Context: an optimization exercise on an open-source flow, tuned for small area, a short achievable clock period and few clock cycles. The choices shown serve that exercise and are no tape-out recipe. RTL that was checked went through simulation tests only; none was proved equivalent to the original. The series may have gaps, and a smaller design here may also do less where the tests do not look. No functional check of the RTL was part of runs 2 to 8. No activity file was given, so power comes from the tool's default toggle rates.

## design.v

```verilog
`timescale 1ns/1ps
module divider #(
    parameter XLEN_WIDTH = 32
)(
    input                   clk_i,
    input                   rst_i,
    input                   stall_i,
    input  logic [XLEN_WIDTH-1:0]      a_i,
    input  logic [XLEN_WIDTH-1:0]      b_i,
    input  logic            req_i,
    input  logic            kill_i,
    input  logic [ 1 : 0]   operation_sel_i,
    output logic [XLEN_WIDTH-1:0]      div_result_o,
    output logic            ready_o,
    output logic            result_valid_o
);
function logic [XLEN_WIDTH-1:0] abs;
    input logic [XLEN_WIDTH-1:0] num;
    abs = num[XLEN_WIDTH-1] ? -num : num;
endfunction
wire operation_div, operation_divu, operation_rem, operation_remu;
assign operation_div  = (operation_sel_i == 2'b00);
assign operation_divu = (operation_sel_i == 2'b01);
assign operation_rem  = (operation_sel_i == 2'b10);
assign operation_remu = (operation_sel_i == 2'b11);
wire is_a_zero, is_b_zero,
     is_a_neg, is_b_neg, signed_adjust, mul_overflow;
assign is_a_zero = (a_i == 32'b0);
assign is_b_zero = (b_i == 32'b0);
assign is_a_neg  = a_i[31] & (operation_div | operation_rem);
assign is_b_neg  = b_i[31] & (operation_div | operation_rem);
assign signed_adjust = is_a_neg ^ is_b_neg;
wire [XLEN_WIDTH-1 : 0] op_a, op_b;
assign op_a = ( | is_a_neg)? abs(a_i) : a_i;
assign op_b = ( | is_b_neg)? abs(b_i) : b_i;
wire              is_calc_done;
reg  [XLEN_WIDTH-1 : 0] reg32;
reg  [XLEN_WIDTH*2 : 0] result;        
reg  [ 5 : 0]     cnt;
assign is_calc_done = ~|cnt;
wire [XLEN_WIDTH-1 : 0]  quotient, remainder;
assign quotient = result[31 : 0];
assign remainder = result[64 : 33];
localparam S_IDLE        = 3'b000,
           S_CALC        = 3'b001,
           S_SIGN_ADJUST = 3'b010,
           S_DONE        = 3'b011,
           S_STALL       = 3'b100,
           S_KILL        = 3'b101;
reg [2 : 0] S, S_nxt;
always @(posedge clk_i)
begin
    if (rst_i)
        S <= S_IDLE;
    else
        S <= S_nxt;
end
always_comb
begin
    case (S)
        S_IDLE:
            if (req_i) begin  
                if ((is_a_zero | is_b_zero))
                    S_nxt = S_DONE;
                else
                    S_nxt = S_CALC;
            end else begin
                S_nxt = S_IDLE;
            end
        S_CALC:
            if (kill_i)
                S_nxt = S_KILL;
            else
                S_nxt = (is_calc_done)? S_SIGN_ADJUST : S_CALC;
        S_SIGN_ADJUST:
            S_nxt = (kill_i) ? S_KILL : S_DONE;
        S_DONE:
            S_nxt = (stall_i)? S_STALL : S_IDLE;
        S_STALL:
            S_nxt = (stall_i)? S_STALL : S_IDLE;
        S_KILL:
            S_nxt = S_IDLE;
        default:
            S_nxt = S_IDLE;
    endcase
end
wire div_sub = (result[63: 32] >= reg32);
wire [32 : 0] adder_opa, adder_opb;
assign adder_opa = -reg32;
assign adder_opb = result[63: 32];
wire [32 : 0] adder_tmp = adder_opa + adder_opb;
wire [64 : 0] result_tmp = {adder_tmp, result[31: 0]};
always @(posedge clk_i) begin
    if ( (S == S_IDLE) & req_i) begin
        if (is_b_zero) begin   
            result[64: 33] <= a_i;
            result[32]  <= 1'b0;
            result[31: 0] <= {32{1'b1}};
        end else begin
            cnt <= 'd32;
            reg32 <= op_b;
            result <= {1'b0, 32'b0, op_a};   
        end
    end else if (S == S_CALC) begin
        cnt <= cnt - 'd1;
        result <= (div_sub)? {result_tmp[63 : 0], 1'b1} : {result[63 : 0], 1'b0};
    end else if (S == S_SIGN_ADJUST) begin
        result[64: 33] <= (is_a_neg)? -remainder : remainder;
        result[31: 0] <= (signed_adjust)? -quotient : quotient;
    end else begin
        result <= result;
    end
end
always_ff @(posedge clk_i) begin
    if (S == S_DONE || S == S_STALL || S == S_KILL || (S == S_IDLE && ~req_i))
        ready_o <= 1;
    else
        ready_o <= 0;
end
always_ff @(posedge clk_i) begin
    if ( S == S_DONE && ~kill_i)
        result_valid_o <= 1;
    else if ( (S == S_STALL || stall_i) && ~kill_i)
        result_valid_o <= result_valid_o;
    else
        result_valid_o <= 0;
end
always_ff @(posedge clk_i) begin
    if (S == S_DONE)
        div_result_o <= ( {32{operation_div | operation_divu}} & quotient)
                      | ( {32{operation_rem | operation_remu}} & remainder)
                      ;
    else
        div_result_o <= div_result_o;
end
endmodule
```

## run.sh

```bash
#!/bin/bash
# synth_recipe.tcl (not shown) runs the flow's synth.tcl, then flattens the netlist and writes it again
# the make line also repeats each setting of config.mk as NAME=value (left out here)
make -C /OpenROAD-flow-scripts/flow DESIGN_CONFIG=/design/flow/config.mk WORK_HOME=/design/flow/orfs CLKGATE_MAP_FILE= SYNTH_SCRIPT=/design/flow/synth_recipe.tcl finish
```

## config.mk

```make
export PLATFORM = sky130hd
export DESIGN_NAME = divider
export DESIGN_NICKNAME = divider
export VERILOG_FILES = /design/flow/design.v
export SDC_FILE = /design/flow/constraint.sdc
export NUM_CORES = 4
export LEC_CHECK = 0
export CAP_MARGIN = 20
export CORE_MARGIN = 2
export CORE_UTILIZATION = 45
export PLACE_DENSITY = 0.6
export SLEW_MARGIN = 20
```

## constraint.sdc

```tcl
create_clock -name core_clock -period 5.5 [get_ports {clk_i}]
set_input_delay 1.1000 -clock core_clock [delete_from_list [all_inputs] [get_ports {clk_i}]]
set_output_delay 1.1000 -clock core_clock [all_outputs]
set_load 0.01 [all_outputs]
```

### Where the registers sit, run 1

Other sequential cells in the stronger gray, the rest of the logic in the fainter gray.
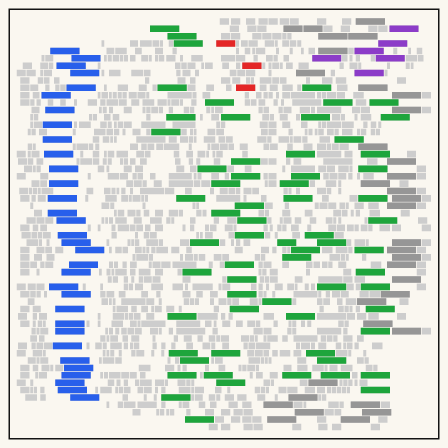
Key: cnt = purple [flops 6, where north-east]; S = red [flops 3]; result = green [flops 65]; reg32 = blue [flops 32, where a vertical strip on the left]
Another 34 sequential cells are not colored.
Reg area: 0.004144 sq mm
Final Core Density: 54.34%
seq pwr: 1.68 mW

### Clock wires, drivers and flops, run 1

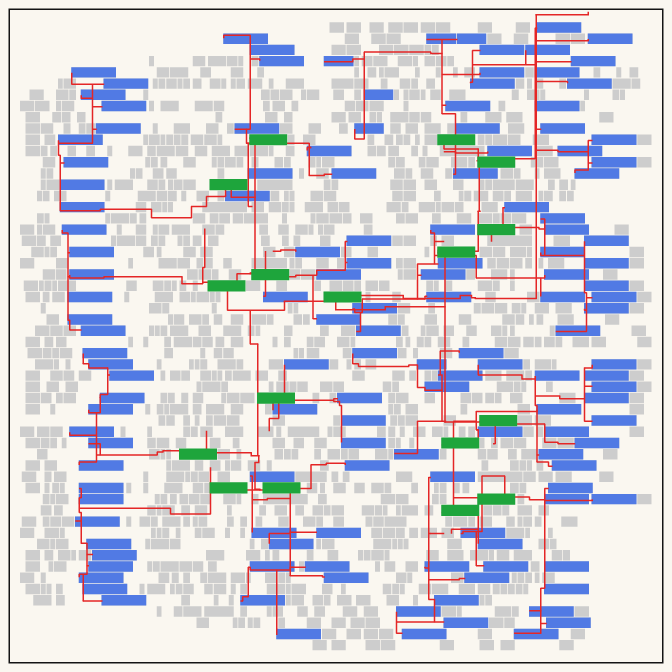
Key: clock wires = red [length 1980 microns]; cells driving clock nets = green [count 17]; flip-flops = blue [count 140]
There are 18 routed clock nets.

==> run summary, run 1 <==
Status - timing/DRC/antenna clean
Setup TNS - 0 ns
Pre-CTS setup slack - 1.061 ns
Compound-Gate Fraction of Synth Area - 20.10%
Worst setup SP type - input pin
Post-CTS sizing - 0
Post-CTS setup repair buffer count - 0
Final non-filler cell area - 0.01268 sq mm
Hold_buf cts - 0
Filler Cell Count - 2111
Register bit count reported by yosys - 140
Area growth syn-to-layout - 18.95%
Max Fclk - 256.0 MHz
Total Die Area - 0.02493 sq mm
Switching Fraction - 35.90%
Leakage power - 4.642 nW
Cell-internal power - 2.881 mW
Slew Limit Fails - 0
Clk pin slew, worst setup/hold paths - 0.07 ns
Initial core utilization - 45.68%
Core Area - 0.02333 sq mm
Routed vias/inst - 5.799
CTS tree - yes
Hpwl dp - 21.96 mm
Top_reg_cell synth - edfxtp_1
Slew headroom - 24.96%
Row count - 56
Antenna Cells - 0
Clock skew - 0.01117 ns
GRT Overall Usage - 23.78%
Type of the worst setup path - input pin to register
Root buffer cell - clkbuf_16
Worst-Margin Slew - 1.123 ns
Initial antenna violation count - 0
Clk buf depth - 2
Post-synthesis mux area share - 3.909%
Non-Filler Instances - 1555
GPL Wtd Cong - 0.9018
Most common cell after layout, fill and taps aside - edfxtp_1
Share of cells above drive strength 1 - 9.142%
Routed len/inst - 18.85 microns
Post-synth ARST share - 0%
Largest net degree at the start of global routing - 44
Sequential power share - 37.4%
CTS buffer count - 17
Max-Cap Viols - 0
Post-synthesis xor/xnor area fraction - 10.35%
Peak supply drop - 0.1773 mV
Simple-gate share of the synthesized area - 17.70%
Worst min path class - register to register
Cell Area, Placed - 0.01201 sq mm
Mapped Cells - 1144
Cell variety after synth - 77
Seq/Total Area, Yosys - 38.88%
Final Cycle Share - 71.03%
Most frequent cells in the layout - edfxtp_1, clkdlybuf4s50_1, a21oi_1, nor2_1, o21ai_0
First-pass detailed-route iteration total - 5
Clock latency at the later pin of the worst-skew pair - 0.43 ns
Clock network power share - 29.0%
Final net count - 1332
Unrepaired setup endpoints after global routing - false
CP required - 5.56 ns
I/O pins - 105
Mapped Area - 0.01066 sq mm
Post-synth EDFFs - 134
WHS - 0.4828 ns
Yosys top cell area share - 37.75%
Grt met1 use - 34.33%
Sink Count - 140
Drt initial violations - 715
Final setup vio count - 0
Total gr overflow - 0
Critical-path maximum fanout - 12
Ranking of synthesized cells by area - edfxtp_1, xnor2_1, a21oi_1
Synth area leader - edfxtp_1
Adder-Cell Fraction of Synth Area - 4.531%
Met3 Use GR - 2.847%
Synth warnings - 1
Combinational share of power - 33.6%
Overall Power - 4.494 mW
Avg Inst Size Synth - 9.317 sq um
First-pass GRT wire length - 45.78 mm
Net Count, Synth - 1253
PortBufs - 104
Largest family of logic cells by synthesized area - compound AO/OA/AOI/OAI gates
Cells after DPL - 1522
CP Capture Type - register
Antenna violation net count after detailed routing - 0
Hold Fails Final Rpt - 0
P per Cell Area - 354.5 mW/mm^2
Vias in the first global route - 8401
Switching power - 1.613 mW
Busiest grt layer - met2
DRC - 0
Setup WS post-layout - 1.594 ns
Final critical-path required period - 3.906 ns
Arrival @ worst endpoint - 3.97 ns
Multi-input gate area - 0.006073 sq mm
H-tree depth - 4
Testbench counts for the RTL of run 1, summed over its fixed seeds: cycles 374,676.
### The whole layout, all layers, run 1

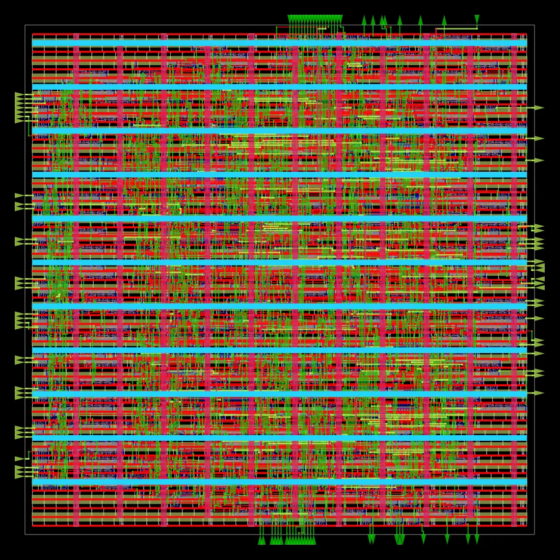
DIE WIDTH: 157.9 microns
Die Ht: 157.9 microns

### M2 wires, run 1

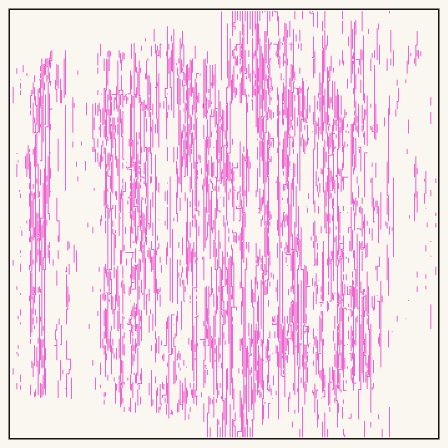
999 nets have wire on it. The longest straight run is 63.9 microns. The layer carries 13000 microns of wire. The wires run mostly vertical.
via count: 9018
grt met2 use: 37.14%
Post-Route WL: 29.31 mm

## run 1: synthesized netlist by cell type, types with 9 or more instances
cell type  number
mux2_2         29
nand3b_1       10
o211ai_1       12
nand2b_1       17
o21ai_0        80
xor2_1         53
a21oi_1        95
a31oi_1        11
xnor2_1        73
a21o_1         18
a22oi_1        24
inv_1          61
nor3_1         31
or3_1          15
nand3_1        16
nor2b_1         9
o31ai_1        14
a221o_1        12
ha_1           37
edfxtp_1      134
clkbuf_1       51
a221oi_1       11
nor4_1         22
nand2_1        71
mux2i_1         9
nor2_1         94
o41ai_1         9
## run 1: cell type report
cell class | count | area share, %
multi-input cells | 882 | 47.90
flip-flops and latches | 140 | 32.69
repair buffers | 121 | 9.247
clock buffers | 17 | 3.355
well taps | 319 | 3.148
clock inverters | 15 | 1.855
inverters | 61 | 1.806
## run 1: layer usage
layer  up-vias  part of all wire (%)
li1       4456                     -
met3        40                   5.9
met2       306                    44
met1      4216                    47
met5         -                     0
met4         0                   2.2
## run 1: sequential cells by signal, summed over array words and instances, names as in the netlist
register,flops
reg32,32
div_result_o,32
ready_o,1
S,3
result,65
cnt,6
result_valid_o,1
## run 1: worst paths after layout
check / startpoint / to / slack (ns) / depth (start not counted)
worst max-delay path: b_i[0] / cnt[3] / 1.59 / 9
worst max register to register: result[37] / result[64] / 1.86 / 10
worst min-delay path: result_valid_o / result_valid_o / 0.48 / 2
worst min register to register: result_valid_o / result_valid_o / 0.48 / 2
## run 1: worst max-delay path: stages
cell and delay (ns):
clkdlybuf4s50_1 0.44, inv_1 0.07, ha_1 0.16, or3b_1 0.39
nor4_1 0.56, nand2_1 0.33, nor4_2 0.30, buf_4 0.28
o21ai_0 0.34
## run 1: power groups by stage
stage,clock (mW),sequential (mW),combinational [mW]
floorplan,0,1.55,1.18
global placement,0,1.68,1.48
detailed placement,0,1.69,1.49
CTS,1.31,1.67,1.50
global route,1.36,1.70,1.67
finish,1.31,1.68,1.51
## run 1: logic make-up after synthesis
logic type,count (synthesis)
fa+ha+maj,38
mux,38
buf+inv,122
simple gates,345
xor+xnor,126
compound gates,335
flops,140
==> run 2, diff against run 1 <==
==> design.v (replaced) <==
`timescale 1ns/1ps
module divider #(
    parameter XLEN_WIDTH = 32
)(
    input                   clk_i,
    input                   rst_i,
    input                   stall_i,
    input  logic [XLEN_WIDTH-1:0]      a_i,
    input  logic [XLEN_WIDTH-1:0]      b_i,
    input  logic            req_i,
    input  logic            kill_i,
    input  logic [ 1 : 0]   operation_sel_i,
    output logic [XLEN_WIDTH-1:0]      div_result_o,
    output logic            ready_o,
    output logic            result_valid_o
);
function automatic [4:0] clz32(input [31:0] x);
    integer i;
    reg found;
    begin
        clz32 = 5'd0;
        found = 1'b0;
        for (i = 31; i >= 0; i = i - 1)
            if (!found && x[i]) begin
                clz32 = 5'(31 - i);
                found = 1'b1;
            end
    end
endfunction
wire is_div    = ~operation_sel_i[1];
wire is_signed = ~operation_sel_i[0];
wire a_neg     = is_signed & a_i[31];
wire b_neg     = is_signed & b_i[31];
wire a_zero    = (a_i == 32'b0);
wire b_zero    = (b_i == 32'b0);
wire [31:0] abs_a = a_neg ? -a_i : a_i;
wire [31:0] abs_b = b_neg ? -b_i : b_i;
wire res_neg   = is_div ? (a_neg ^ b_neg) : a_neg;
localparam S_IDLE  = 2'd0,
           S_SETUP = 2'd1,
           S_CALC  = 2'd2,
           S_FIX   = 2'd3;
reg [1:0] S;
reg [31:0] R;        
reg [31:0] D;        
reg [4:0]  cnt;      
wire [4:0] clz_r = clz32(R);
wire [4:0] clz_d = clz32(D);
wire [5:0] shamt = {1'b0, clz_d} - {1'b0, clz_r};
wire r_zero      = (R == 32'b0);
wire trivial     = shamt[5] | r_zero;      
wire [32:0] diff = {1'b0, R} - {1'b0, D};
wire qb          = ~diff[32];
wire [31:0] R_nx = qb ? diff[31:0] : R;
wire last        = (cnt == 5'd0);
wire start   = (S == S_IDLE) & req_i;
wire quick   = a_zero | b_zero;
wire [31:0] direct = is_div ? {32{b_zero}} : a_i;
wire done_setup = (S == S_SETUP) & trivial;
wire done_calc  = (S == S_CALC) & last & ~res_neg;
wire done_fix   = (S == S_FIX);
wire finish     = (start & quick) | done_setup | done_calc | done_fix;
always_ff @(posedge clk_i) begin
    if (rst_i)
        S <= S_IDLE;
    else if (kill_i)
        S <= S_IDLE;
    else case (S)
        S_IDLE:  S <= (req_i & ~quick) ? S_SETUP : S_IDLE;
        S_SETUP: S <= trivial ? S_IDLE : S_CALC;
        S_CALC:  S <= last ? (res_neg ? S_FIX : S_IDLE) : S_CALC;
        default: S <= S_IDLE;
    endcase
end
always_ff @(posedge clk_i) begin
    case (S)
        S_IDLE:  begin R <= abs_a; D <= abs_b; end
        S_SETUP: begin R <= R;     D <= D << shamt[4:0]; end
        default: begin R <= R_nx;  D <= D >> 1; end
    endcase
    cnt <= (S == S_SETUP) ? shamt[4:0] : cnt - 5'd1;
end
always_ff @(posedge clk_i) begin
    if (start | (S == S_SETUP))
        div_result_o <= direct;
    else if (S == S_CALC)
        div_result_o <= (last & ~is_div) ? R_nx : {div_result_o[30:0], qb};
    else if (S == S_FIX)
        div_result_o <= -div_result_o;
end
always_ff @(posedge clk_i) begin
    if (rst_i) begin
        ready_o        <= 1'b1;
        result_valid_o <= 1'b0;
    end else begin
        ready_o        <= kill_i | ((S == S_IDLE) & ~req_i) | finish;
        result_valid_o <= ~kill_i & (finish | (stall_i & result_valid_o));
    end
end
endmodule
### Clock wires, drivers and flops, run 2

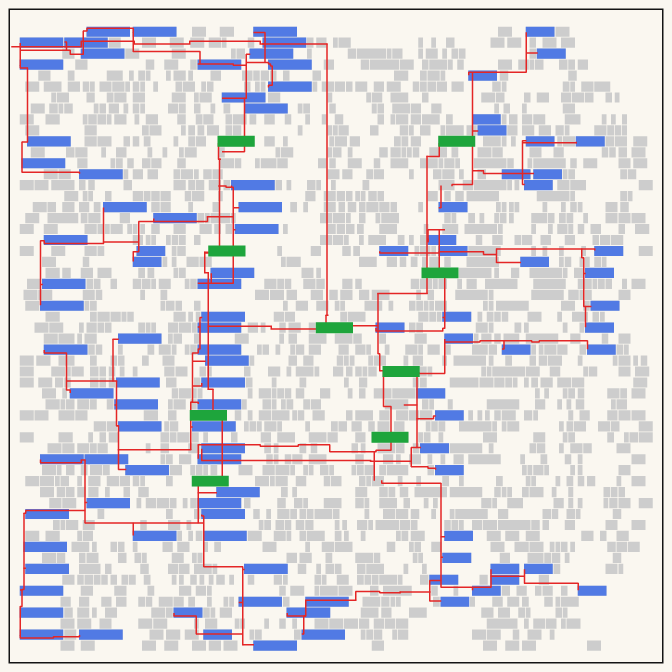
Key: clock wires = red [length 1680 microns]; cells driving clock nets = green [count 9]; flip-flops = blue [count 105]
There are 10 routed clock nets.

### Pin map, run 2

Pins as bars across the die edge, other pins in gray.
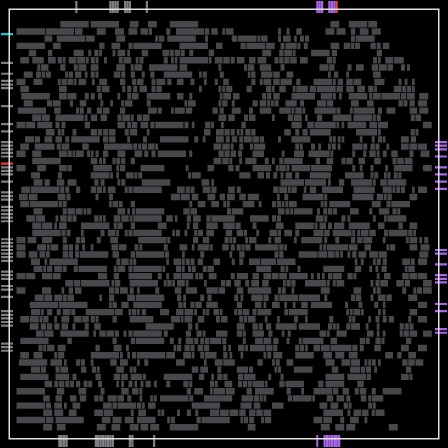
Key: b_i = purple [pins 32, direction input, edge 18 east, 8 south, 6 north]; operation_sel_i = red [pins 2, direction input, edge 1 north, 1 west]; clk_i = cyan [pins 1, direction input, edge west]
All pins by edge: 48 west, 23 south, 18 east, 16 north.
DIE WIDTH: 161.8 microns
PortBufs: 104
Die Ht: 161.8 microns

### Where the registers sit, run 2

Other sequential cells in the stronger gray, the rest of the logic in the fainter gray.
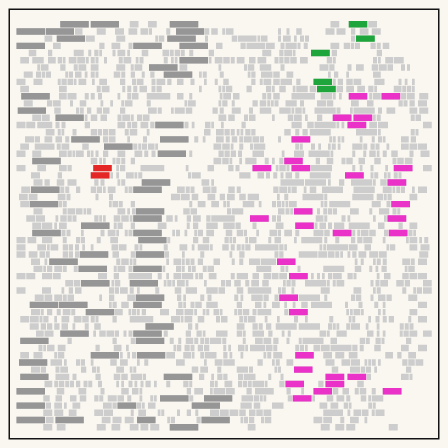
Key: D = magenta [flops 32]; cnt = green [flops 5, where north-east]; S = red [flops 2]
Seq area share: 21.03%
Reg area: 0.002743 sq mm
Final Core Density: 53.47%

### M2 wires, run 2

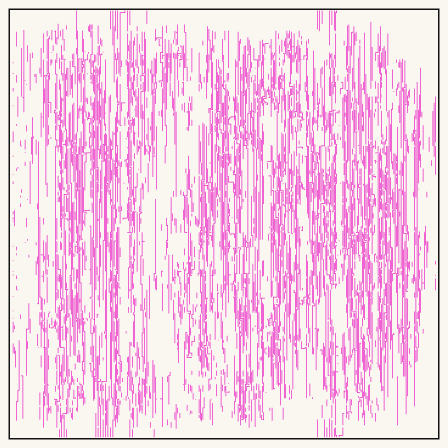
1333 nets have wire on it. The layer carries 18600 microns of wire. The wires run mostly vertical.

==> run 2 against run 1 <==
Against the previous run: still clean; fmax down 23%; die area rose by 5.0%; global-route usage is 6.1 points higher; flip-flop and latch count decreased by 35; count of clock-buffer cells in the layout is 8 lower; area after synthesis rose by 5.1%; hold slack lost 0.0042 ns; register-to-register slack worse by 1.4 ns; cell area is 2.9% higher; clock skew is 0.0065 ns higher; largest cell class unchanged.
==> run summary, run 2 <==
Type of the worst setup path - register to register (was input pin to register)
Synth warnings - 1 (unchanged)
First-pass GRT wire length - 61.71 mm (was 45.78 mm)
Status - timing/DRC/antenna clean (unchanged)
Critical path cell sequence - nor4_1, nand2_1, nor3_1, nand3_1, nor3_1, nand2_1, o311ai_1, nor2_1, a21oi_1, o22ai_1, ha_2, fa_2, buf_4, mux4_2, mux2i_1, nand2_1, o21ai_0, o221ai_1, o211ai_1, o21ai_0 (was clkdlybuf4s50_1, inv_1, ha_1, or3b_1, nor4_1, nand2_1, nor4_2, buf_4, o21ai_0)
Max Fclk - 196.5 MHz (was 256.0 MHz)
Via count - 11530 (was 9018)
Area growth syn-to-layout - 16.39% (was 18.95%)
Core Area - 0.02439 sq mm (was 0.02333 sq mm)
Unrepaired setup endpoints after global routing - false (unchanged)
CTS tree - yes (unchanged)
Worst-Margin Slew - 1.013 ns (was 1.123 ns)
Largest regs - D: 32 flops, R: 32 flops, div_result_o: 32 flops (was result: 65 flops, div_result_o: 32 flops, reg32: 32 flops)
Most frequent cells in the layout - nand2_1, nor2_1, a21oi_1, o21ai_0, clkdlybuf4s50_1 (was edfxtp_1, clkdlybuf4s50_1, a21oi_1, nor2_1, o21ai_0)
Sink Count - 105 (was 140)
Mapped Cells - 1463 (was 1144)
Slew Limit Fails - 0 (unchanged)
Total gr overflow - 0 (unchanged)
CP required - 5.74 ns (was 5.56 ns)
Clk buf depth - 2 (unchanged)
Max-Cap Viols - 0 (unchanged)
R2R Setup Slk - 0.41 ns (was 1.86 ns)
Row count - 57 (was 56)
Post-Route WL - 39.56 mm (was 29.31 mm)
GPL Wtd Cong - 0.9492 (was 0.9018)
Busiest grt layer - met2 (unchanged)
Yosys top cell area share - 17.15% (was 37.75%)
Worst path max stage delay - 0.64 ns (was 0.56 ns)
Worst min path class - register to register (unchanged)
Most common cell on crit path - nand2_1
Top_reg_cell synth - edfxtp_1 (unchanged)
First-pass detailed-route iteration total - 6 (was 5)
Hpwl dp - 30.66 mm (was 21.96 mm)
Routed vias/inst - 6.154 (was 5.799)
Most common cell after layout, fill and taps aside - nand2_1 (was edfxtp_1)
Slew headroom - 31.59% (was 24.96%)
Count leader, synth - nand2_1 (was edfxtp_1)
Critical-path maximum fanout - 21 (was 12)
Total Die Area - 0.02618 sq mm (was 0.02493 sq mm)
Hold Fails Final Rpt - 0 (unchanged)
Grt met1 use - 40.87% (was 34.33%)
Antenna violation net count after detailed routing - 0 (unchanged)
Largest net degree at the start of global routing - 57 (was 44)
Multi-input gate area - 0.007943 sq mm (was 0.006073 sq mm)
P per Cell Area - 500.6 mW/mm^2 (was 354.5 mW/mm^2)
Routed len/inst - 21.12 microns (was 18.85 microns)
Antenna Cells - 0 (unchanged)
Cell variety after synth - 84 (was 77)
Mapped Area - 0.01120 sq mm (was 0.01066 sq mm)
Setup TNS - 0 ns (unchanged)
Clk pin slew, worst setup/hold paths - 0.08 ns (was 0.07 ns)
Avg Inst Size Synth - 7.659 sq um (was 9.317 sq um)
Met3 Use GR - 2.196% (was 2.847%)
Vias in the first global route - 11100 (was 8401)
Ranking of synthesized cells by area - edfxtp_1, dfxtp_1, a21oi_1 (was edfxtp_1, xnor2_1, a21oi_1)
Overall Power - 6.528 mW (was 4.494 mW)
Clock skew - 0.01765 ns (was 0.01117 ns)
Final Cycle Share - 92.54% (was 71.03%)
CP Capture Type - register (unchanged)
Hold_buf cts - 0 (unchanged)
Seq/Total Area, Yosys - 24.48% (was 38.88%)
Share of cells above drive strength 1 - 8.199% (was 9.142%)
GRT Overall Usage - 29.93% (was 23.78%)
Drt initial violations - 991 (was 715)
Initial core utilization - 45.94% (was 45.68%)
Slowest CP cell - fa_2 (was nor4_1)
Final setup vio count - 0 (unchanged)
Net Count, Synth - 1577 (was 1253)
Filler Cell Count - 2432 (was 2111)
Initial antenna violation count - 0 (unchanged)
H-tree depth - 3 (was 4)
Register bit count reported by yosys - 105 (was 140)
Most frequent cells after synthesis - nand2_1, nor2_1, a21oi_1 (was edfxtp_1, a21oi_1, nor2_1)
Final critical-path required period - 5.090 ns (was 3.906 ns)
Root buffer cell - clkbuf_16 (unchanged)
Worst setup SP type - register (was input pin)
Synth area leader - edfxtp_1 (unchanged)
Peak supply drop - 0.2518 mV (was 0.1773 mV)
DRC - 0 (unchanged)
CTS buffer count - 9 (was 17)
Leakage power - 4.960 nW (was 4.642 nW)
Arrival @ worst endpoint - 5.33 ns (was 3.97 ns)
Post-synth ARST share - 0% (unchanged)
Clock latency at the later pin of the worst-skew pair - 0.37 ns (was 0.43 ns)
I/O pins - 105 (unchanged)
Grt met2 use - 50.12% (was 37.14%)
Post-synth EDFFs - 64 (was 134)
Final net count - 1658 (was 1332)
run 2: final timing paths:
check,startpoint,end,cells past startpoint
max,D[23],D[21],20
min,cnt[0],cnt[0],1
max reg2reg,D[23],D[21],20
min reg2reg,cnt[0],cnt[0],1
run 2: per-stage QoR:
step	instance area (sq um)	cells	hold slack [ns]	worst slack, ns
5_1_grt	13040	1873	0.5215	0.06697
4_1_cts	13040	1873	0.4841	0.3330
3_3_place_gp	12740	1857	0.4540	0.5505
2_1_floorplan	11200	1463	0.4409	0.4422
6_report	13040	1873	0.4786	0.4103
3_5_place_dp	12740	1857	0.4715	0.3540
run 2: layout make-up:
type / count / share of cell area [%]
well taps: 324 / 3.109
flip-flops and latches: 105 / 21.03
multi-input cells: 1215 / 60.90
repair buffers: 152 / 10.94
inverters: 61 / 1.756
clock buffers: 9 / 1.727
clock inverters: 7 / 0.5373
run 2: cells by family after synthesis:
kind of cell,after synthesis,synth area share [%]
DFF,105,24.48
adders and majority gates,43,4.936
buffers and inverters,143,4.969
AOI/OAI and AO/OA,474,26.19
and+or+nand+nor,519,21.79
xor gates and xnor gates,110,8.599
muxes,69,9.045
run 2: report_power, final:
group	total [mW]	switching (mW)	leakage [nW]	internal, mW
clock network	0.679	0.357	0.147	0.323
logic	4.57	2.64	3.81	1.93
registers	1.28	0.253	0.999	1.03
run 2: worst max-delay path, delay by kind of cell, from the launching register on:
kind | cells | cell delay [ns]
AND/OR/NAND/NOR | 8 | 1.48
flip-flops | 1 | 0.39
AO/OA/AOI/OAI | 7 | 1.32
adder cells (fa/ha/maj) | 2 | 0.86
buffers and inverters | 1 | 0.33
multiplexers | 2 | 0.57
run 2: per-layer routing:
layer | share of wire [%] | routed length, microns
met1 | 45 | 17700
met4 | 2.9 | 1144
met5 | 0 | 0
met2 | 47 | 18600
met3 | 5.4 | 2121
run 2: timing repair:
| item | 4_1_cts | 5_1_grt |
|---|---|---|
| setup buffers | 0 | 0 |
| resized for setup | 0 | 2 |
| endpoints found under the setup margin | 0 | 13 |
==> run 3, diff against run 2 <==
--- a/design.v
+++ b/design.v
@@ -14,15 +14,15 @@
     output logic            ready_o,
     output logic            result_valid_o
 );
-function automatic [4:0] clz32(input [31:0] x);
+function automatic [5:0] clz32(input [31:0] x);
     integer i;
     reg found;
     begin
-        clz32 = 5'd0;
+        clz32 = 6'd32;
         found = 1'b0;
         for (i = 31; i >= 0; i = i - 1)
             if (!found && x[i]) begin
-                clz32 = 5'(31 - i);
+                clz32 = 6'(31 - i);
                 found = 1'b1;
             end
     end
@@ -36,6 +36,11 @@
 wire [31:0] abs_a = a_neg ? -a_i : a_i;
 wire [31:0] abs_b = b_neg ? -b_i : b_i;
 wire res_neg   = is_div ? (a_neg ^ b_neg) : a_neg;
+wire a_pow2 = &(~a_i[30:0] | a_i[31:1]);
+wire b_pow2 = &(~b_i[30:0] | b_i[31:1]);
+wire [5:0] clz_a = clz32(a_neg ? ~a_i : a_i) - {5'b0, a_neg & a_pow2};
+wire [5:0] clz_b = clz32(b_neg ? ~b_i : b_i) - {5'b0, b_neg & b_pow2};
+wire [6:0] shamt = {1'b0, clz_b} - {1'b0, clz_a};
 localparam S_IDLE  = 2'd0,
            S_SETUP = 2'd1,
            S_CALC  = 2'd2,
@@ -44,11 +49,7 @@
 reg [31:0] R;        
 reg [31:0] D;        
 reg [4:0]  cnt;      
-wire [4:0] clz_r = clz32(R);
-wire [4:0] clz_d = clz32(D);
-wire [5:0] shamt = {1'b0, clz_d} - {1'b0, clz_r};
-wire r_zero      = (R == 32'b0);
-wire trivial     = shamt[5] | r_zero;      
+reg        trivial;  
 wire [32:0] diff = {1'b0, R} - {1'b0, D};
 wire qb          = ~diff[32];
 wire [31:0] R_nx = qb ? diff[31:0] : R;
@@ -74,11 +75,10 @@
 end
 always_ff @(posedge clk_i) begin
     case (S)
-        S_IDLE:  begin R <= abs_a; D <= abs_b; end
-        S_SETUP: begin R <= R;     D <= D << shamt[4:0]; end
-        default: begin R <= R_nx;  D <= D >> 1; end
+        S_IDLE:  begin R <= abs_a; D <= abs_b; cnt <= shamt[4:0]; trivial <= shamt[6]; end
+        S_SETUP: begin R <= R;     D <= D << cnt; cnt <= cnt; end
+        default: begin R <= R_nx;  D <= D >> 1; cnt <= cnt - 5'd1; end
     endcase
-    cnt <= (S == S_SETUP) ? shamt[4:0] : cnt - 5'd1;
 end
 always_ff @(posedge clk_i) begin
     if (start | (S == S_SETUP))
### M2 wires, run 3

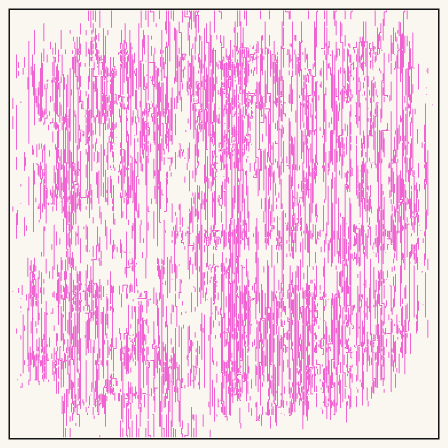
The layer carries 21.2 mm of wire. The wires run mostly vertical. The longest straight run is 61.9 microns.
via count: 13830
grt met2 use: 49.87%
Post-Route WL: 48.36 mm

### The whole layout, all layers, run 3

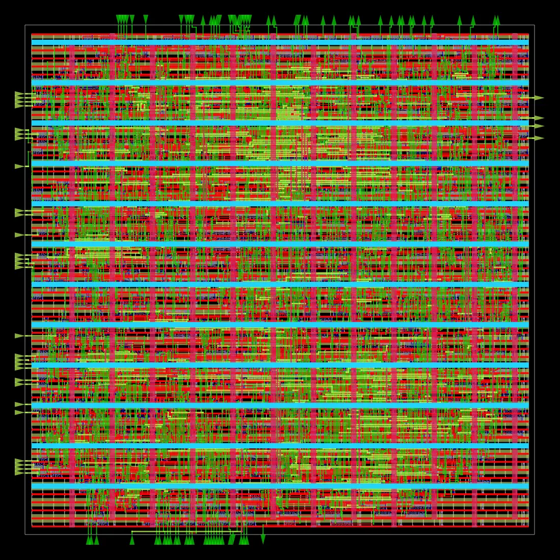
I/O pins: 105
Die Ht: 171.8 microns
final non-filler cell area: 0.01468 sq mm
DIE WIDTH: 171.8 microns

==> run 3 against run 2 <==
Against the previous run: still clean on timing, DRC and antenna; via count up 20%; largest power group unchanged; clock skew is 0.0012 ns lower; first-iteration DRC count is 72% higher; synthesized cell count increased by 18%; global-route usage grew 2.7 points; critical path depth shrank 2; die area grew 13%; register-to-register slack gained 0.75 ns; combinational power shrank 49%; area after synthesis rose by 13%; count of clock-buffer cells in the layout unchanged.
==> run summary, run 3 <==
Adder-Cell Fraction of Synth Area - 4.860% (was 4.936%)
RR Startpoint - D[2] (was D[23])
Hpwl dp - 37.64 mm (was 30.66 mm)
CTS tree - yes (unchanged)
Clk pin slew, worst setup/hold paths - 0.08 ns (about the same)
Initial antenna violation count - 0 (unchanged)
Final setup vio count - 0 (unchanged)
PortBufs - 104 (unchanged)
Hold_sp - D[26] (was cnt[0])
Routed vias/inst - 6.343 (was 6.154)
CP required - 5.58 ns (was 5.74 ns)
Clk buf depth - 2 (unchanged)
Mapped Area - 0.01267 sq mm (was 0.01120 sq mm)
Area growth syn-to-layout - 15.90% (was 16.39%)
Top_reg_cell synth - edfxtp_1 (unchanged)
GPL Wtd Cong - 0.9803 (was 0.9492)
Cell Area, Placed - 0.01438 sq mm (was 0.01274 sq mm)
Cells after DPL - 2165 (was 1857)
Routed len/inst - 22.17 microns (was 21.12 microns)
H-tree depth - 3 (unchanged)
First-pass detailed-route iteration total - 6 (unchanged)
Filler Cell Count - 2832 (was 2432)
Post-CTS sizing - 0 (unchanged)
CP Capture Type - register (unchanged)
Max Fclk - 197.0 MHz (was 196.5 MHz)
CP Launch Point - operation_sel_i[0] (was D[23])
Post-synthesis xor/xnor area fraction - 8.090% (was 8.599%)
Total gr overflow - 0 (unchanged)
Most frequent cells after synthesis - nand2_1, nor2_1, a21oi_1 (unchanged)
Core Area - 0.02778 sq mm (was 0.02439 sq mm)
Vias in the first global route - 12470 (was 11100)
Arrival @ worst endpoint - 5.16 ns (was 5.33 ns)
Multi-input gate area - 0.008974 sq mm (was 0.007943 sq mm)
Largest regs - D: 32 flops, R: 32 flops, div_result_o: 32 flops (unchanged)
Drt initial violations - 1709 (was 991)
Count leader, synth - nand2_1 (unchanged)
Share of cells above drive strength 1 - 10.09% (was 8.199%)
Synth warnings - 1 (unchanged)
Mapped Cells - 1724 (was 1463)
Hold Fails Final Rpt - 0 (unchanged)
Largest family of logic cells by synthesized area - compound AO/OA/AOI/OAI gates (unchanged)
Post-synth ARST share - 0% (unchanged)
Clock latency at the later pin of the worst-skew pair - 0.37 ns (about the same)
Yosys top cell area share - 16.59% (was 17.15%)
Most frequent cells in the layout - nand2_1, nor2_1, a21oi_1, o21ai_0, clkdlybuf4s50_1 (unchanged)
Antenna violation net count after detailed routing - 0 (unchanged)
Final critical-path required period - 5.075 ns (was 5.090 ns)
Non-Filler Instances - 2181 (was 1873)
First-pass GRT wire length - 73.83 mm (was 61.71 mm)
Max-Cap Viols - 0 (unchanged)
Peak supply drop - 0.1778 mV (was 0.2518 mV)
Seq/Total Area, Yosys - 22.28% (was 24.48%)
Clock skew - 0.01640 ns (was 0.01765 ns)
Pre-CTS setup slack - 0.08483 ns (was 0.3540 ns)
Status - timing/DRC/antenna clean (unchanged)
Final net count - 1917 (was 1658)
Cell variety after synth - 89 (was 84)
Final Cycle Share - 92.28% (was 92.54%)
Post-CTS setup repair buffer count - 0 (unchanged)
Type of the worst setup path - input pin to register (was register to register)
Leakage power - 5.638 nW (was 4.960 nW)
Ranking of synthesized cells by area - edfxtp_1, a21oi_1, dfxtp_1 (was edfxtp_1, dfxtp_1, a21oi_1)
Worst-Margin Slew - 1.015 ns (was 1.013 ns)
GRT Overall Usage - 32.58% (was 29.93%)
Compound-Gate Fraction of Synth Area - 27.24% (was 26.19%)
Setup TNS - 0 ns (unchanged)
Simple-gate share of the synthesized area - 23.41% (was 21.79%)
Slew headroom - 32.12% (was 31.59%)
DRC - 0 (unchanged)
Avg Inst Size Synth - 7.348 sq um (was 7.659 sq um)
Net Count, Synth - 1843 (was 1577)
Largest net degree at the start of global routing - 72 (was 57)
Sink Count - 106 (was 105)
Row count - 61 (was 57)
Initial core utilization - 45.60% (was 45.94%)
Post-synthesis mux area share - 7.092% (was 9.045%)
Register bit count reported by yosys - 106 (was 105)
Worst setup SP type - input pin (was register)
Overall Power - 4.152 mW (was 6.528 mW)
CTS buffer count - 9 (unchanged)
Slew Limit Fails - 0 (unchanged)
Unrepaired setup endpoints after global routing - false (unchanged)
Root buffer cell - clkbuf_16 (unchanged)
Setup WS post-layout - 0.4247 ns (was 0.4103 ns)
Worst min path class - register to register (unchanged)
Hold_buf cts - 0 (unchanged)
P per Cell Area - 282.8 mW/mm^2 (was 500.6 mW/mm^2)
Antenna Cells - 0 (unchanged)
Synth area leader - edfxtp_1 (unchanged)
Critical-path maximum fanout - 6 (was 21)
Most common cell after layout, fill and taps aside - nand2_1 (unchanged)
Total Die Area - 0.02951 sq mm (was 0.02618 sq mm)
Post-synth EDFFs - 70 (was 64)
### Clock wires, drivers and flops, run 3

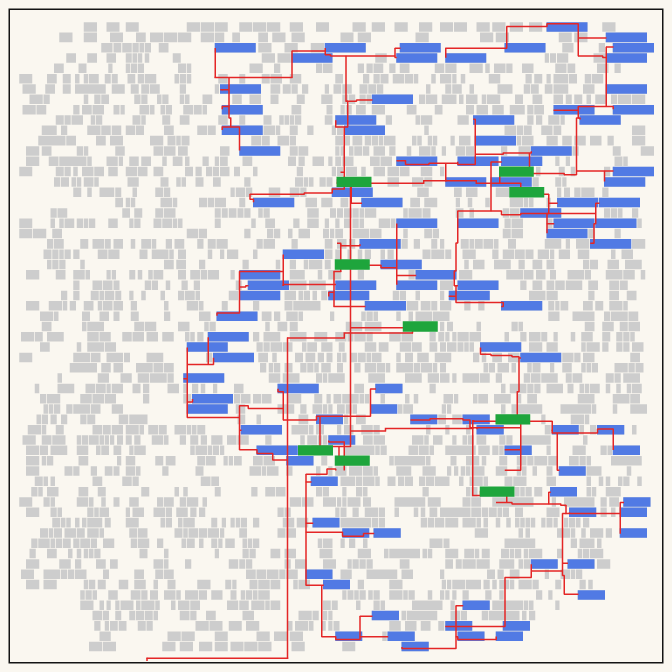
Key: clock wires = red [length 1590 microns]; flip-flops = blue [count 106]; cells driving clock nets = green [count 9]
There are 10 routed clock nets.

### Where the registers sit, run 3

Other sequential cells in the stronger gray, the rest of the logic in the fainter gray.
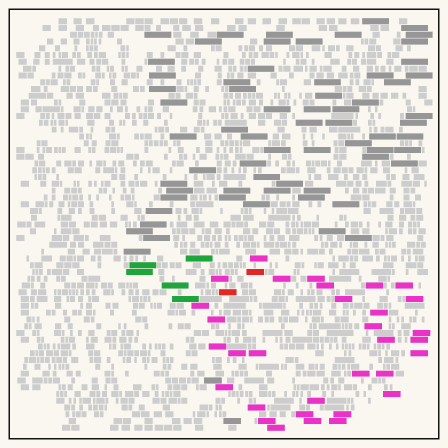
Key: D = magenta [flops 32]; cnt = green [flops 5, where center]; S = red [flops 2]
seq pwr: 1.13 mW
Final Core Density: 52.85%
Seq area share: 19.23%
Reg area: 0.002823 sq mm

run 3: cell types whose count changed after synthesis, sizes merged, moves of 9 or more:
cell / previous run / this run
buf: 18 / 27
xnor2: 51 / 76
nand2: 170 / 187
o21ai: 117 / 127
nor2b: 10 / 19
inv: 59 / 81
xor2: 59 / 41
a21oi: 160 / 169
a31oi: 19 / 32
nor3: 33 / 52
and3: 5 / 14
clkbuf: 64 / 114
nand3: 28 / 43
a21o: 15 / 27
run 3: final timing paths:
check	endpoint	slack (ns)	depth (start not counted)
hold / removal	D[25]	0.53	2
setup reg to reg	div_result_o[28]	1.16	11
hold reg to reg	D[25]	0.53	2
setup / recovery	cnt[4]	0.42	18
run 3: cell families (layout without fill, tap and decap cells):
logic type	count (synthesis)	after routing
AND/OR/NAND/NOR	619	619
buffers and inverters	223	302
flip-flops	106	106
multiplexers	65	65
XOR/XNOR	117	117
adder cells (fa/ha/maj)	48	48
AO/OA/AOI/OAI	546	546
run 3: through the flow:
| stage | utilization, % | hold slack [ns] |
|---|---|---|
| final | 52.85 | 0.5331 |
| after global routing | 52.85 | 0.5564 |
| after CTS | 52.85 | 0.5195 |
| after detailed placement | 51.77 | 0.5017 |
| after global placement | 51.77 | 0.5069 |
| after floorplan | - | 0.4638 |
run 3: final cells by class:
type / count / share of cell area (%)
clock buffers: 9 / 1.534
clock inverters: 7 / 0.5113
inverters: 82 / 2.096
multi-input cells: 1395 / 61.12
flip-flops and latches: 106 / 19.23
well taps: 378 / 3.221
repair buffers: 204 / 12.29
run 3: report_power, final:
| group | internal, mW | switching [mW] | total, mW | leakage (nW) |
|---|---|---|---|---|
| registers | 0.994 | 0.136 | 1.13 | 1.02 |
| clock network | 0.357 | 0.334 | 0.690 | 0.138 |
| logic | 0.916 | 1.42 | 2.33 | 4.48 |
run 3: metal layers:
layer	up-vias	track usage (%)	wire length, microns
li1	6464	-	-
met3	69	5.660	4687
met4	0	7.417	1031
met5	-	0	0
met1	6554	47.67	21420
met2	747	49.87	21220
run 3: worst max-delay path: stages:
cell and delay [ns]:
clkdlybuf4s50_1 0.48, buf_4 0.21, nand2b_1 0.24, nor3_1 0.29
a32oi_1 0.13, or3_1 0.47, nor4b_1 0.31, buf_4 0.17
a211oi_1 0.07, ha_1 0.23, ha_1 0.27, inv_1 0.06
fa_1 0.46, a21o_1 0.20, a21o_1 0.20, xor2_1 0.14
nor2_1 0.09, a31oi_1 0.05
==> run 4, diff against run 3 <==
--- a/design.v
+++ b/design.v
@@ -48,12 +48,23 @@
 reg [1:0] S;
 reg [31:0] R;        
 reg [31:0] D;        
-reg [4:0]  cnt;      
+reg [3:0]  cnt;      
 reg        trivial;  
-wire [32:0] diff = {1'b0, R} - {1'b0, D};
-wire qb          = ~diff[32];
-wire [31:0] R_nx = qb ? diff[31:0] : R;
-wire last        = (cnt == 5'd0);
+wire [33:0] t1 = {2'b0, R} - {2'b0, D};
+wire [33:0] t2 = {2'b0, R} - {1'b0, D, 1'b0};
+wire [34:0] cx = {3'b0, R};
+wire [34:0] cy = ~{3'b0, D};
+wire [34:0] cz = ~{2'b0, D, 1'b0};
+wire [34:0] cs = cx ^ cy ^ cz;
+wire [34:0] cc = (cx & cy) | (cx & cz) | (cy & cz);
+wire [35:0] t3w = {cs, 1'b1} + {cc[33:0], 1'b1, 1'b1};
+wire [34:0] t3 = t3w[35:1];
+wire ge1 = ~t1[33];
+wire ge2 = ~t2[33];
+wire ge3 = ~t3[34];
+wire [1:0] qd = {ge2, ge3 | (ge1 & ~ge2)};
+wire [31:0] R_nx = ge3 ? t3[31:0] : ge2 ? t2[31:0] : ge1 ? t1[31:0] : R;
+wire last        = (cnt == 4'd0);
 wire start   = (S == S_IDLE) & req_i;
 wire quick   = a_zero | b_zero;
 wire [31:0] direct = is_div ? {32{b_zero}} : a_i;
@@ -75,16 +86,16 @@
 end
 always_ff @(posedge clk_i) begin
     case (S)
-        S_IDLE:  begin R <= abs_a; D <= abs_b; cnt <= shamt[4:0]; trivial <= shamt[6]; end
-        S_SETUP: begin R <= R;     D <= D << cnt; cnt <= cnt; end
-        default: begin R <= R_nx;  D <= D >> 1; cnt <= cnt - 5'd1; end
+        S_IDLE:  begin R <= abs_a; D <= abs_b; cnt <= shamt[4:1]; trivial <= shamt[6]; end
+        S_SETUP: begin R <= R;     D <= D << {cnt, 1'b0}; cnt <= cnt; end
+        default: begin R <= R_nx;  D <= D >> 2; cnt <= cnt - 4'd1; end
     endcase
 end
 always_ff @(posedge clk_i) begin
     if (start | (S == S_SETUP))
         div_result_o <= direct;
     else if (S == S_CALC)
-        div_result_o <= (last & ~is_div) ? R_nx : {div_result_o[30:0], qb};
+        div_result_o <= (last & ~is_div) ? R_nx : {div_result_o[29:0], qd};
     else if (S == S_FIX)
         div_result_o <= -div_result_o;
 end
### Clock wires, drivers and flops, run 4

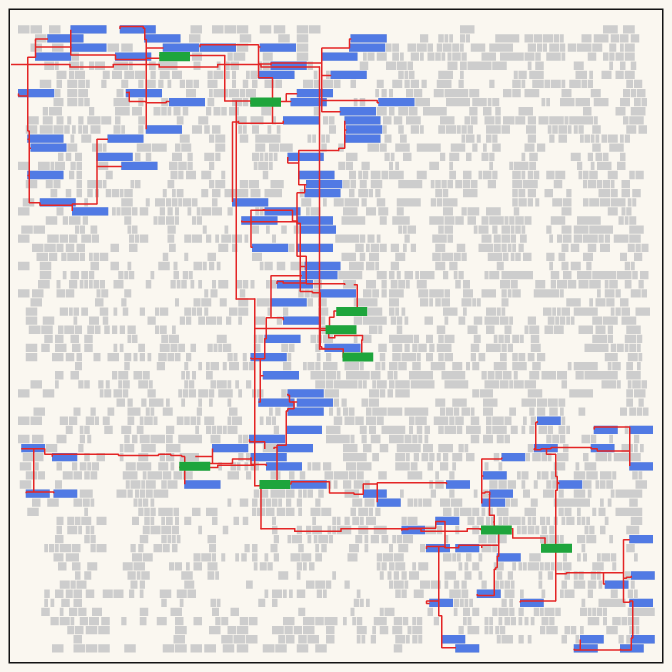
Key: flip-flops = blue [count 105]; clock wires = red [length 1790 microns]; cells driving clock nets = green [count 9]
There are 10 routed clock nets.

### Pin map, run 4

Pins as bars across the die edge, other pins in gray.
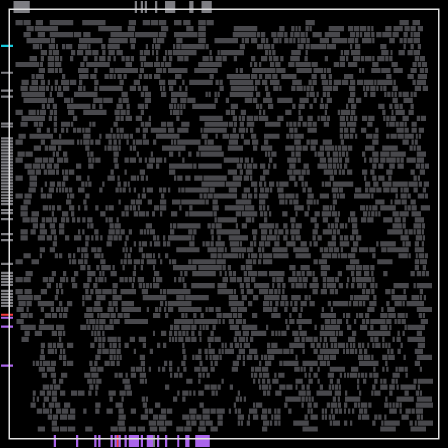
Key: clk_i = cyan [pins 1, direction input, edge west]; b_i = purple [pins 32, direction input, edge 29 south, 3 west]; operation_sel_i = red [pins 2, direction input, edge 1 south, 1 west]
All pins by edge: 50 west, 31 south, 24 north.
DIE WIDTH: 194.8 microns
Die Ht: 194.8 microns

==> run 4 against run 3 <==
Against the previous run: hold slack got worse by 0.025 ns; sequential power rose by 6%; flip-flop and latch count fell by 1; register-to-register slack got worse by 0.77 ns; area after synthesis rose by 29%; critical endpoint is now div_result_o[26]; largest cell class unchanged.
==> run summary, run 4 <==
Worst-Margin Slew - 1.090 ns (was 1.015 ns)
Largest net degree at the start of global routing - 55 (was 72)
Grt met1 use - 51.26% (was 47.67%)
Antenna violation net count after detailed routing - 0 (unchanged)
Post-CTS setup repair buffer count - 0 (unchanged)
Busiest grt layer - met2 (unchanged)
Critical-path maximum fanout - 18 (was 6)
Buf/Inv on CP - 1 (was 4)
Largest family of logic cells by synthesized area - compound AO/OA/AOI/OAI gates (unchanged)
P per Cell Area - 422.1 mW/mm^2 (was 282.8 mW/mm^2)
Total gr overflow - 0 (unchanged)
Top_reg_cell synth - edfxtp_1 (unchanged)
Ranking of synthesized cells by area - edfxtp_1, ha_1, a21oi_1 (was edfxtp_1, a21oi_1, dfxtp_1)
CP required - 5.72 ns (was 5.58 ns)
Most frequent cells in the layout - a21oi_1, nand2_1, nor2_1, o21ai_0 (was nand2_1, nor2_1, a21oi_1, o21ai_0, clkdlybuf4s50_1)
Clk pin slew, worst setup/hold paths - 0.09 ns (was 0.08 ns)
Type of the worst setup path - register to register (was input pin to register)
Clk buf depth - 2 (unchanged)
Row count - 69 (was 61)
Hold Fails Final Rpt - 0 (unchanged)
Unrepaired setup endpoints after global routing - false (unchanged)
Compound-Gate Fraction of Synth Area - 30.91% (was 27.24%)
Leakage power - 7.313 nW (was 5.638 nW)
Root buffer cell - clkbuf_16 (unchanged)
Max Fclk - 195.6 MHz (was 197.0 MHz)
Sequential power share - 15.2% (was 27.2%)
Vias in the first global route - 17050 (was 12470)
Slew headroom - 26.56% (was 32.12%)
First-pass GRT wire length - 104.0 mm (was 73.83 mm)
Worst min path class - register to register (unchanged)
Avg Inst Size Synth - 7.398 sq um (was 7.348 sq um)
Drt initial violations - 2216 (was 1709)
Pre-CTS setup slack - 0.1217 ns (was 0.08483 ns)
Hpwl dp - 54.62 mm (was 37.64 mm)
Post-CTS sizing - 0 (unchanged)
Routed len/inst - 24.69 microns (was 22.17 microns)
GPL Wtd Cong - 0.9833 (was 0.9803)
Met3 Use GR - 6.143% (was 5.660%)
Max-Cap Viols - 0 (unchanged)
Hold_buf cts - 0 (unchanged)
First-pass detailed-route iteration total - 6 (unchanged)
Final critical-path required period - 5.112 ns (was 5.075 ns)
PortBufs - 104 (unchanged)
Initial antenna violation count - 1 (was 0)
Arrival @ worst endpoint - 5.33 ns (was 5.16 ns)
CTS buffer count - 9 (unchanged)
Synth area leader - edfxtp_1 (unchanged)
Largest regs - D: 32 flops, R: 32 flops, div_result_o: 32 flops (unchanged)
Share of cells above drive strength 1 - 8.080% (was 10.09%)
Setup TNS - 0 ns (unchanged)
Worst path max stage delay - 0.81 ns (was 0.48 ns)
Clock latency at the later pin of the worst-skew pair - 0.39 ns (was 0.37 ns)
Register bit count reported by yosys - 105 (was 106)
Final Cycle Share - 92.95% (was 92.28%)
Cell family with most CP delay - compound AO/OA/AOI/OAI gates (was simple AND/OR/NAND/NOR gates)
Yosys top cell area share - 12.65% (was 16.59%)
Sink Count - 105 (was 106)
GRT Overall Usage - 35.56% (was 32.58%)
Clock skew - 0.01989 ns (was 0.01640 ns)
WHS - 0.5079 ns (was 0.5331 ns)
Post-synth EDFFs - 69 (was 70)
Core Area - 0.03574 sq mm (was 0.02778 sq mm)
H-tree depth - 3 (unchanged)
Clock network power share - 9.4% (was 16.6%)
Post-synthesis xor/xnor area fraction - 8.819% (was 8.090%)
Status - timing/DRC/antenna clean (unchanged)
Total Die Area - 0.03795 sq mm (was 0.02951 sq mm)
Cell-internal power - 3.608 mW (was 2.266 mW)
Count leader, synth - a21oi_1 (was nand2_1)
Seq/Total Area, Yosys - 17.04% (was 22.28%)
Slowest CP cell - or2_1 (was clkdlybuf4s50_1)
Simple-gate share of the synthesized area - 21.54% (was 23.41%)
Post-synthesis mux area share - 3.535% (was 7.092%)
Mapped Cells - 2215 (was 1724)
I/O pins - 105 (unchanged)
Final net count - 2512 (was 1917)
Switching Fraction - 54.02% (was 45.42%)
Peak supply drop - 0.2197 mV (was 0.1778 mV)
Cell variety after synth - 96 (was 89)
Slew Limit Fails - 0 (unchanged)
Most frequent cells after synthesis - a21oi_1, nand2_1, nor2_1 (was nand2_1, nor2_1, a21oi_1)
DRC - 0 (unchanged)
Switching power - 4.239 mW (was 1.886 mW)
Most common cell after layout, fill and taps aside - a21oi_1 (was nand2_1)
Worst setup SP type - register (was input pin)
Combinational share of power - 75.4% (was 56.2%)
CP Capture Type - register (unchanged)
Setup WS post-layout - 0.3876 ns (was 0.4247 ns)
Adder-Cell Fraction of Synth Area - 12.60% (was 4.860%)
Net Count, Synth - 2430 (was 1843)
Mapped Area - 0.01639 sq mm (was 0.01267 sq mm)
CTS tree - yes (unchanged)
Area growth syn-to-layout - 13.47% (was 15.90%)
Synth warnings - 1 (unchanged)
Critical path cell sequence - ha_1, fa_1, nand2b_1, a21oi_1, o221a_2, a311oi_4, a211oi_2, or2_1, buf_4, nand4_1, a32oi_1, a22oi_1, o22ai_1 (was clkdlybuf4s50_1, buf_4, nand2b_1, nor3_1, a32oi_1, or3_1, nor4b_1, buf_4, a211oi_1, ha_1, ha_1, inv_1, fa_1, a21o_1, a21o_1, xor2_1, nor2_1, a31oi_1)
Post-synth ARST share - 0% (unchanged)
Antenna Cells - 0 (unchanged)
Routed vias/inst - 6.565 (was 6.343)
Final setup vio count - 0 (unchanged)
Initial core utilization - 45.84% (was 45.60%)
### M2 wires, run 4

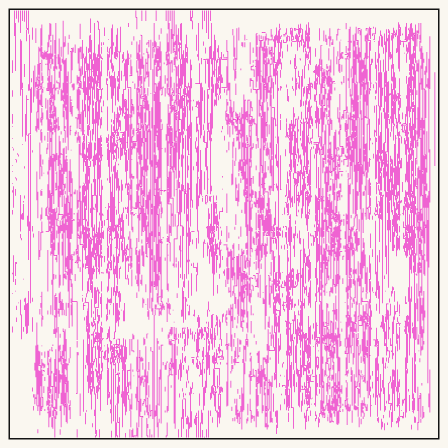
2064 nets have wire on it. The wires run mostly vertical. The longest straight run is 106 microns. The layer carries 28.5 mm of wire.
Post-Route WL: 68.23 mm
via count: 18140
grt met2 use: 52.99%

### Where the registers sit, run 4

Other sequential cells in the stronger gray, the rest of the logic in the fainter gray.
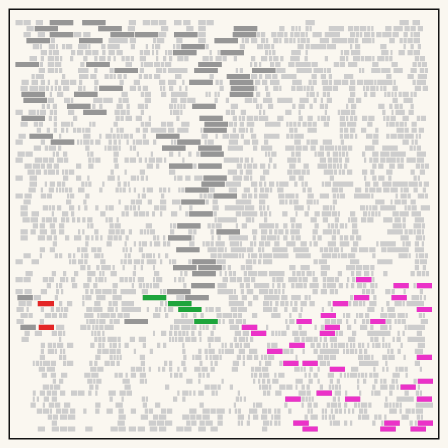
Key: D = magenta [flops 32, where south-east]; cnt = green [flops 4]; S = red [flops 2]
Another 67 sequential cells are not colored.

-- run 4: changes by cell type after synthesis, sizes merged, moves of 33 or more --
cell and delta:
a21oi +67, o21ai +46, xnor2 +33, fa +33, nand2 +45, ha +63
-- run 4: kinds of logic (layout without fill, tap and decap cells) --
| logic type | Yosys count | count (layout) |
|---|---|---|
| flip-flops | 105 | 105 |
| XOR/XNOR | 165 | 165 |
| adder cells (fa/ha/maj) | 144 | 144 |
| AO/OA/AOI/OAI | 788 | 788 |
| AND/OR/NAND/NOR | 732 | 732 |
| buffers and inverters | 230 | 317 |
| multiplexers | 51 | 51 |
-- run 4: worst paths after layout --
kind | start | cells after the start | slack, ns | to
setup / recovery | D[0] | 13 | 0.39 | div_result_o[26]
hold / removal | D[27] | 2 | 0.51 | D[25]
setup reg to reg | D[0] | 13 | 0.39 | div_result_o[26]
hold reg to reg | D[27] | 2 | 0.51 | D[25]
-- run 4: worst reg2reg max path, stage by stage (launching register included) --
cell and delay (ns):
dfxtp_1 0.43, ha_1 0.32, fa_1 0.41, nand2b_1 0.22
a21oi_1 0.34, o221a_2 0.34, a311oi_4 0.20, a211oi_2 0.54
or2_1 0.81, buf_4 0.34, nand4_1 0.11, a32oi_1 0.44
a22oi_1 0.22, o22ai_1 0.23
-- run 4: power by group through the flow --
| stage | sequential [mW] | clock [mW] | combinational, mW |
|---|---|---|---|
| floorplan | 1.14 | 0 | 3.87 |
| global placement | 1.21 | 0 | 5.66 |
| detailed placement | 1.21 | 0 | 5.70 |
| CTS | 1.19 | 0.740 | 5.74 |
| global route | 1.21 | 0.761 | 6.38 |
| finish | 1.20 | 0.734 | 5.92 |
-- run 4: metrics by stage --
step | instances | power [mW] | area, sq um | utilization, %
global placement | 2747 | 6.870 | 18270 | 51.12
floorplan | 2215 | 5.010 | 16390 | -
detailed placement | 2747 | 6.911 | 18270 | 51.12
CTS | 2763 | 7.674 | 18590 | 52.02
finish | 2763 | 7.848 | 18590 | 52.02
global route | 2763 | 8.359 | 18590 | 52.02
-- run 4: cell type report --
type                    count  area (sq um)
clock inverters             7         95.09
fillers                  3601         17150
multi-input cells        1880         12700
well taps                 461         576.8
repair buffers            213          1872
flip-flops and latches    105          2794
inverters                  88         330.3
clock buffers               9         225.2
-- run 4: metal layers --
| layer | routed length (microns) | up-vias |
|---|---|---|
| met4 | 2673 | 0 |
| met5 | 0 | - |
| li1 | - | 8378 |
| met3 | 6395 | 109 |
| met1 | 30690 | 8731 |
| met2 | 28460 | 920 |
==> run 5, diff against run 4 <==
--- a/config.mk
+++ b/config.mk
@@ -5,6 +5,7 @@
 export SDC_FILE = /design/flow/constraint.sdc
 export NUM_CORES = 4
 export LEC_CHECK = 0
+export ABC_CLOCK_PERIOD_IN_PS = 2000
 export CAP_MARGIN = 20
 export CORE_MARGIN = 2
 export CORE_UTILIZATION = 45
### The whole layout, all layers, run 5

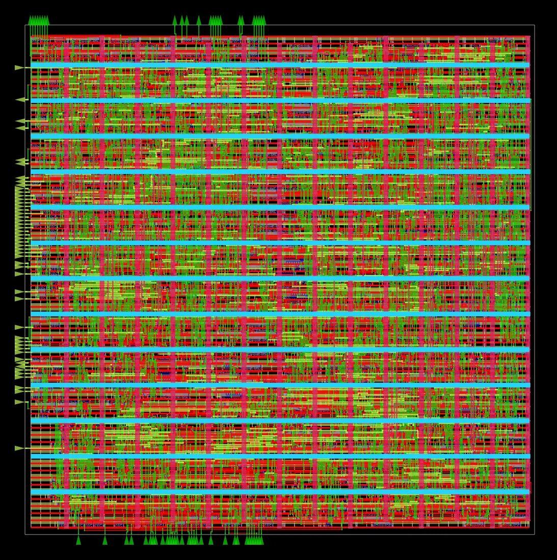
Non-Filler Instances: 2763
Final Core Density: 52.02%
final non-filler cell area: 0.01859 sq mm
Total Die Area: 0.03795 sq mm
row count: 69

==> run 5 against run 4 <==
Against the previous run: die area unchanged; still clean; worst setup slack is the same; clock skew unchanged; count of clock-buffer cells in the layout did not move; cell count unchanged; sequential share of layout area unchanged; core utilization is the same; via count is the same; clock power about the same; hold slack is the same; area after synthesis is the same; first-iteration DRC count stayed put.
==> run summary, run 5 <==
Hold_sp - D[27] (unchanged)
Type of the worst setup path - register to register (unchanged)
I/O pins - 105 (unchanged)
Hold Fails Final Rpt - 0 (unchanged)
Most common cell after layout, fill and taps aside - a21oi_1 (unchanged)
Area growth syn-to-layout - 13.47% (unchanged)
Clk buf depth - 2 (unchanged)
Worst path max stage delay - 0.81 ns (about the same)
GRT Overall Usage - 35.56% (unchanged)
PortBufs - 104 (unchanged)
Total gr overflow - 0 (unchanged)
H-tree depth - 3 (unchanged)
Overall Power - 7.848 mW (unchanged)
Synth warnings - 1 (unchanged)
Final net count - 2512 (unchanged)
Pre-CTS setup slack - 0.1217 ns (unchanged)
Slew Limit Fails - 0 (unchanged)
Worst setup SP type - register (unchanged)
Cell variety after synth - 96 (unchanged)
Buf/Inv on CP - 1 (unchanged)
Multi-input gate area - 0.01270 sq mm (unchanged)
Sink Count - 105 (unchanged)
Cell Area, Placed - 0.01827 sq mm (unchanged)
Die Ht - 194.8 microns (unchanged)
Largest net degree at the start of global routing - 55 (unchanged)
Via count - 18140 (unchanged)
WHS - 0.5079 ns (unchanged)
Mapped Cells - 2215 (unchanged)
RR Startpoint - D[0] (unchanged)
Max Fclk - 195.6 MHz (unchanged)
CTS buffer count - 9 (unchanged)
Status - timing/DRC/antenna clean (unchanged)
Net Count, Synth - 2430 (unchanged)
Initial antenna violation count - 1 (unchanged)
Setup WS post-layout - 0.3876 ns (unchanged)
Filler Cell Count - 3601 (unchanged)
Cells after DPL - 2747 (unchanged)
Worst-Margin Slew - 1.090 ns (unchanged)
Yosys top cell area share - 12.65% (unchanged)
Clk pin slew, worst setup/hold paths - 0.09 ns (about the same)
Routed len/inst - 24.69 microns (unchanged)
Final setup vio count - 0 (unchanged)
Post-Route WL - 68.23 mm (unchanged)
Setup TNS - 0 ns (unchanged)
P per Cell Area - 422.1 mW/mm^2 (unchanged)
Hold Path Stages - 2 (unchanged)
Reg area - 0.002794 sq mm (unchanged)
R2r endpoint - div_result_o[26] (unchanged)
First-pass GRT wire length - 104.0 mm (unchanged)
Worst min path class - register to register (unchanged)
Arrival @ worst endpoint - 5.33 ns (about the same)
Most frequent cells in the layout - a21oi_1, nand2_1, nor2_1, o21ai_0 (unchanged)
Initial core utilization - 45.84% (unchanged)
Post-CTS setup repair buffer count - 0 (unchanged)
Core Area - 0.03574 sq mm (unchanged)
Most frequent cells after synthesis - a21oi_1, nand2_1, nor2_1 (unchanged)
Final critical-path required period - 5.112 ns (unchanged)
CTS tree - yes (unchanged)
Slowest CP cell - or2_1 (unchanged)
CP required - 5.72 ns (about the same)
Peak supply drop - 0.2197 mV (unchanged)
R2R depth - 13 (unchanged)
Unrepaired setup endpoints after global routing - false (unchanged)
Count leader, synth - a21oi_1 (unchanged)
Routed vias/inst - 6.565 (unchanged)
Cell family with most CP delay - compound AO/OA/AOI/OAI gates (unchanged)
Drt initial violations - 2216 (unchanged)
Share of cells above drive strength 1 - 8.080% (unchanged)
Top_reg_cell synth - edfxtp_1 (unchanged)
Hpwl dp - 54.62 mm (unchanged)
Synth area leader - edfxtp_1 (unchanged)
Avg Inst Size Synth - 7.398 sq um (unchanged)
GPL Wtd Cong - 0.9833 (unchanged)
Leakage power - 7.313 nW (unchanged)
Post-synth ARST share - 0% (unchanged)
Critical path cell sequence - ha_1, fa_1, nand2b_1, a21oi_1, o221a_2, a311oi_4, a211oi_2, or2_1, buf_4, nand4_1, a32oi_1, a22oi_1, o22ai_1 (unchanged)
Antenna violation net count after detailed routing - 0 (unchanged)
Antenna Cells - 0 (unchanged)
Sink of the worst hold path - D[25] (unchanged)
Critical-path maximum fanout - 18 (unchanged)
Clock latency at the later pin of the worst-skew pair - 0.39 ns (about the same)
Largest regs - D: 32 flops, R: 32 flops, div_result_o: 32 flops (unchanged)
Max-Cap Viols - 0 (unchanged)
Post-synth EDFFs - 69 (unchanged)
CP Capture Type - register (unchanged)
Slew headroom - 26.56% (unchanged)
DRC - 0 (unchanged)
Vias in the first global route - 17050 (unchanged)
First-pass detailed-route iteration total - 6 (unchanged)
Mapped Area - 0.01639 sq mm (unchanged)
Ranking of synthesized cells by area - edfxtp_1, ha_1, a21oi_1 (unchanged)
Root buffer cell - clkbuf_16 (unchanged)
DIE WIDTH - 194.8 microns (unchanged)
Hold_buf cts - 0 (unchanged)
Final Cycle Share - 92.95% (unchanged)
Register bit count reported by yosys - 105 (unchanged)
R2R Setup Slk - 0.39 ns (about the same)
Post-CTS sizing - 0 (unchanged)
Clock skew - 0.01989 ns (unchanged)
Seq/Total Area, Yosys - 17.04% (unchanged)
run 5: cell counts in the layout (fill, tap and decap cells not counted):
No cell type changed its count.
run 5: cell type report:
type                    instances  share of cell area, %
inverters                      88                  1.777
flip-flops and latches        105                  15.03
repair buffers                213                  10.07
clock buffers                   9                  1.211
multi-input cells            1880                  68.30
well taps                     461                  3.102
clock inverters                 7                 0.5114
run 5: report_power, final:
part	switching (mW)	internal, mW
Clock	0.367	0.368
Combinational	3.68	2.24
Sequential	0.196	1.00
Total	4.24	3.61
run 5: per-layer routing:
layer / track usage [%] / share of wire (%)
met3: 6.143 / 9.4
met2: 52.99 / 42
met4: 13.03 / 3.9
met5: 0 / 0
met1: 51.26 / 45
run 5: worst max-delay path by stage:
stage	startpoint	to	slack (ns)	cells after the start
global placement	operation_sel_i[0]	cnt[3]	0.22	16
detailed placement	operation_sel_i[0]	cnt[3]	0.12	15
finish	D[0]	div_result_o[26]	0.39	13
CTS	D[0]	div_result_o[26]	0.45	13
floorplan	b_i[31]	cnt[3]	0.73	15
global route	operation_sel_i[0]	cnt[3]	0.11	17
run 5: cells by family (layout without fill, tap and decap cells):
| kind of cell | Yosys count | in the layout | synth area share, % |
|---|---|---|---|
| flops | 105 | 105 | 17.04 |
| compound gates | 788 | 788 | 30.91 |
| xor+xnor | 165 | 165 | 8.820 |
| fa+ha+maj | 144 | 144 | 12.60 |
| buf+inv | 230 | 317 | 5.551 |
| simple gates | 732 | 732 | 21.54 |
| mux | 51 | 51 | 3.535 |
run 5: tightest hold or removal path, delay by kind of cell (launching register included):
kind | cells | cell delay (ns)
AOI/OAI and AO/OA | 1 | 0.06
DFF | 1 | 0.35
and+or+nand+nor | 1 | 0.06
==> run 6, diff against run 5 <==
--- a/design.v
+++ b/design.v
@@ -15,16 +15,31 @@
     output logic            result_valid_o
 );
 function automatic [5:0] clz32(input [31:0] x);
+    reg [15:0] z1, c1;
+    reg [7:0]  z2; reg [1:0] c2 [0:7];
+    reg [3:0]  z3; reg [2:0] c3 [0:3];
+    reg [1:0]  z4; reg [3:0] c4 [0:1];
+    reg [4:0]  c5;
     integer i;
-    reg found;
     begin
-        clz32 = 6'd32;
-        found = 1'b0;
-        for (i = 31; i >= 0; i = i - 1)
-            if (!found && x[i]) begin
-                clz32 = 6'(31 - i);
-                found = 1'b1;
-            end
+        for (i = 0; i < 16; i = i + 1) begin
+            z1[i] = ~(x[2*i+1] | x[2*i]);
+            c1[i] = ~x[2*i+1];
+        end
+        for (i = 0; i < 8; i = i + 1) begin
+            z2[i] = z1[2*i+1] & z1[2*i];
+            c2[i] = z1[2*i+1] ? {1'b1, c1[2*i]} : {1'b0, c1[2*i+1]};
+        end
+        for (i = 0; i < 4; i = i + 1) begin
+            z3[i] = z2[2*i+1] & z2[2*i];
+            c3[i] = z2[2*i+1] ? {1'b1, c2[2*i]} : {1'b0, c2[2*i+1]};
+        end
+        for (i = 0; i < 2; i = i + 1) begin
+            z4[i] = z3[2*i+1] & z3[2*i];
+            c4[i] = z3[2*i+1] ? {1'b1, c3[2*i]} : {1'b0, c3[2*i+1]};
+        end
+        c5 = z4[1] ? {1'b1, c4[0]} : {1'b0, c4[1]};
+        clz32 = (z4[1] & z4[0]) ? 6'd32 : {1'b0, c5};
     end
 endfunction
 wire is_div    = ~operation_sel_i[1];
@@ -38,8 +53,10 @@
 wire res_neg   = is_div ? (a_neg ^ b_neg) : a_neg;
 wire a_pow2 = &(~a_i[30:0] | a_i[31:1]);
 wire b_pow2 = &(~b_i[30:0] | b_i[31:1]);
-wire [5:0] clz_a = clz32(a_neg ? ~a_i : a_i) - {5'b0, a_neg & a_pow2};
-wire [5:0] clz_b = clz32(b_neg ? ~b_i : b_i) - {5'b0, b_neg & b_pow2};
+wire [5:0] lz_a = clz32(a_i ^ {32{a_i[31]}}) - {5'b0, a_i[31] & a_pow2};
+wire [5:0] lz_b = clz32(b_i ^ {32{b_i[31]}}) - {5'b0, b_i[31] & b_pow2};
+wire [5:0] clz_a = (a_i[31] & ~is_signed) ? 6'd0 : lz_a;
+wire [5:0] clz_b = (b_i[31] & ~is_signed) ? 6'd0 : lz_b;
 wire [6:0] shamt = {1'b0, clz_b} - {1'b0, clz_a};
 localparam S_IDLE  = 2'd0,
            S_SETUP = 2'd1,
--- a/config.mk
+++ b/config.mk
@@ -5,7 +5,6 @@
 export SDC_FILE = /design/flow/constraint.sdc
 export NUM_CORES = 4
 export LEC_CHECK = 0
-export ABC_CLOCK_PERIOD_IN_PS = 2000
 export CAP_MARGIN = 20
 export CORE_MARGIN = 2
 export CORE_UTILIZATION = 45
==> run 6 against run 5 <==
Against the previous run: worst setup slack improved by 0.096 ns; via count increased by 0.12%; hold slack improved by 0.0084 ns; sequential share of layout area increased by 0.055 points; first-iteration DRC count decreased by 15%; largest power group unchanged; highest routed layer unchanged.
==> run summary, run 6 <==
Critical-path maximum fanout - 12 (was 18)
Vias in the first global route - 16930 (was 17050)
Initial antenna violation count - 0 (was 1)
Register bit count reported by yosys - 105 (unchanged)
P per Cell Area - 445.3 mW/mm^2 (was 422.1 mW/mm^2)
Worst min path class - register to register (unchanged)
DRC - 0 (unchanged)
Sink Count - 105 (unchanged)
PortBufs - 104 (unchanged)
Final non-filler cell area - 0.01852 sq mm (was 0.01859 sq mm)
Synth warnings - 7 (was 1)
Drt initial violations - 1884 (was 2216)
Final net count - 2530 (was 2512)
CP required - 5.62 ns (was 5.72 ns)
First-pass detailed-route iteration total - 6 (unchanged)
Routed vias/inst - 6.523 (was 6.565)
Root buffer cell - clkbuf_16 (unchanged)
Clk buf depth - 2 (unchanged)
GPL Wtd Cong - 1.010 (was 0.9833)
Multi-input gate area - 0.01288 sq mm (was 0.01270 sq mm)
Most frequent cells in the layout - nor2_1, a21oi_1, nand2_1, o21ai_0, ha_1 (was a21oi_1, nand2_1, nor2_1, o21ai_0)
Worst-Margin Slew - 1.026 ns (was 1.090 ns)
Unrepaired setup endpoints after global routing - false (unchanged)
Slew headroom - 31.36% (was 26.56%)
Status - timing/DRC/antenna clean (unchanged)
CTS tree - yes (unchanged)
Most frequent cells after synthesis - nor2_1, a21oi_1, nand2_1 (was a21oi_1, nand2_1, nor2_1)
Seq/Total Area, Yosys - 16.83% (was 17.04%)
CP Capture Type - register (unchanged)
Mapped Area - 0.01659 sq mm (was 0.01639 sq mm)
Leakage power - 7.260 nW (was 7.313 nW)
Avg Inst Size Synth - 7.289 sq um (was 7.398 sq um)
Clk pin slew, worst setup/hold paths - 0.09 ns (about the same)
Largest net degree at the start of global routing - 56 (was 55)
Hold Fails Final Rpt - 0 (unchanged)
Clock skew - 0.01794 ns (was 0.01989 ns)
Net Count, Synth - 2495 (was 2430)
Arrival @ worst endpoint - 5.13 ns (was 5.33 ns)
Initial core utilization - 45.53% (was 45.84%)
Clock latency at the later pin of the worst-skew pair - 0.39 ns (about the same)
Most common cell after layout, fill and taps aside - nor2_1 (was a21oi_1)
Cell Area, Placed - 0.01820 sq mm (was 0.01827 sq mm)
Core Area - 0.03643 sq mm (was 0.03574 sq mm)
Final Cycle Share - 91.21% (was 92.95%)
Mapped Cells - 2276 (was 2215)
Via count - 18160 (was 18140)
Top_reg_cell synth - edfxtp_1 (unchanged)
Filler Cell Count - 3673 (was 3601)
Post-synth EDFFs - 69 (unchanged)
Ranking of synthesized cells by area - edfxtp_1, ha_1, a21oi_1 (unchanged)
Type of the worst setup path - input pin to register (was register to register)
Hpwl dp - 54.15 mm (was 54.62 mm)
Post-synth ARST share - 0% (unchanged)
CTS buffer count - 9 (unchanged)
Setup TNS - 0 ns (unchanged)
H-tree depth - 3 (unchanged)
Post-CTS sizing - 0 (unchanged)
Routed len/inst - 24.18 microns (was 24.69 microns)
Final setup vio count - 0 (unchanged)
Antenna Cells - 0 (unchanged)
Post-CTS setup repair buffer count - 0 (unchanged)
Yosys top cell area share - 12.49% (was 12.65%)
Final critical-path required period - 5.017 ns (was 5.112 ns)
Share of cells above drive strength 1 - 5.613% (was 8.080%)
Hold_buf cts - 0 (unchanged)
Max Fclk - 199.3 MHz (was 195.6 MHz)
Peak supply drop - 0.1818 mV (was 0.2197 mV)
Max-Cap Viols - 0 (unchanged)
Slew Limit Fails - 0 (unchanged)
I/O pins - 105 (unchanged)
Worst setup SP type - input pin (was register)
Largest regs - D: 32 flops, R: 32 flops, div_result_o: 32 flops (unchanged)
Antenna violation net count after detailed routing - 0 (unchanged)
Cell variety after synth - 85 (was 96)
Total gr overflow - 0 (unchanged)
GRT Overall Usage - 34.66% (was 35.56%)
Synth area leader - edfxtp_1 (unchanged)
Count leader, synth - nor2_1 (was a21oi_1)
Area growth syn-to-layout - 11.61% (was 13.47%)
First-pass GRT wire length - 102.2 mm (was 104.0 mm)
==> run 6: area by class of cell <==
type | count | area share (%)
Timing Repair Buffer | 171 | 8.474
Sequential cell | 105 | 15.08
Tap cell | 468 | 3.162
Clock buffer | 9 | 1.216
Inverter | 97 | 1.966
Multi-Input combinational cell | 1927 | 69.59
Clock inverter | 7 | 0.5135
==> run 6: cells by family after synthesis <==
| group | after synthesis | synth area share, % |
|---|---|---|
| AO/OA/AOI/OAI | 803 | 30.55 |
| XOR/XNOR | 173 | 9.133 |
| adder cells (fa/ha/maj) | 148 | 12.75 |
| buffers and inverters | 244 | 5.679 |
| flip-flops | 105 | 16.83 |
| multiplexers | 55 | 4.110 |
| AND/OR/NAND/NOR | 748 | 20.94 |
==> run 6: through the flow <==
stage | worst slack (ns) | utilization [%] | hold slack (ns) | total power [mW] | instances
2_1_floorplan | 0.6898 | - | 0.4638 | 5.440 | 2276
3_3_place_gp | 0.2548 | 49.94 | 0.4963 | 7.284 | 2768
3_5_place_dp | 0.1602 | 49.94 | 0.5069 | 7.294 | 2768
4_1_cts | 0.5532 | 50.82 | 0.5175 | 8.066 | 2784
5_1_grt | 0.3910 | 50.82 | 0.5397 | 8.818 | 2784
6_report | 0.4833 | 50.82 | 0.5163 | 8.245 | 2784
==> run 6: worst paths after layout <==
check        slack (ns)  cells after the start     from               end
max reg2reg        0.69                     14    D[15]  div_result_o[12]
min                0.52                      2    D[18]             D[16]
max                0.48                     17  a_i[31]            cnt[3]
min reg2reg        0.52                      2    D[18]             D[16]
==> run 6: worst max-delay path: stages <==
cell and delay [ns]:
clkdlybuf4s50_1 0.54, inv_1 0.08, buf_4 0.19, nor3_1 0.25, a31o_2 0.17, nand2_1 0.10, or2_2 0.36, o21bai_1 0.20
o32a_1 0.35, ha_1 0.24, ha_1 0.29, nand2b_1 0.18, fa_1 0.45, a21o_1 0.18, a21o_1 0.20, xnor2_1 0.17
o21ai_0 0.09
==> run 6: power breakdown <==
part | total, mW | internal, mW | switching, mW | leakage [nW]
Clock | 0.738 | 0.369 | 0.369 | 0.157
Sequential | 1.25 | 1.00 | 0.245 | 1.01
Combinational | 6.26 | 2.33 | 3.93 | 6.09
Total | 8.24 | 3.70 | 4.55 | 7.26
==> run 6: layer usage <==
metal  vias up  track usage (%)  wire, microns
met5         -                0              0
met4         0            13.41           2711
met3       113            4.917           5675
met2       863            51.47          28110
met1      8736            50.62          30810
li1       8448                -              -
### Pin map, run 6

Pins as bars across the die edge, other pins in gray.
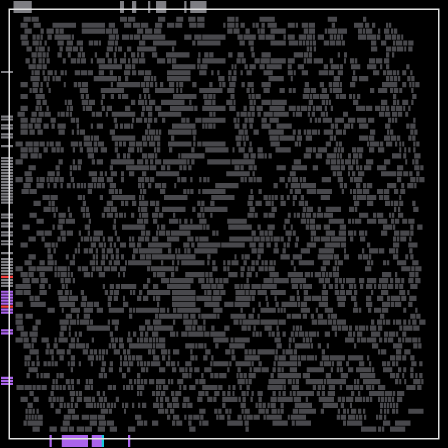
Key: clk_i = cyan [pins 1, direction input, edge south]; operation_sel_i = red [pins 2, direction input, edge west]; b_i = purple [pins 32, direction input, edge 20 south, 12 west]
Die Ht: 196.0 microns
DIE WIDTH: 196.0 microns

### M2 wires, run 6

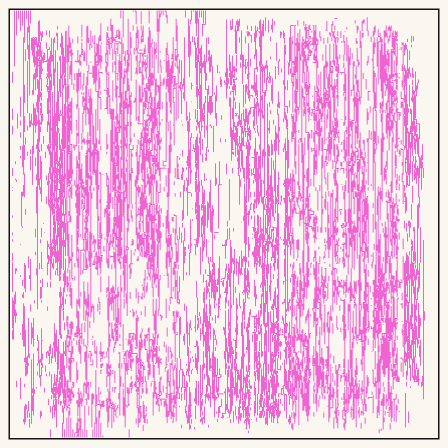
2092 nets have wire on it. The layer carries 28.1 mm of wire. The wires run mostly vertical.

### The whole layout, all layers, run 6

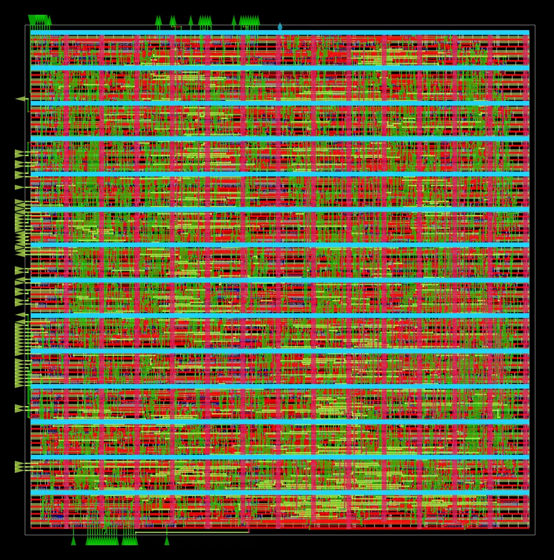
Non-Filler Instances: 2784
Final Core Density: 50.82%
Post-Route WL: 67.31 mm
Total Die Area: 0.03842 sq mm
row count: 70

### Where the registers sit, run 6

Other sequential cells in the stronger gray, the rest of the logic in the fainter gray.
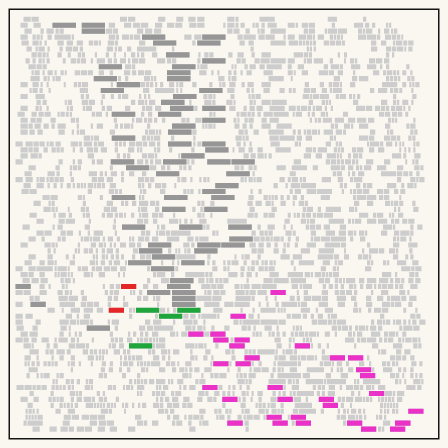
Key: cnt = green [flops 4]; D = magenta [flops 32]; S = red [flops 2]
Another 67 sequential cells are not colored.
Seq area share: 15.08%
Reg area: 0.002793 sq mm

==> run 7, diff against run 6 <==
--- a/config.mk
+++ b/config.mk
@@ -9,4 +9,5 @@
 export CORE_MARGIN = 2
 export CORE_UTILIZATION = 45
 export PLACE_DENSITY = 0.6
+export SETUP_SLACK_MARGIN = 2.5
 export SLEW_MARGIN = 20
### Pin map, run 7

Pins as bars across the die edge, other pins in gray.
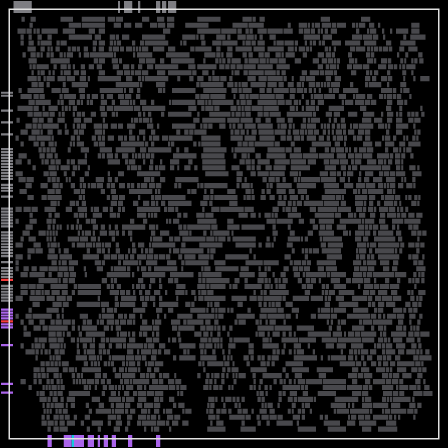
Key: b_i = purple [pins 32, direction input, edge 23 south, 9 west]; operation_sel_i = red [pins 2, direction input, edge west]; clk_i = cyan [pins 1, direction input, edge south]
All pins by edge: 58 west, 24 south, 23 north.

### Clock wires, drivers and flops, run 7

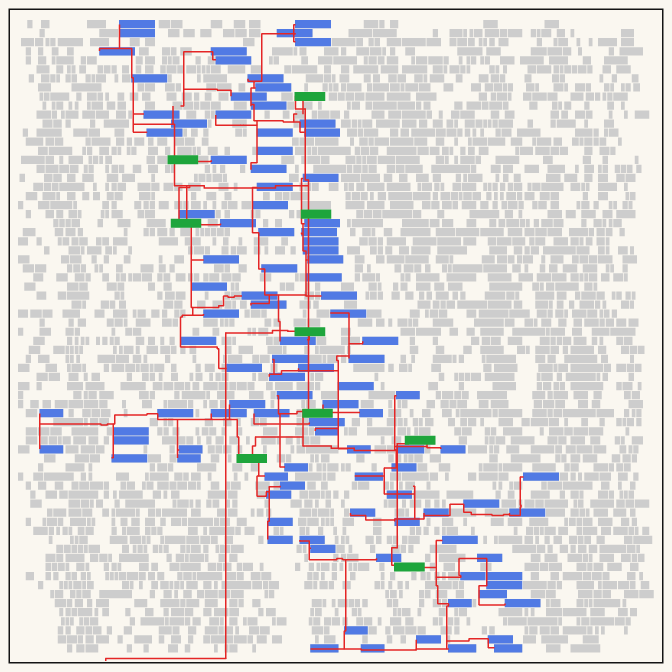
Key: cells driving clock nets = green [count 9]; clock wires = red [length 1610 microns]; flip-flops = blue [count 105]
There are 10 routed clock nets.
clock skew: 0.01361 ns
clock network power share: 6.2%
clock latency at the later pin of the worst-skew pair: 0.38 ns

==> run 7 against run 6 <==
Against the previous run: still clean; core utilization rose by 10 points; worst setup slack improved by 1.0 ns; cell area rose by 20%; critical endpoint unchanged.
==> run summary, run 7 <==
Status - timing/DRC/antenna clean (unchanged)
Type of the worst setup path - input pin to register (unchanged)
Seq/Total Area, Yosys - 16.83% (unchanged)
DIE WIDTH - 196.0 microns (unchanged)
Hpwl dp - 52.59 mm (was 54.15 mm)
Hold Path Stages - 2 (unchanged)
Most frequent cells after synthesis - nor2_1, a21oi_1, nand2_1 (unchanged)
Most common cell after layout, fill and taps aside - nor2_1 (unchanged)
P per Cell Area - 487.6 mW/mm^2 (was 445.3 mW/mm^2)
Worst min path class - register to register (unchanged)
Unrepaired setup endpoints after global routing - true (was false)
Via count - 19300 (was 18160)
Clk buf depth - 2 (unchanged)
Clk pin slew, worst setup/hold paths - 0.08 ns (was 0.09 ns)
CTS buffer count - 9 (unchanged)
Vias in the first global route - 17930 (was 16930)
Total gr overflow - 0 (unchanged)
Hold Fails Final Rpt - 0 (unchanged)
Final critical-path required period - 4.001 ns (was 5.017 ns)
Most frequent cells in the layout - nor2_1, a21oi_1, nand2_1, buf_4, o21ai_0 (was nor2_1, a21oi_1, nand2_1, o21ai_0, ha_1)
Synth warnings - 7 (unchanged)
Area growth syn-to-layout - 33.74% (was 11.61%)
Largest net degree at the start of global routing - 56 (unchanged)
Final net count - 2686 (was 2530)
Antenna violation net count after detailed routing - 0 (unchanged)
Peak supply drop - 0.2211 mV (was 0.1818 mV)
Setup WS post-layout - 1.499 ns (was 0.4833 ns)
WHS - 0.5326 ns (was 0.5163 ns)
CP Capture Type - register (unchanged)
Arrival @ worst endpoint - 4.11 ns (was 5.13 ns)
Slew headroom - 28.45% (was 31.36%)
Initial core utilization - 45.53% (unchanged)
Leakage power - 8.543 nW (was 7.260 nW)
Die Ht - 196.0 microns (unchanged)
Sink Count - 105 (unchanged)
Cell variety after synth - 85 (unchanged)
First-pass GRT wire length - 108.0 mm (was 102.2 mm)
Final setup vio count - 0 (unchanged)
Max Fclk - 249.9 MHz (was 199.3 MHz)
Hold_buf cts - 0 (unchanged)
R2r endpoint - R[6] (was div_result_o[12])
Critical-path maximum fanout - 4 (was 12)
Antenna Cells - 0 (unchanged)
GPL Wtd Cong - 0.9664 (was 1.010)
Routed len/inst - 24.41 microns (was 24.18 microns)
Post-synth ARST share - 0% (unchanged)
Largest regs - D: 32 flops, R: 32 flops, div_result_o: 32 flops (unchanged)
Core Area - 0.03643 sq mm (unchanged)
I/O pins - 105 (unchanged)
Row count - 70 (unchanged)
Count leader, synth - nor2_1 (unchanged)
Hold_sp - D[18] (unchanged)
GRT Overall Usage - 36.31% (was 34.66%)
Initial antenna violation count - 0 (unchanged)
PortBufs - 104 (unchanged)
Yosys top cell area share - 12.49% (unchanged)
Post-synth EDFFs - 69 (unchanged)
Final Cycle Share - 72.75% (was 91.21%)
Routed vias/inst - 6.566 (was 6.523)
R2R depth - 15 (was 14)
CP required - 5.61 ns (was 5.62 ns)
Slew Limit Fails - 0 (unchanged)
Filler Cell Count - 3304 (was 3673)
Sink of the worst hold path - D[16] (unchanged)
Top_reg_cell synth - edfxtp_1 (unchanged)
Max-Cap Viols - 0 (unchanged)
Pre-CTS setup slack - 0.3425 ns (was 0.1602 ns)
Mapped Area - 0.01659 sq mm (unchanged)
Root buffer cell - clkbuf_16 (unchanged)
Setup TNS - 0 ns (unchanged)
Net Count, Synth - 2495 (unchanged)
Worst setup SP type - input pin (unchanged)
DRC - 0 (unchanged)
Drt initial violations - 2252 (was 1884)
R2R Setup Slk - 1.56 ns (was 0.69 ns)
CTS tree - yes (unchanged)
RR Startpoint - D[20] (was D[15])
Synth area leader - edfxtp_1 (unchanged)
Register bit count reported by yosys - 105 (unchanged)
H-tree depth - 3 (unchanged)
Avg Inst Size Synth - 7.289 sq um (unchanged)
Worst-Margin Slew - 1.069 ns (was 1.026 ns)
Mapped Cells - 2276 (unchanged)
First-pass detailed-route iteration total - 6 (unchanged)
Total Die Area - 0.03842 sq mm (unchanged)
Share of cells above drive strength 1 - 27.14% (was 5.613%)
Ranking of synthesized cells by area - edfxtp_1, ha_1, a21oi_1 (unchanged)
### The whole layout, all layers, run 7

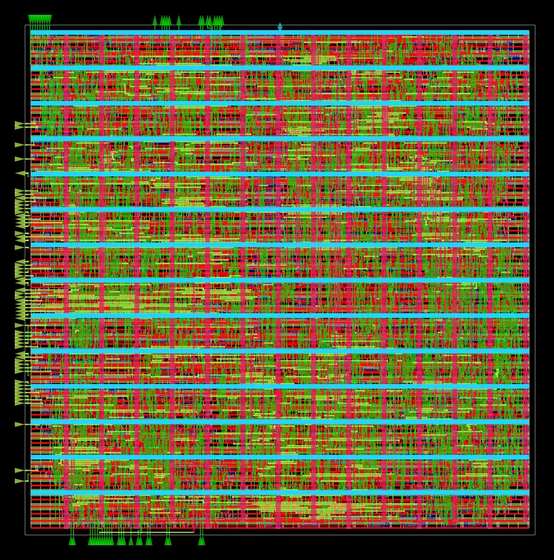
Final Core Density: 60.89%
final non-filler cell area: 0.02219 sq mm
Post-Route WL: 71.77 mm

### M2 wires, run 7

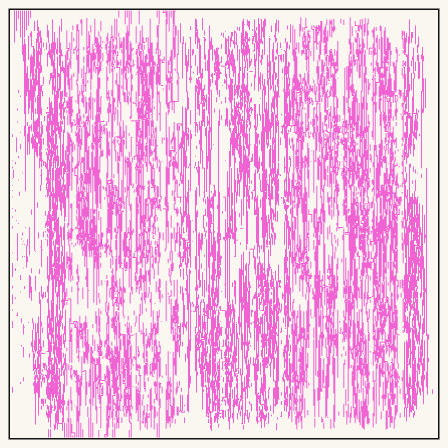
The wires run mostly vertical. The layer carries 31.9 mm of wire. 2319 nets have wire on it. The longest straight run is 130 microns. The layer holds 45% of the routed length.

==> run 7: stage by stage <==
| stage | cell area, sq um | std cells | util (%) | power (mW) |
|---|---|---|---|---|
| after CTS | 21260 | 2888 | 58.34 | 10.12 |
| final | 22190 | 2940 | 60.89 | 10.82 |
| after global placement | 18490 | 2750 | 50.74 | 7.555 |
| after floorplan | 17190 | 2276 | - | 5.786 |
| after detailed placement | 18490 | 2750 | 50.74 | 7.578 |
| after global routing | 22190 | 2940 | 60.89 | 11.41 |
==> run 7: logic make-up (layout without fill, tap and decap cells) <==
family	count (synthesis)	count (layout)	share of synthesized area (%)
flops	105	105	16.83
mux	55	55	4.110
buf+inv	244	437	5.679
simple gates	748	749	20.94
xor+xnor	173	173	9.133
compound gates	803	805	30.55
fa+ha+maj	148	148	12.75
==> run 7: layer usage <==
metal | share of wire (%) | vias up | track usage (%)
met2 | 45 | 1073 | 56.93
met1 | 43 | 9317 | 52.36
met4 | 3.3 | 0 | 11.95
li1 | - | 8793 | -
met3 | 9.1 | 120 | 3.559
met5 | 0 | - | 0
==> run 7: timing repair <==
action | CTS | global route
cloned | 14 | 1
setup buffers | 108 | 50
hold endpoints to repair | 0 | 0
gates resized for setup | 502 | 187
pin swaps | 119 | 81
endpoints found under the setup margin | 87 | 87
==> run 7: worst max-delay path by stage <==
stage,start,slack [ns],endpoint,depth (start not counted)
2_1_floorplan,a_i[19],1.15,cnt[3],15
3_3_place_gp,a_i[31],0.45,cnt[3],16
3_5_place_dp,a_i[23],0.34,cnt[3],15
4_1_cts,a_i[31],1.49,cnt[3],16
5_1_grt,a_i[31],1.40,cnt[3],15
6_report,a_i[31],1.50,cnt[3],15
==> run 7: cell type report <==
cell class	count	area, sq um	share of cell area [%]
multi-input cells	1930	14960	67.41
repair buffers	324	3108	14.01
flip-flops and latches	105	2836	12.78
well taps	468	585.6	2.639
inverters	97	401.6	1.810
clock buffers	10	250.2	1.128
clock inverters	6	47.55	0.2143
==> run 7: worst max-delay path: stages <==
cell      delay (ns)
buf_8           0.11
or3_4           0.39
a21oi_4         0.17
nand2_2         0.08
or2_4           0.26
o21bai_4        0.17
o32a_1          0.30
ha_2            0.22
ha_4            0.21
nand2b_4        0.15
fa_2            0.40
a21o_1          0.17
a21o_1          0.18
xnor2_1         0.15
o21ai_1         0.06
==> run 7: power breakdown <==
group	total [mW]	switching (mW)	internal [mW]
clock network	0.675	0.335	0.341
registers	1.24	0.232	1.01
logic	8.90	5.09	3.81
==> run 8, diff against run 7 <==
--- a/config.mk
+++ b/config.mk
@@ -9,5 +9,5 @@
 export CORE_MARGIN = 2
 export CORE_UTILIZATION = 45
 export PLACE_DENSITY = 0.6
-export SETUP_SLACK_MARGIN = 2.5
+export SETUP_SLACK_MARGIN = 3.0
 export SLEW_MARGIN = 20
==> run 8 against run 7 <==
Against the previous run: synthesized cell count unchanged; clock skew up 0.0014 ns; critical path type unchanged; combinational power down 2.7%; largest power group unchanged; still clean on timing, DRC and antenna; first-iteration DRC count down 10%.
==> run summary, run 8 <==
Status - timing/DRC/antenna clean (unchanged)
Hold_buf cts - 0 (unchanged)
I/O pins - 105 (unchanged)
Peak supply drop - 0.2255 mV (was 0.2211 mV)
Net Count, Synth - 2495 (unchanged)
Filler Cell Count - 3305 (was 3304)
Root buffer cell - clkbuf_16 (unchanged)
Non-Filler Instances - 2960 (was 2940)
Critical-path maximum fanout - 3 (was 4)
Antenna violation net count after detailed routing - 0 (unchanged)
Routed vias/inst - 6.478 (was 6.566)
Clock skew - 0.01506 ns (was 0.01361 ns)
H-tree depth - 3 (unchanged)
Arrival @ worst endpoint - 4.16 ns (was 4.11 ns)
Initial core utilization - 45.53% (unchanged)
CP required - 5.61 ns (about the same)
Clk pin slew, worst setup/hold paths - 0.09 ns (was 0.08 ns)
Cell variety after synth - 85 (unchanged)
P per Cell Area - 470.9 mW/mm^2 (was 487.6 mW/mm^2)
Most common cell after layout, fill and taps aside - nor2_1 (unchanged)
Most frequent cells after synthesis - nor2_1, a21oi_1, nand2_1 (unchanged)
Share of cells above drive strength 1 - 28.21% (was 27.14%)
Seq/Total Area, Yosys - 16.83% (unchanged)
RR Startpoint - R[16] (was D[20])
Yosys top cell area share - 12.49% (unchanged)
PortBufs - 104 (unchanged)
CP Launch Point - a_i[18] (was a_i[31])
Final net count - 2706 (was 2686)
Max-Cap Viols - 0 (unchanged)
Largest net degree at the start of global routing - 56 (unchanged)
CP Capture Type - register (unchanged)
Register bit count reported by yosys - 105 (unchanged)
Final Cycle Share - 73.56% (was 72.75%)
Synth warnings - 7 (unchanged)
Unrepaired setup endpoints after global routing - true (unchanged)
Row count - 70 (unchanged)
Post-synth ARST share - 0% (unchanged)
Max Fclk - 247.2 MHz (was 249.9 MHz)
Antenna Cells - 0 (unchanged)
Leakage power - 8.712 nW (was 8.543 nW)
CTS tree - yes (unchanged)
Top_reg_cell synth - edfxtp_1 (unchanged)
Slew headroom - 39.85% (was 28.45%)
Worst setup SP type - input pin (unchanged)
Vias in the first global route - 18230 (was 17930)
Total gr overflow - 0 (unchanged)
DIE WIDTH - 196.0 microns (unchanged)
Cells after DPL - 2753 (was 2750)
Initial antenna violation count - 0 (unchanged)
Ranking of synthesized cells by area - edfxtp_1, ha_1, a21oi_1 (unchanged)
DRC - 0 (unchanged)
Total Die Area - 0.03842 sq mm (unchanged)
Hpwl dp - 52.99 mm (was 52.59 mm)
First-pass GRT wire length - 108.3 mm (was 108.0 mm)
Avg Inst Size Synth - 7.289 sq um (unchanged)
Mapped Area - 0.01659 sq mm (unchanged)
Type of the worst setup path - input pin to register (unchanged)
R2R depth - 14 (was 15)
CTS buffer count - 9 (unchanged)
Final critical-path required period - 4.046 ns (was 4.001 ns)
Mapped Cells - 2276 (unchanged)
Worst min path class - register to register (unchanged)
First-pass detailed-route iteration total - 6 (unchanged)
Setup TNS - 0 ns (unchanged)
GRT Overall Usage - 36.21% (was 36.31%)
Core Area - 0.03643 sq mm (unchanged)
Sink Count - 105 (unchanged)
Hold Fails Final Rpt - 0 (unchanged)
Final setup vio count - 0 (unchanged)
Largest regs - D: 32 flops, R: 32 flops, div_result_o: 32 flops (unchanged)
Routed len/inst - 23.98 microns (was 24.41 microns)
Clock latency at the later pin of the worst-skew pair - 0.37 ns (was 0.38 ns)
Worst-Margin Slew - 0.9013 ns (was 1.069 ns)
Post-synth EDFFs - 69 (unchanged)
R2R Setup Slk - 1.52 ns (was 1.56 ns)
R2r endpoint - R[3] (was R[6])
Synth area leader - edfxtp_1 (unchanged)
Slew Limit Fails - 0 (unchanged)
Most frequent cells in the layout - nor2_1, nand2_1, a21oi_1, buf_4, o21ai_0 (was nor2_1, a21oi_1, nand2_1, buf_4, o21ai_0)
Die Ht - 196.0 microns (unchanged)
GPL Wtd Cong - 0.9624 (was 0.9664)
Overall Power - 10.54 mW (was 10.82 mW)
Count leader, synth - nor2_1 (unchanged)
Area growth syn-to-layout - 34.93% (was 33.74%)
Critical Path End - cnt[3] (unchanged)
Multi-input gate area - 0.01509 sq mm (was 0.01496 sq mm)
Clk buf depth - 2 (unchanged)
Drt initial violations - 2025 (was 2252)
Hold Path Stages - 2 (unchanged)
## run 8: cells by family after synthesis
kind of cell / Yosys count / share of synthesized area [%]
buf+inv: 244 / 5.679
mux: 55 / 4.110
simple gates: 748 / 20.94
compound gates: 803 / 30.55
flops: 105 / 16.83
xor+xnor: 173 / 9.133
fa+ha+maj: 148 / 12.75
## run 8: timing repair
action	in CTS	in global routing
pin swaps	132	101
cloned	9	0
gates resized for setup	553	193
endpoints found under the hold margin	0	0
setup buffers	143	39
endpoints found under the setup margin	128	107
## run 8: worst min path at each step
stage               slack, ns  endpoint  startpoint
floorplan                0.46     D[16]       D[18]
global placement         0.52     D[14]       D[16]
detailed placement       0.53     D[14]       D[16]
CTS                      0.51     D[16]       D[18]
global route             0.52     D[16]       D[18]
finish                   0.50     D[16]       D[18]
## run 8: layout make-up
type	instances	share of cell area, %
well taps	468	2.616
flip-flops and latches	105	12.70
inverters	97	1.805
clock buffers	9	1.006
clock inverters	7	0.3186
repair buffers	344	14.15
multi-input cells	1930	67.40
## run 8: metrics by stage
stage | hold slack [ns] | area [sq um] | setup WS [ns]
final | 0.5031 | 22390 | 1.454
after global routing | 0.5181 | 22390 | 1.328
after CTS | 0.5140 | 21490 | 1.482
after detailed placement | 0.5272 | 18530 | 0.3409
after global placement | 0.5175 | 18530 | 0.4347
after floorplan | 0.4563 | 17220 | 1.154
## run 8: worst max-delay path, cell delays in order
cell and delay, ns:
buf_6 0.09, or2_4 0.26, nor4_4 0.32, o21bai_4 0.11
or2_4 0.26, o21bai_4 0.17, o32a_1 0.32, ha_4 0.19
ha_4 0.21, nand2b_4 0.15, fa_2 0.39, a21o_1 0.18
a21o_1 0.17, xnor2_1 0.16, o21ai_1 0.07
## run 8: report_power, final
group	total, mW	switching [mW]	internal (mW)
Clock	0.669	0.347	0.322
Sequential	1.21	0.201	1.01
Combinational	8.66	5.01	3.64
Total	10.5	5.56	4.98
## run 8: routing by layer
metal	vias to the layer above	wire (microns)	share of wire, %	global-route usage, %
met2	945	31360	44	56.86
met5	-	0	0	0
li1	8821	-	-	-
met3	133	6023	8.5	5.295
met1	9275	31000	44	51.18
met4	0	2590	3.6	11.50
### Where the registers sit, run 8

Other sequential cells in the stronger gray, the rest of the logic in the fainter gray.
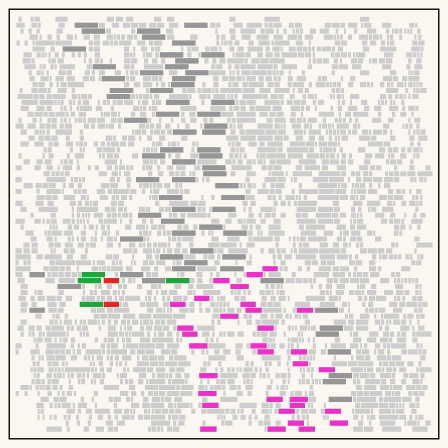
Key: S = red [flops 2]; D = magenta [flops 32, where south]; cnt = green [flops 4]
seq pwr: 1.21 mW
Final Core Density: 61.44%
Seq area share: 12.70%
Reg area: 0.002844 sq mm

### M2 wires, run 8

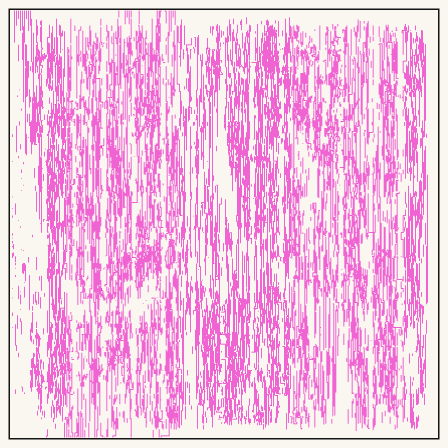
The longest straight run is 101 microns. 2316 nets have wire on it.
grt met2 use: 56.86%
via count: 19170
Post-Route WL: 70.97 mm

### Pin map, run 8

Pins as bars across the die edge, other pins in gray.
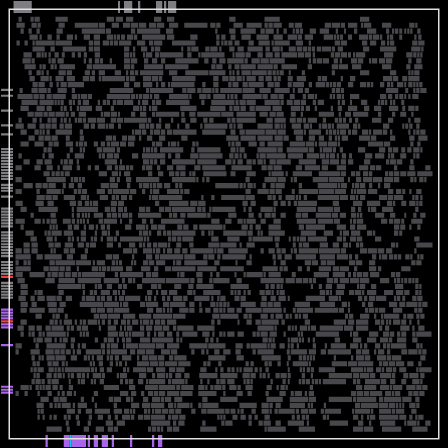
Key: b_i = purple [pins 32, direction input, edge 22 south, 10 west]; clk_i = cyan [pins 1, direction input, edge south]; operation_sel_i = red [pins 2, direction input, edge west]
All pins by edge: 59 west, 23 north, 23 south.

### Clock wires, drivers and flops, run 8

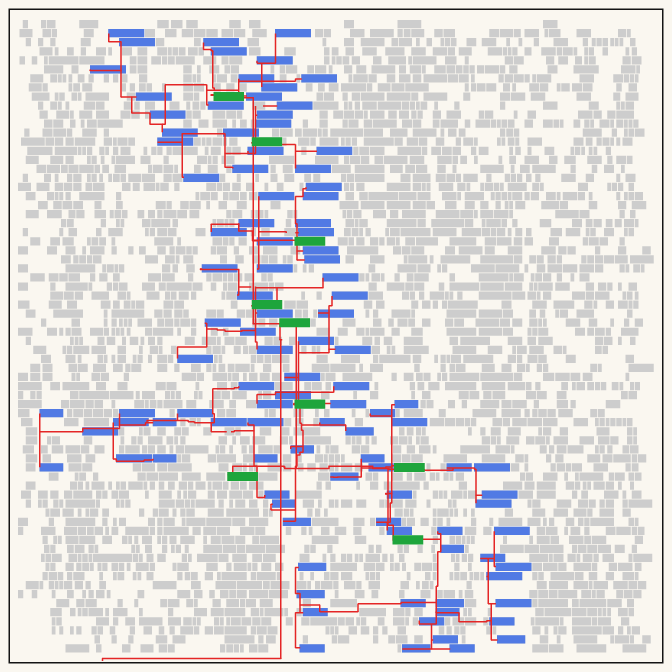
Key: cells driving clock nets = green [count 9]; flip-flops = blue [count 105]; clock wires = red [length 1510 microns]
There are 10 routed clock nets.

==> run 9, diff against run 8 <==
--- a/design.v
+++ b/design.v
@@ -46,7 +46,6 @@
 wire is_signed = ~operation_sel_i[0];
 wire a_neg     = is_signed & a_i[31];
 wire b_neg     = is_signed & b_i[31];
-wire a_zero    = (a_i == 32'b0);
 wire b_zero    = (b_i == 32'b0);
 wire [31:0] abs_a = a_neg ? -a_i : a_i;
 wire [31:0] abs_b = b_neg ? -b_i : b_i;
@@ -66,7 +65,6 @@
 reg [31:0] R;        
 reg [31:0] D;        
 reg [3:0]  cnt;      
-reg        trivial;  
 wire [33:0] t1 = {2'b0, R} - {2'b0, D};
 wire [33:0] t2 = {2'b0, R} - {1'b0, D, 1'b0};
 wire [34:0] cx = {3'b0, R};
@@ -83,12 +81,11 @@
 wire [31:0] R_nx = ge3 ? t3[31:0] : ge2 ? t2[31:0] : ge1 ? t1[31:0] : R;
 wire last        = (cnt == 4'd0);
 wire start   = (S == S_IDLE) & req_i;
-wire quick   = a_zero | b_zero;
+wire quick   = b_zero | shamt[6];
 wire [31:0] direct = is_div ? {32{b_zero}} : a_i;
-wire done_setup = (S == S_SETUP) & trivial;
 wire done_calc  = (S == S_CALC) & last & ~res_neg;
 wire done_fix   = (S == S_FIX);
-wire finish     = (start & quick) | done_setup | done_calc | done_fix;
+wire finish     = (start & quick) | done_calc | done_fix;
 always_ff @(posedge clk_i) begin
     if (rst_i)
         S <= S_IDLE;
@@ -96,20 +93,20 @@
         S <= S_IDLE;
     else case (S)
         S_IDLE:  S <= (req_i & ~quick) ? S_SETUP : S_IDLE;
-        S_SETUP: S <= trivial ? S_IDLE : S_CALC;
+        S_SETUP: S <= S_CALC;
         S_CALC:  S <= last ? (res_neg ? S_FIX : S_IDLE) : S_CALC;
         default: S <= S_IDLE;
     endcase
 end
 always_ff @(posedge clk_i) begin
     case (S)
-        S_IDLE:  begin R <= abs_a; D <= abs_b; cnt <= shamt[4:1]; trivial <= shamt[6]; end
-        S_SETUP: begin R <= R;     D <= D << {cnt, 1'b0}; cnt <= cnt; end
+        S_IDLE:  begin R <= abs_a; D <= abs_b; cnt <= shamt[4:1]; end
+        S_SETUP: begin R <= abs_a; D <= D << {cnt, 1'b0}; cnt <= shamt[4:1]; end
         default: begin R <= R_nx;  D <= D >> 2; cnt <= cnt - 4'd1; end
     endcase
 end
 always_ff @(posedge clk_i) begin
-    if (start | (S == S_SETUP))
+    if (start)
         div_result_o <= direct;
     else if (S == S_CALC)
         div_result_o <= (last & ~is_div) ? R_nx : {div_result_o[29:0], qd};
--- a/config.mk
+++ b/config.mk
@@ -9,5 +9,5 @@
 export CORE_MARGIN = 2
 export CORE_UTILIZATION = 45
 export PLACE_DENSITY = 0.6
-export SETUP_SLACK_MARGIN = 3.0
+export SETUP_SLACK_MARGIN = 1.5
 export SLEW_MARGIN = 20
### Pin map, run 9

Pins as bars across the die edge, other pins in gray.
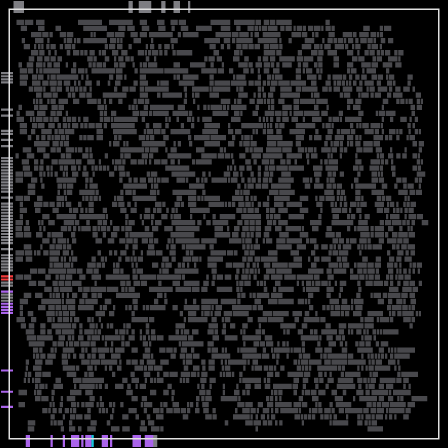
Key: clk_i = cyan [pins 1, direction input, edge south]; b_i = purple [pins 32, direction input, edge 24 south, 8 west]; operation_sel_i = red [pins 2, direction input, edge west]
DIE WIDTH: 191.9 microns
Die Ht: 191.9 microns

### The whole layout, all layers, run 9

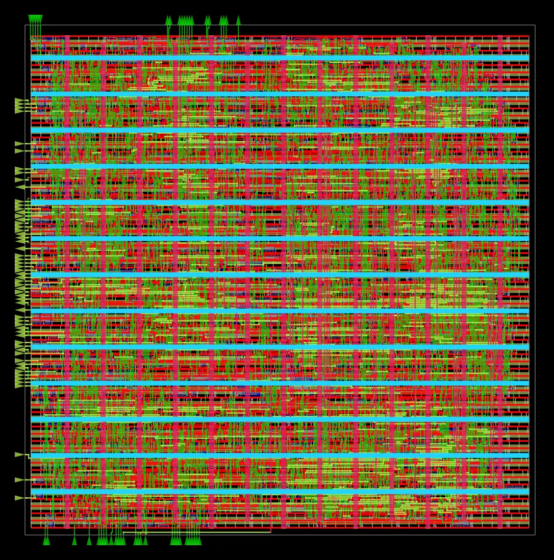
Non-Filler Instances: 2829
Post-Route WL: 65.14 mm
Total Die Area: 0.03682 sq mm

### Clock wires, drivers and flops, run 9

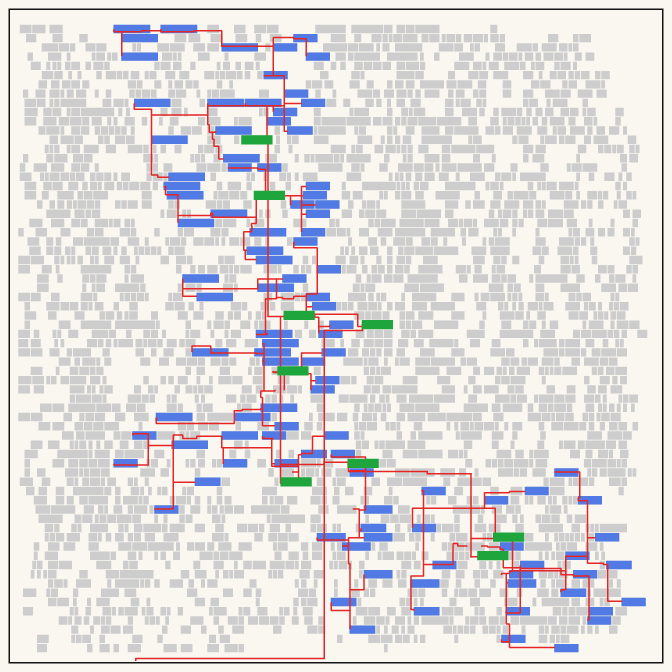
Key: clock wires = red [length 1600 microns]; cells driving clock nets = green [count 9]; flip-flops = blue [count 104]
There are 10 routed clock nets.
clock network power share: 9.2%
clock skew: 0.01829 ns

### M2 wires, run 9

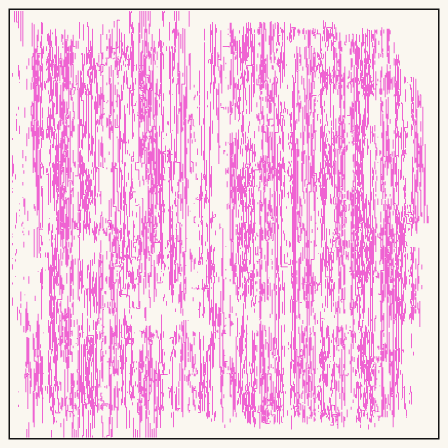
The wires run mostly vertical. The layer holds 41% of the routed length. The longest straight run is 133 microns. 2185 nets have wire on it.
grt met2 use: 48.57%
via count: 18240

==> run 9 against run 8 <==
Against the previous run: core utilization shrank 4.4 points; total power shrank 29%; die area is 4.2% lower; clock power up 3.7%; wire length down 8.2%.
==> run summary, run 9 <==
Met3 Use GR - 4.860% (was 5.295%)
Ranking of synthesized cells by area - dfxtp_1, ha_1, a21oi_1 (was edfxtp_1, ha_1, a21oi_1)
CTS tree - yes (unchanged)
GPL Wtd Cong - 0.9804 (was 0.9624)
Net Count, Synth - 2441 (was 2495)
Top_reg_cell synth - dfxtp_1 (was edfxtp_1)
Synth warnings - 7 (unchanged)
Filler Cell Count - 3320 (was 3305)
Post-synth EDFFs - 32 (was 69)
Core Area - 0.03463 sq mm (was 0.03643 sq mm)
Most common cell after layout, fill and taps aside - a21oi_1 (was nor2_1)
DRC - 0 (unchanged)
Sink Count - 104 (was 105)
Count leader, synth - a21oi_1 (was nor2_1)
Post-synthesis xor/xnor area fraction - 9.483% (was 9.133%)
Adder-Cell Fraction of Synth Area - 13.23% (was 12.75%)
PortBufs - 104 (unchanged)
Clk pin slew, worst setup/hold paths - 0.09 ns (about the same)
CP required - 5.77 ns (was 5.61 ns)
Initial core utilization - 45.87% (was 45.53%)
Arrival @ worst endpoint - 4.65 ns (was 4.16 ns)
Max-Cap Viols - 0 (unchanged)
Worst min path class - register to register (unchanged)
Simple-gate share of the synthesized area - 21.22% (was 20.94%)
Reg area - 0.002440 sq mm (was 0.002844 sq mm)
Seq/Total Area, Yosys - 15.12% (was 16.83%)
I/O pins - 105 (unchanged)
Compound-Gate Fraction of Synth Area - 31.18% (was 30.55%)
Cells after DPL - 2719 (was 2753)
Worst setup SP type - input pin (unchanged)
Post-synth ARST share - 0% (unchanged)
Largest regs - D: 32 flops, R: 32 flops, div_result_o: 32 flops (unchanged)
Vias in the first global route - 16490 (was 18230)
Antenna violation net count after detailed routing - 0 (unchanged)
H-tree depth - 3 (unchanged)
Slew headroom - 32.27% (was 39.85%)
Hpwl dp - 50.10 mm (was 52.99 mm)
Initial antenna violation count - 0 (unchanged)
Largest net degree at the start of global routing - 92 (was 56)
Routed vias/inst - 6.448 (was 6.478)
Post-synthesis mux area share - 4.033% (was 4.110%)
Grt met1 use - 52.69% (was 51.18%)
Worst-Margin Slew - 1.012 ns (was 0.9013 ns)
Largest family of logic cells by synthesized area - compound AO/OA/AOI/OAI gates (unchanged)
CTS buffer count - 9 (unchanged)
Cell variety after synth - 81 (was 85)
Share of cells above drive strength 1 - 20.05% (was 28.21%)
Antenna Cells - 0 (unchanged)
Drt initial violations - 1938 (was 2025)
Total gr overflow - 0 (unchanged)
Clock latency at the later pin of the worst-skew pair - 0.38 ns (was 0.37 ns)
Critical-path maximum fanout - 7 (was 3)
Mapped Area - 0.01589 sq mm (was 0.01659 sq mm)
Row count - 68 (was 70)
Area growth syn-to-layout - 24.42% (was 34.93%)
Most frequent cells after synthesis - a21oi_1, nand2_1, nor2_1 (was nor2_1, a21oi_1, nand2_1)
Peak supply drop - 0.1836 mV (was 0.2255 mV)
Multi-input gate area - 0.01360 sq mm (was 0.01509 sq mm)
Unrepaired setup endpoints after global routing - true (unchanged)
Busiest grt layer - met1 (was met2)
CP Capture Type - register (unchanged)
GRT Overall Usage - 34.56% (was 36.21%)
Routed len/inst - 23.03 microns (was 23.98 microns)
Yosys top cell area share - 9.074% (was 12.49%)
Setup TNS - 0 ns (unchanged)
Avg Inst Size Synth - 7.146 sq um (was 7.289 sq um)
Hold_buf cts - 0 (unchanged)
Clk buf depth - 2 (unchanged)
Root buffer cell - clkbuf_16 (unchanged)
First-pass GRT wire length - 97.67 mm (was 108.3 mm)
WHS - 0.5037 ns (was 0.5031 ns)
Leakage power - 7.772 nW (was 8.712 nW)
Final setup vio count - 0 (unchanged)
Mapped Cells - 2223 (was 2276)
Final Cycle Share - 79.72% (was 73.56%)
Hold Fails Final Rpt - 0 (unchanged)
Most frequent cells in the layout - a21oi_1, nand2_1, nor2_1, buf_4, o21ai_0 (was nor2_1, nand2_1, a21oi_1, buf_4, o21ai_0)
Register bit count reported by yosys - 104 (was 105)
Status - timing/DRC/antenna clean (unchanged)
Slew Limit Fails - 0 (unchanged)
Max Fclk - 228.1 MHz (was 247.2 MHz)
Final critical-path required period - 4.385 ns (was 4.046 ns)
P per Cell Area - 379.8 mW/mm^2 (was 470.9 mW/mm^2)
Final net count - 2587 (was 2706)
First-pass detailed-route iteration total - 6 (unchanged)
Type of the worst setup path - input pin to register (unchanged)
Synth area leader - dfxtp_1 (was edfxtp_1)
R2R Setup Slk - 1.43 ns (was 1.52 ns)
Testbench counts for the RTL of run 9, summed over its fixed seeds: cycles 67,179.
[run 9: layer usage]
| layer | vias to the layer above | wire, microns |
|---|---|---|
| li1 | 8473 | - |
| met5 | - | 0 |
| met3 | 111 | 6394 |
| met1 | 8709 | 29670 |
| met2 | 949 | 26550 |
| met4 | 0 | 2526 |
[run 9: critical path: stages]
cell             delay, ns
clkdlybuf4s15_1       0.26
buf_6                 0.16
nand4_1               0.14
o22ai_2               0.24
buf_4                 0.13
buf_4                 0.10
buf_4                 0.10
buf_4                 0.09
o221ai_1              0.18
a31oi_1               0.28
a211o_1               0.18
nor2b_1               0.17
xnor2_1               0.13
nand2_1               0.07
ha_1                  0.32
a21oi_2               0.07
nor2b_1               0.13
o21a_1                0.16
o21ai_2               0.07
nor3b_2               0.21
a41oi_1               0.06
nor4_1                0.30
[run 9: metrics by stage]
stage | instance area [sq um] | total power [mW] | utilization (%) | setup WS (ns)
after global placement | 17710 | 5.913 | 51.15 | 0.1304
after global routing | 19760 | 7.963 | 57.07 | 0.9668
after detailed placement | 17710 | 5.926 | 51.15 | 0.06433
after floorplan | 16020 | 4.465 | - | 0.9500
final | 19760 | 7.506 | 57.07 | 1.115
after CTS | 19070 | 6.917 | 55.07 | 1.240
[run 9: cells by family (layout without fill, tap and decap cells)]
| kind of cell | count (synthesis) | in the layout |
|---|---|---|
| XOR/XNOR | 172 | 172 |
| adder cells (fa/ha/maj) | 147 | 147 |
| multiplexers | 54 | 54 |
| AND/OR/NAND/NOR | 722 | 723 |
| buffers and inverters | 242 | 392 |
| AO/OA/AOI/OAI | 782 | 782 |
| flip-flops | 104 | 104 |
[run 9: area by class of cell]
cell class	count	share of cell area [%]
Multi-Input combinational cell	1878	68.83
Clock inverter	7	0.4242
Timing Repair Buffer	283	12.37
Tap cell	455	2.880
Sequential cell	104	12.34
Inverter	93	2.007
Clock buffer	9	1.140
[run 9: where the power goes]
part,switching (mW),total [mW],internal (mW)
registers,0.177,1.09,0.915
logic,3.44,5.72,2.28
clock network,0.365,0.694,0.329
[run 9: what timing repair did]
| item | 4_1_cts | 5_1_grt |
|---|---|---|
| cloned | 2 | 1 |
| gates resized for setup | 346 | 112 |
| pin swaps | 75 | 48 |
| hold endpoints to repair | 0 | 0 |
| buffers inserted | 54 | 37 |
| setup endpoints to repair | 74 | 59 |
[run 9: path summary, 6_finish.rpt]
kind,startpoint,end,cells after the start
worst min-delay path,D[19],D[17],2
worst max-delay path,a_i[10],S[0],22
worst min register to register,D[19],D[17],2
worst max register to register,D[17],div_result_o[13],15
==> run 10, diff against run 9 <==
--- a/config.mk
+++ b/config.mk
@@ -9,5 +9,5 @@
 export CORE_MARGIN = 2
 export CORE_UTILIZATION = 45
 export PLACE_DENSITY = 0.6
-export SETUP_SLACK_MARGIN = 1.5
+export SETUP_SLACK_MARGIN = 1.0
 export SLEW_MARGIN = 20
### M2 wires, run 10

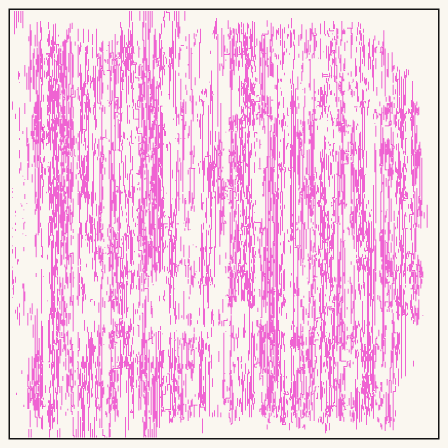
2095 nets have wire on it. The layer carries 25.0 mm of wire.
via count: 17780
Post-Route WL: 62.18 mm

### Clock wires, drivers and flops, run 10

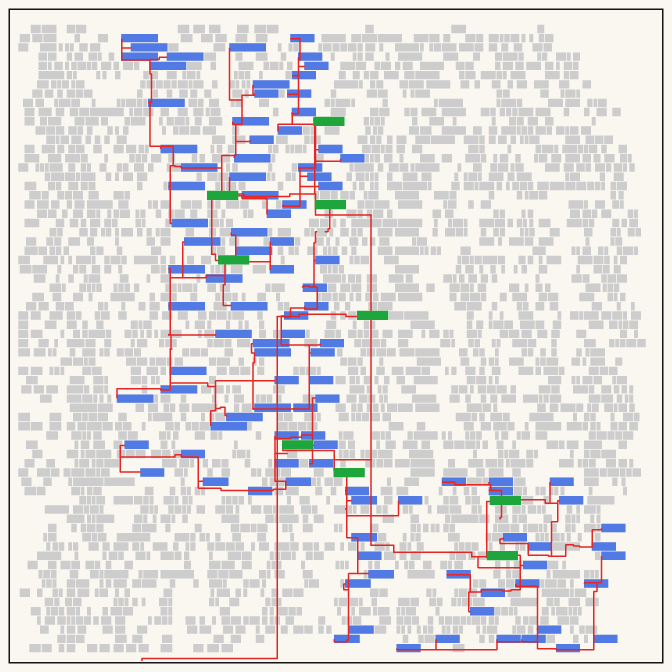
Key: clock wires = red [length 1610 microns]; cells driving clock nets = green [count 9]; flip-flops = blue [count 104]
There are 10 routed clock nets.
clock network power share: 9.6%
clock network power: 659 uW
clock skew: 0.01758 ns

### Pin map, run 10

Pins as bars across the die edge, other pins in gray.
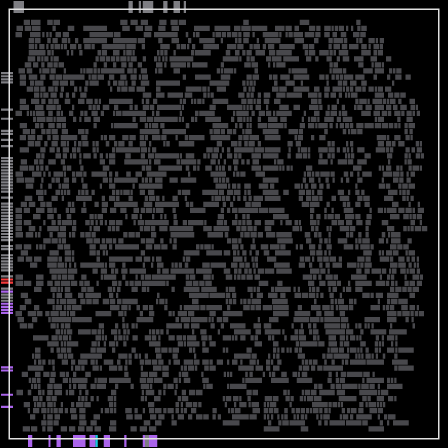
Key: operation_sel_i = red [pins 2, direction input, edge west]; clk_i = cyan [pins 1, direction input, edge south]; b_i = purple [pins 32, direction input, edge 23 south, 9 west]

### The whole layout, all layers, run 10

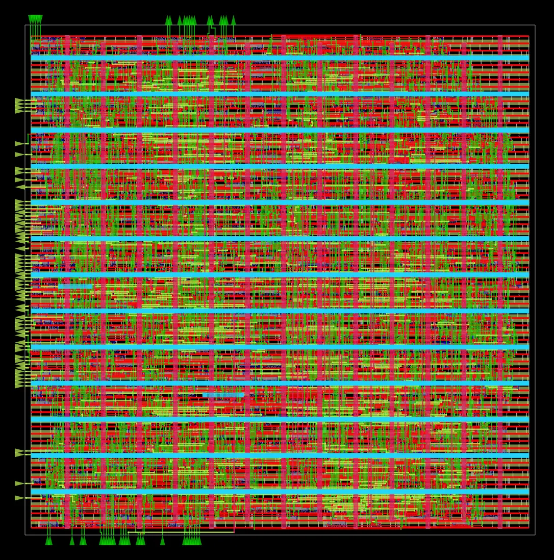
final non-filler cell area: 0.01875 sq mm
Final Core Density: 54.13%
row count: 68
Non-Filler Instances: 2781

==> run 10 against run 9 <==
Against the previous run: still clean on timing, DRC and antenna; sequential power about the same; first-iteration DRC count up 3.8%; cell count down 1.7%; count of clock-buffer cells in the layout unchanged; global-route usage down 1.4 points; total power down 8.8%; area after synthesis unchanged; worst setup slack worse by 0.086 ns; clock power down 5.0%; wire length down 4.5%; cell area down 5.2%; sequential share of layout area up 0.52 points.
==> run summary, run 10 <==
Status - timing/DRC/antenna clean (unchanged)
Vias in the first global route - 15740 (was 16490)
Final critical-path required period - 4.471 ns (was 4.385 ns)
Synth warnings - 7 (unchanged)
First-pass GRT wire length - 93.63 mm (was 97.67 mm)
Post-synth ARST share - 0% (unchanged)
Worst setup SP type - input pin (unchanged)
Share of cells above drive strength 1 - 12.73% (was 20.05%)
Arrival @ worst endpoint - 4.71 ns (was 4.65 ns)
Leakage power - 7.493 nW (was 7.772 nW)
Drt initial violations - 2012 (was 1938)
Cell Area, Placed - 0.01771 sq mm (about the same)
Slew headroom - 32.66% (was 32.27%)
Pre-CTS setup slack - 0.2118 ns (was 0.06433 ns)
CP Capture Type - register (unchanged)
Yosys top cell area share - 9.074% (unchanged)
Register bit count reported by yosys - 104 (unchanged)
Adder-Cell Fraction of Synth Area - 13.23% (unchanged)
Clock latency at the later pin of the worst-skew pair - 0.38 ns (about the same)
Mapped Area - 0.01589 sq mm (unchanged)
CTS buffer count - 9 (unchanged)
Sink Count - 104 (unchanged)
Area growth syn-to-layout - 18.01% (was 24.42%)
Antenna violation net count after detailed routing - 0 (unchanged)
Final net count - 2539 (was 2587)
Setup TNS - 0 ns (unchanged)
Most common cell after layout, fill and taps aside - a21oi_1 (unchanged)
Synth area leader - dfxtp_1 (unchanged)
I/O pins - 105 (unchanged)
Total Die Area - 0.03682 sq mm (unchanged)
Max-Cap Viols - 0 (unchanged)
Post-synth EDFFs - 32 (unchanged)
Filler Cell Count - 3370 (was 3320)
GRT Overall Usage - 33.18% (was 34.56%)
Critical-path maximum fanout - 4 (was 7)
CTS tree - yes (unchanged)
Ranking of synthesized cells by area - dfxtp_1, ha_1, a21oi_1 (unchanged)
Largest regs - D: 32 flops, R: 32 flops, div_result_o: 32 flops (unchanged)
Root buffer cell - clkbuf_16 (unchanged)
Initial antenna violation count - 2 (was 0)
Avg Inst Size Synth - 7.146 sq um (unchanged)
Clk pin slew, worst setup/hold paths - 0.08 ns (was 0.09 ns)
Most frequent cells after synthesis - a21oi_1, nand2_1, nor2_1 (unchanged)
First-pass detailed-route iteration total - 6 (unchanged)
Hold Fails Final Rpt - 0 (unchanged)
Final Cycle Share - 81.28% (was 79.72%)
Hold_buf cts - 0 (unchanged)
Post-synthesis xor/xnor area fraction - 9.483% (unchanged)
Initial core utilization - 45.87% (unchanged)
Max Fclk - 223.7 MHz (was 228.1 MHz)
Peak supply drop - 0.2027 mV (was 0.1836 mV)
Total gr overflow - 0 (unchanged)
CP required - 5.74 ns (was 5.77 ns)
Antenna Cells - 0 (unchanged)
DIE WIDTH - 191.9 microns (unchanged)
R2R Setup Slk - 1.08 ns (was 1.43 ns)
Worst min path class - register to register (unchanged)
Count leader, synth - a21oi_1 (unchanged)
Seq/Total Area, Yosys - 15.12% (unchanged)
Net Count, Synth - 2441 (unchanged)
Slew Limit Fails - 0 (unchanged)
P per Cell Area - 365.4 mW/mm^2 (was 379.8 mW/mm^2)
Mapped Cells - 2223 (unchanged)
Cell variety after synth - 81 (unchanged)
DRC - 0 (unchanged)
Simple-gate share of the synthesized area - 21.22% (unchanged)
Setup WS post-layout - 1.029 ns (was 1.115 ns)
GPL Wtd Cong - 0.9646 (was 0.9804)
Final setup vio count - 0 (unchanged)
Most frequent cells in the layout - a21oi_1, nand2_1, nor2_1, o21ai_0, buf_4 (was a21oi_1, nand2_1, nor2_1, buf_4, o21ai_0)
Worst-Margin Slew - 1.006 ns (was 1.012 ns)
Core Area - 0.03463 sq mm (unchanged)
Clk buf depth - 2 (unchanged)
Top_reg_cell synth - dfxtp_1 (unchanged)
Largest family of logic cells by synthesized area - compound AO/OA/AOI/OAI gates (unchanged)
PortBufs - 104 (unchanged)
Post-synthesis mux area share - 4.033% (unchanged)
Overall Power - 6.849 mW (was 7.506 mW)
Hpwl dp - 49.38 mm (was 50.10 mm)
Die Ht - 191.9 microns (unchanged)
Routed vias/inst - 6.394 (was 6.448)
Type of the worst setup path - input pin to register (unchanged)
Unrepaired setup endpoints after global routing - true (unchanged)
H-tree depth - 3 (unchanged)
Largest net degree at the start of global routing - 92 (unchanged)
Compound-Gate Fraction of Synth Area - 31.18% (unchanged)
Routed len/inst - 22.36 microns (was 23.03 microns)
Cells after DPL - 2719 (unchanged)
-- run 10: cell counts after synthesis --
Identical to the previous run, type by type.
-- run 10: path summary, 6_finish.rpt --
check / from / to / cells past startpoint
worst max-delay path: b_i[7] / S[0] / 19
worst min register to register: D[19] / D[17] / 2
worst max register to register: D[26] / div_result_o[10] / 13
worst min-delay path: D[19] / D[17] / 2
-- run 10: layout make-up --
| type | instances | area (sq um) | share of cell area (%) |
|---|---|---|---|
| Clock inverter | 7 | 61.31 | 0.3271 |
| Sequential cell | 104 | 2412 | 12.87 |
| Multi-Input combinational cell | 1877 | 13080 | 69.77 |
| Clock buffer | 9 | 225.2 | 1.201 |
| Tap cell | 455 | 569.3 | 3.037 |
| Inverter | 93 | 352.8 | 1.882 |
| Timing Repair Buffer | 236 | 2046 | 10.91 |
-- run 10: critical path: stages --
cell,delay [ns]
dlygate4sd2_1,0.24
or4_4,0.56
o22ai_4,0.26
o21ai_2,0.11
a2111oi_4,0.37
o21ai_2,0.11
a21oi_2,0.23
ha_4,0.17
xor2_1,0.15
nor2_1,0.06
ha_1,0.29
a21o_1,0.17
a21oi_2,0.13
nor2b_1,0.06
o21a_1,0.18
o21ai_2,0.17
nor3b_2,0.06
a41oi_1,0.20
nor4_1,0.06
-- run 10: repair_timing --
action                                  in CTS  in global routing
pin swaps                                   41                 32
resized for setup                          124                 61
buffers inserted                            36                 10
endpoints found under the setup margin      14                 41
-- run 10: report_power, final --
group | switching (mW) | total [mW] | internal [mW]
Clock | 0.341 | 0.659 | 0.318
Combinational | 3.14 | 5.10 | 1.96
Sequential | 0.173 | 1.08 | 0.912
-- run 10: cell families after synthesis --
| logic type | Yosys count |
|---|---|
| AOI/OAI and AO/OA | 782 |
| and+or+nand+nor | 722 |
| buffers and inverters | 242 |
| xor gates and xnor gates | 172 |
| adders and majority gates | 147 |
| DFF | 104 |
| muxes | 54 |
-- run 10: stage by stage --
stage / utilization (%) / hold WS, ns
after detailed placement: 51.16 / 0.5026
after global placement: 51.15 / 0.4952
after global routing: 54.13 / 0.5340
after floorplan: - / 0.4613
after CTS: 53.30 / 0.5012
final: 54.13 / 0.5016
-- run 10: per-layer routing --
layer / GRT usage, % / routed length [microns] / vias to the layer above
met3: 5.664 / 5930 / 86
met1: 51.09 / 29270 / 8437
li1: - / - / 8352
met5: 0 / 24 / -
met4: 10.53 / 1977 / 4
met2: 46.04 / 24980 / 903

-- separate check: timing with driven ports --
How much do the figures lean on ideal ports? The routed layouts below were timed once more, with nothing changed but the port constraints. Step 1 assumes that a clkbuf_16 drives the clock port and a buf_2 every other input. Step 2, shift: input delay + t, output delay - t, t = (earliest + latest rising clock arrival at the registers) / 2. This alone moves slack from input paths to output paths. a / b / c = ideal ports / drivers / drivers and shift; a / b = the first two.
run | t (ns) | setup slack, ns | latest minus earliest clock arrival (ns) | worst data-port slew with drivers (ns) | cell pins on the clock port's net
run 1 | 0.470 | 1.594 / 1.620 / 1.150 | 0.012 / 0.011 | 0.07 | 1
run 2 | 0.413 | 0.410 / 0.410 / 0.410 | 0.018 / 0.018 | 0.05 | 1
run 3 | 0.411 | 0.425 / 0.452 / 0.041 | 0.016 / 0.017 | 0.09 | 1
run 4 | 0.441 | 0.388 / 0.388 / 0.063 | 0.020 / 0.019 | 0.06 | 1
run 5 | 0.441 | 0.388 / 0.388 / 0.063 | 0.020 / 0.019 | 0.06 | 1
run 6 | 0.426 | 0.483 / 0.507 / 0.081 | 0.018 / 0.018 | 0.04 | 1
run 7 | 0.418 | 1.499 / 1.510 / 1.092 | 0.013 / 0.013 | 0.06 | 1
run 8 | 0.412 | 1.454 / 1.467 / 1.054 | 0.015 / 0.015 | 0.06 | 1
run 9 | 0.415 | 1.115 / 1.141 / 0.726 | 0.018 / 0.018 | 0.05 | 1
run 10 | 0.417 | 1.029 / 1.058 / 0.641 | 0.017 / 0.018 | 0.04 | 1
After both steps setup and hold are still met in every run listed. For run 1, which loses most, drivers alone change the setup slack by +0.026 ns; drivers and shift together by -0.444 ns.
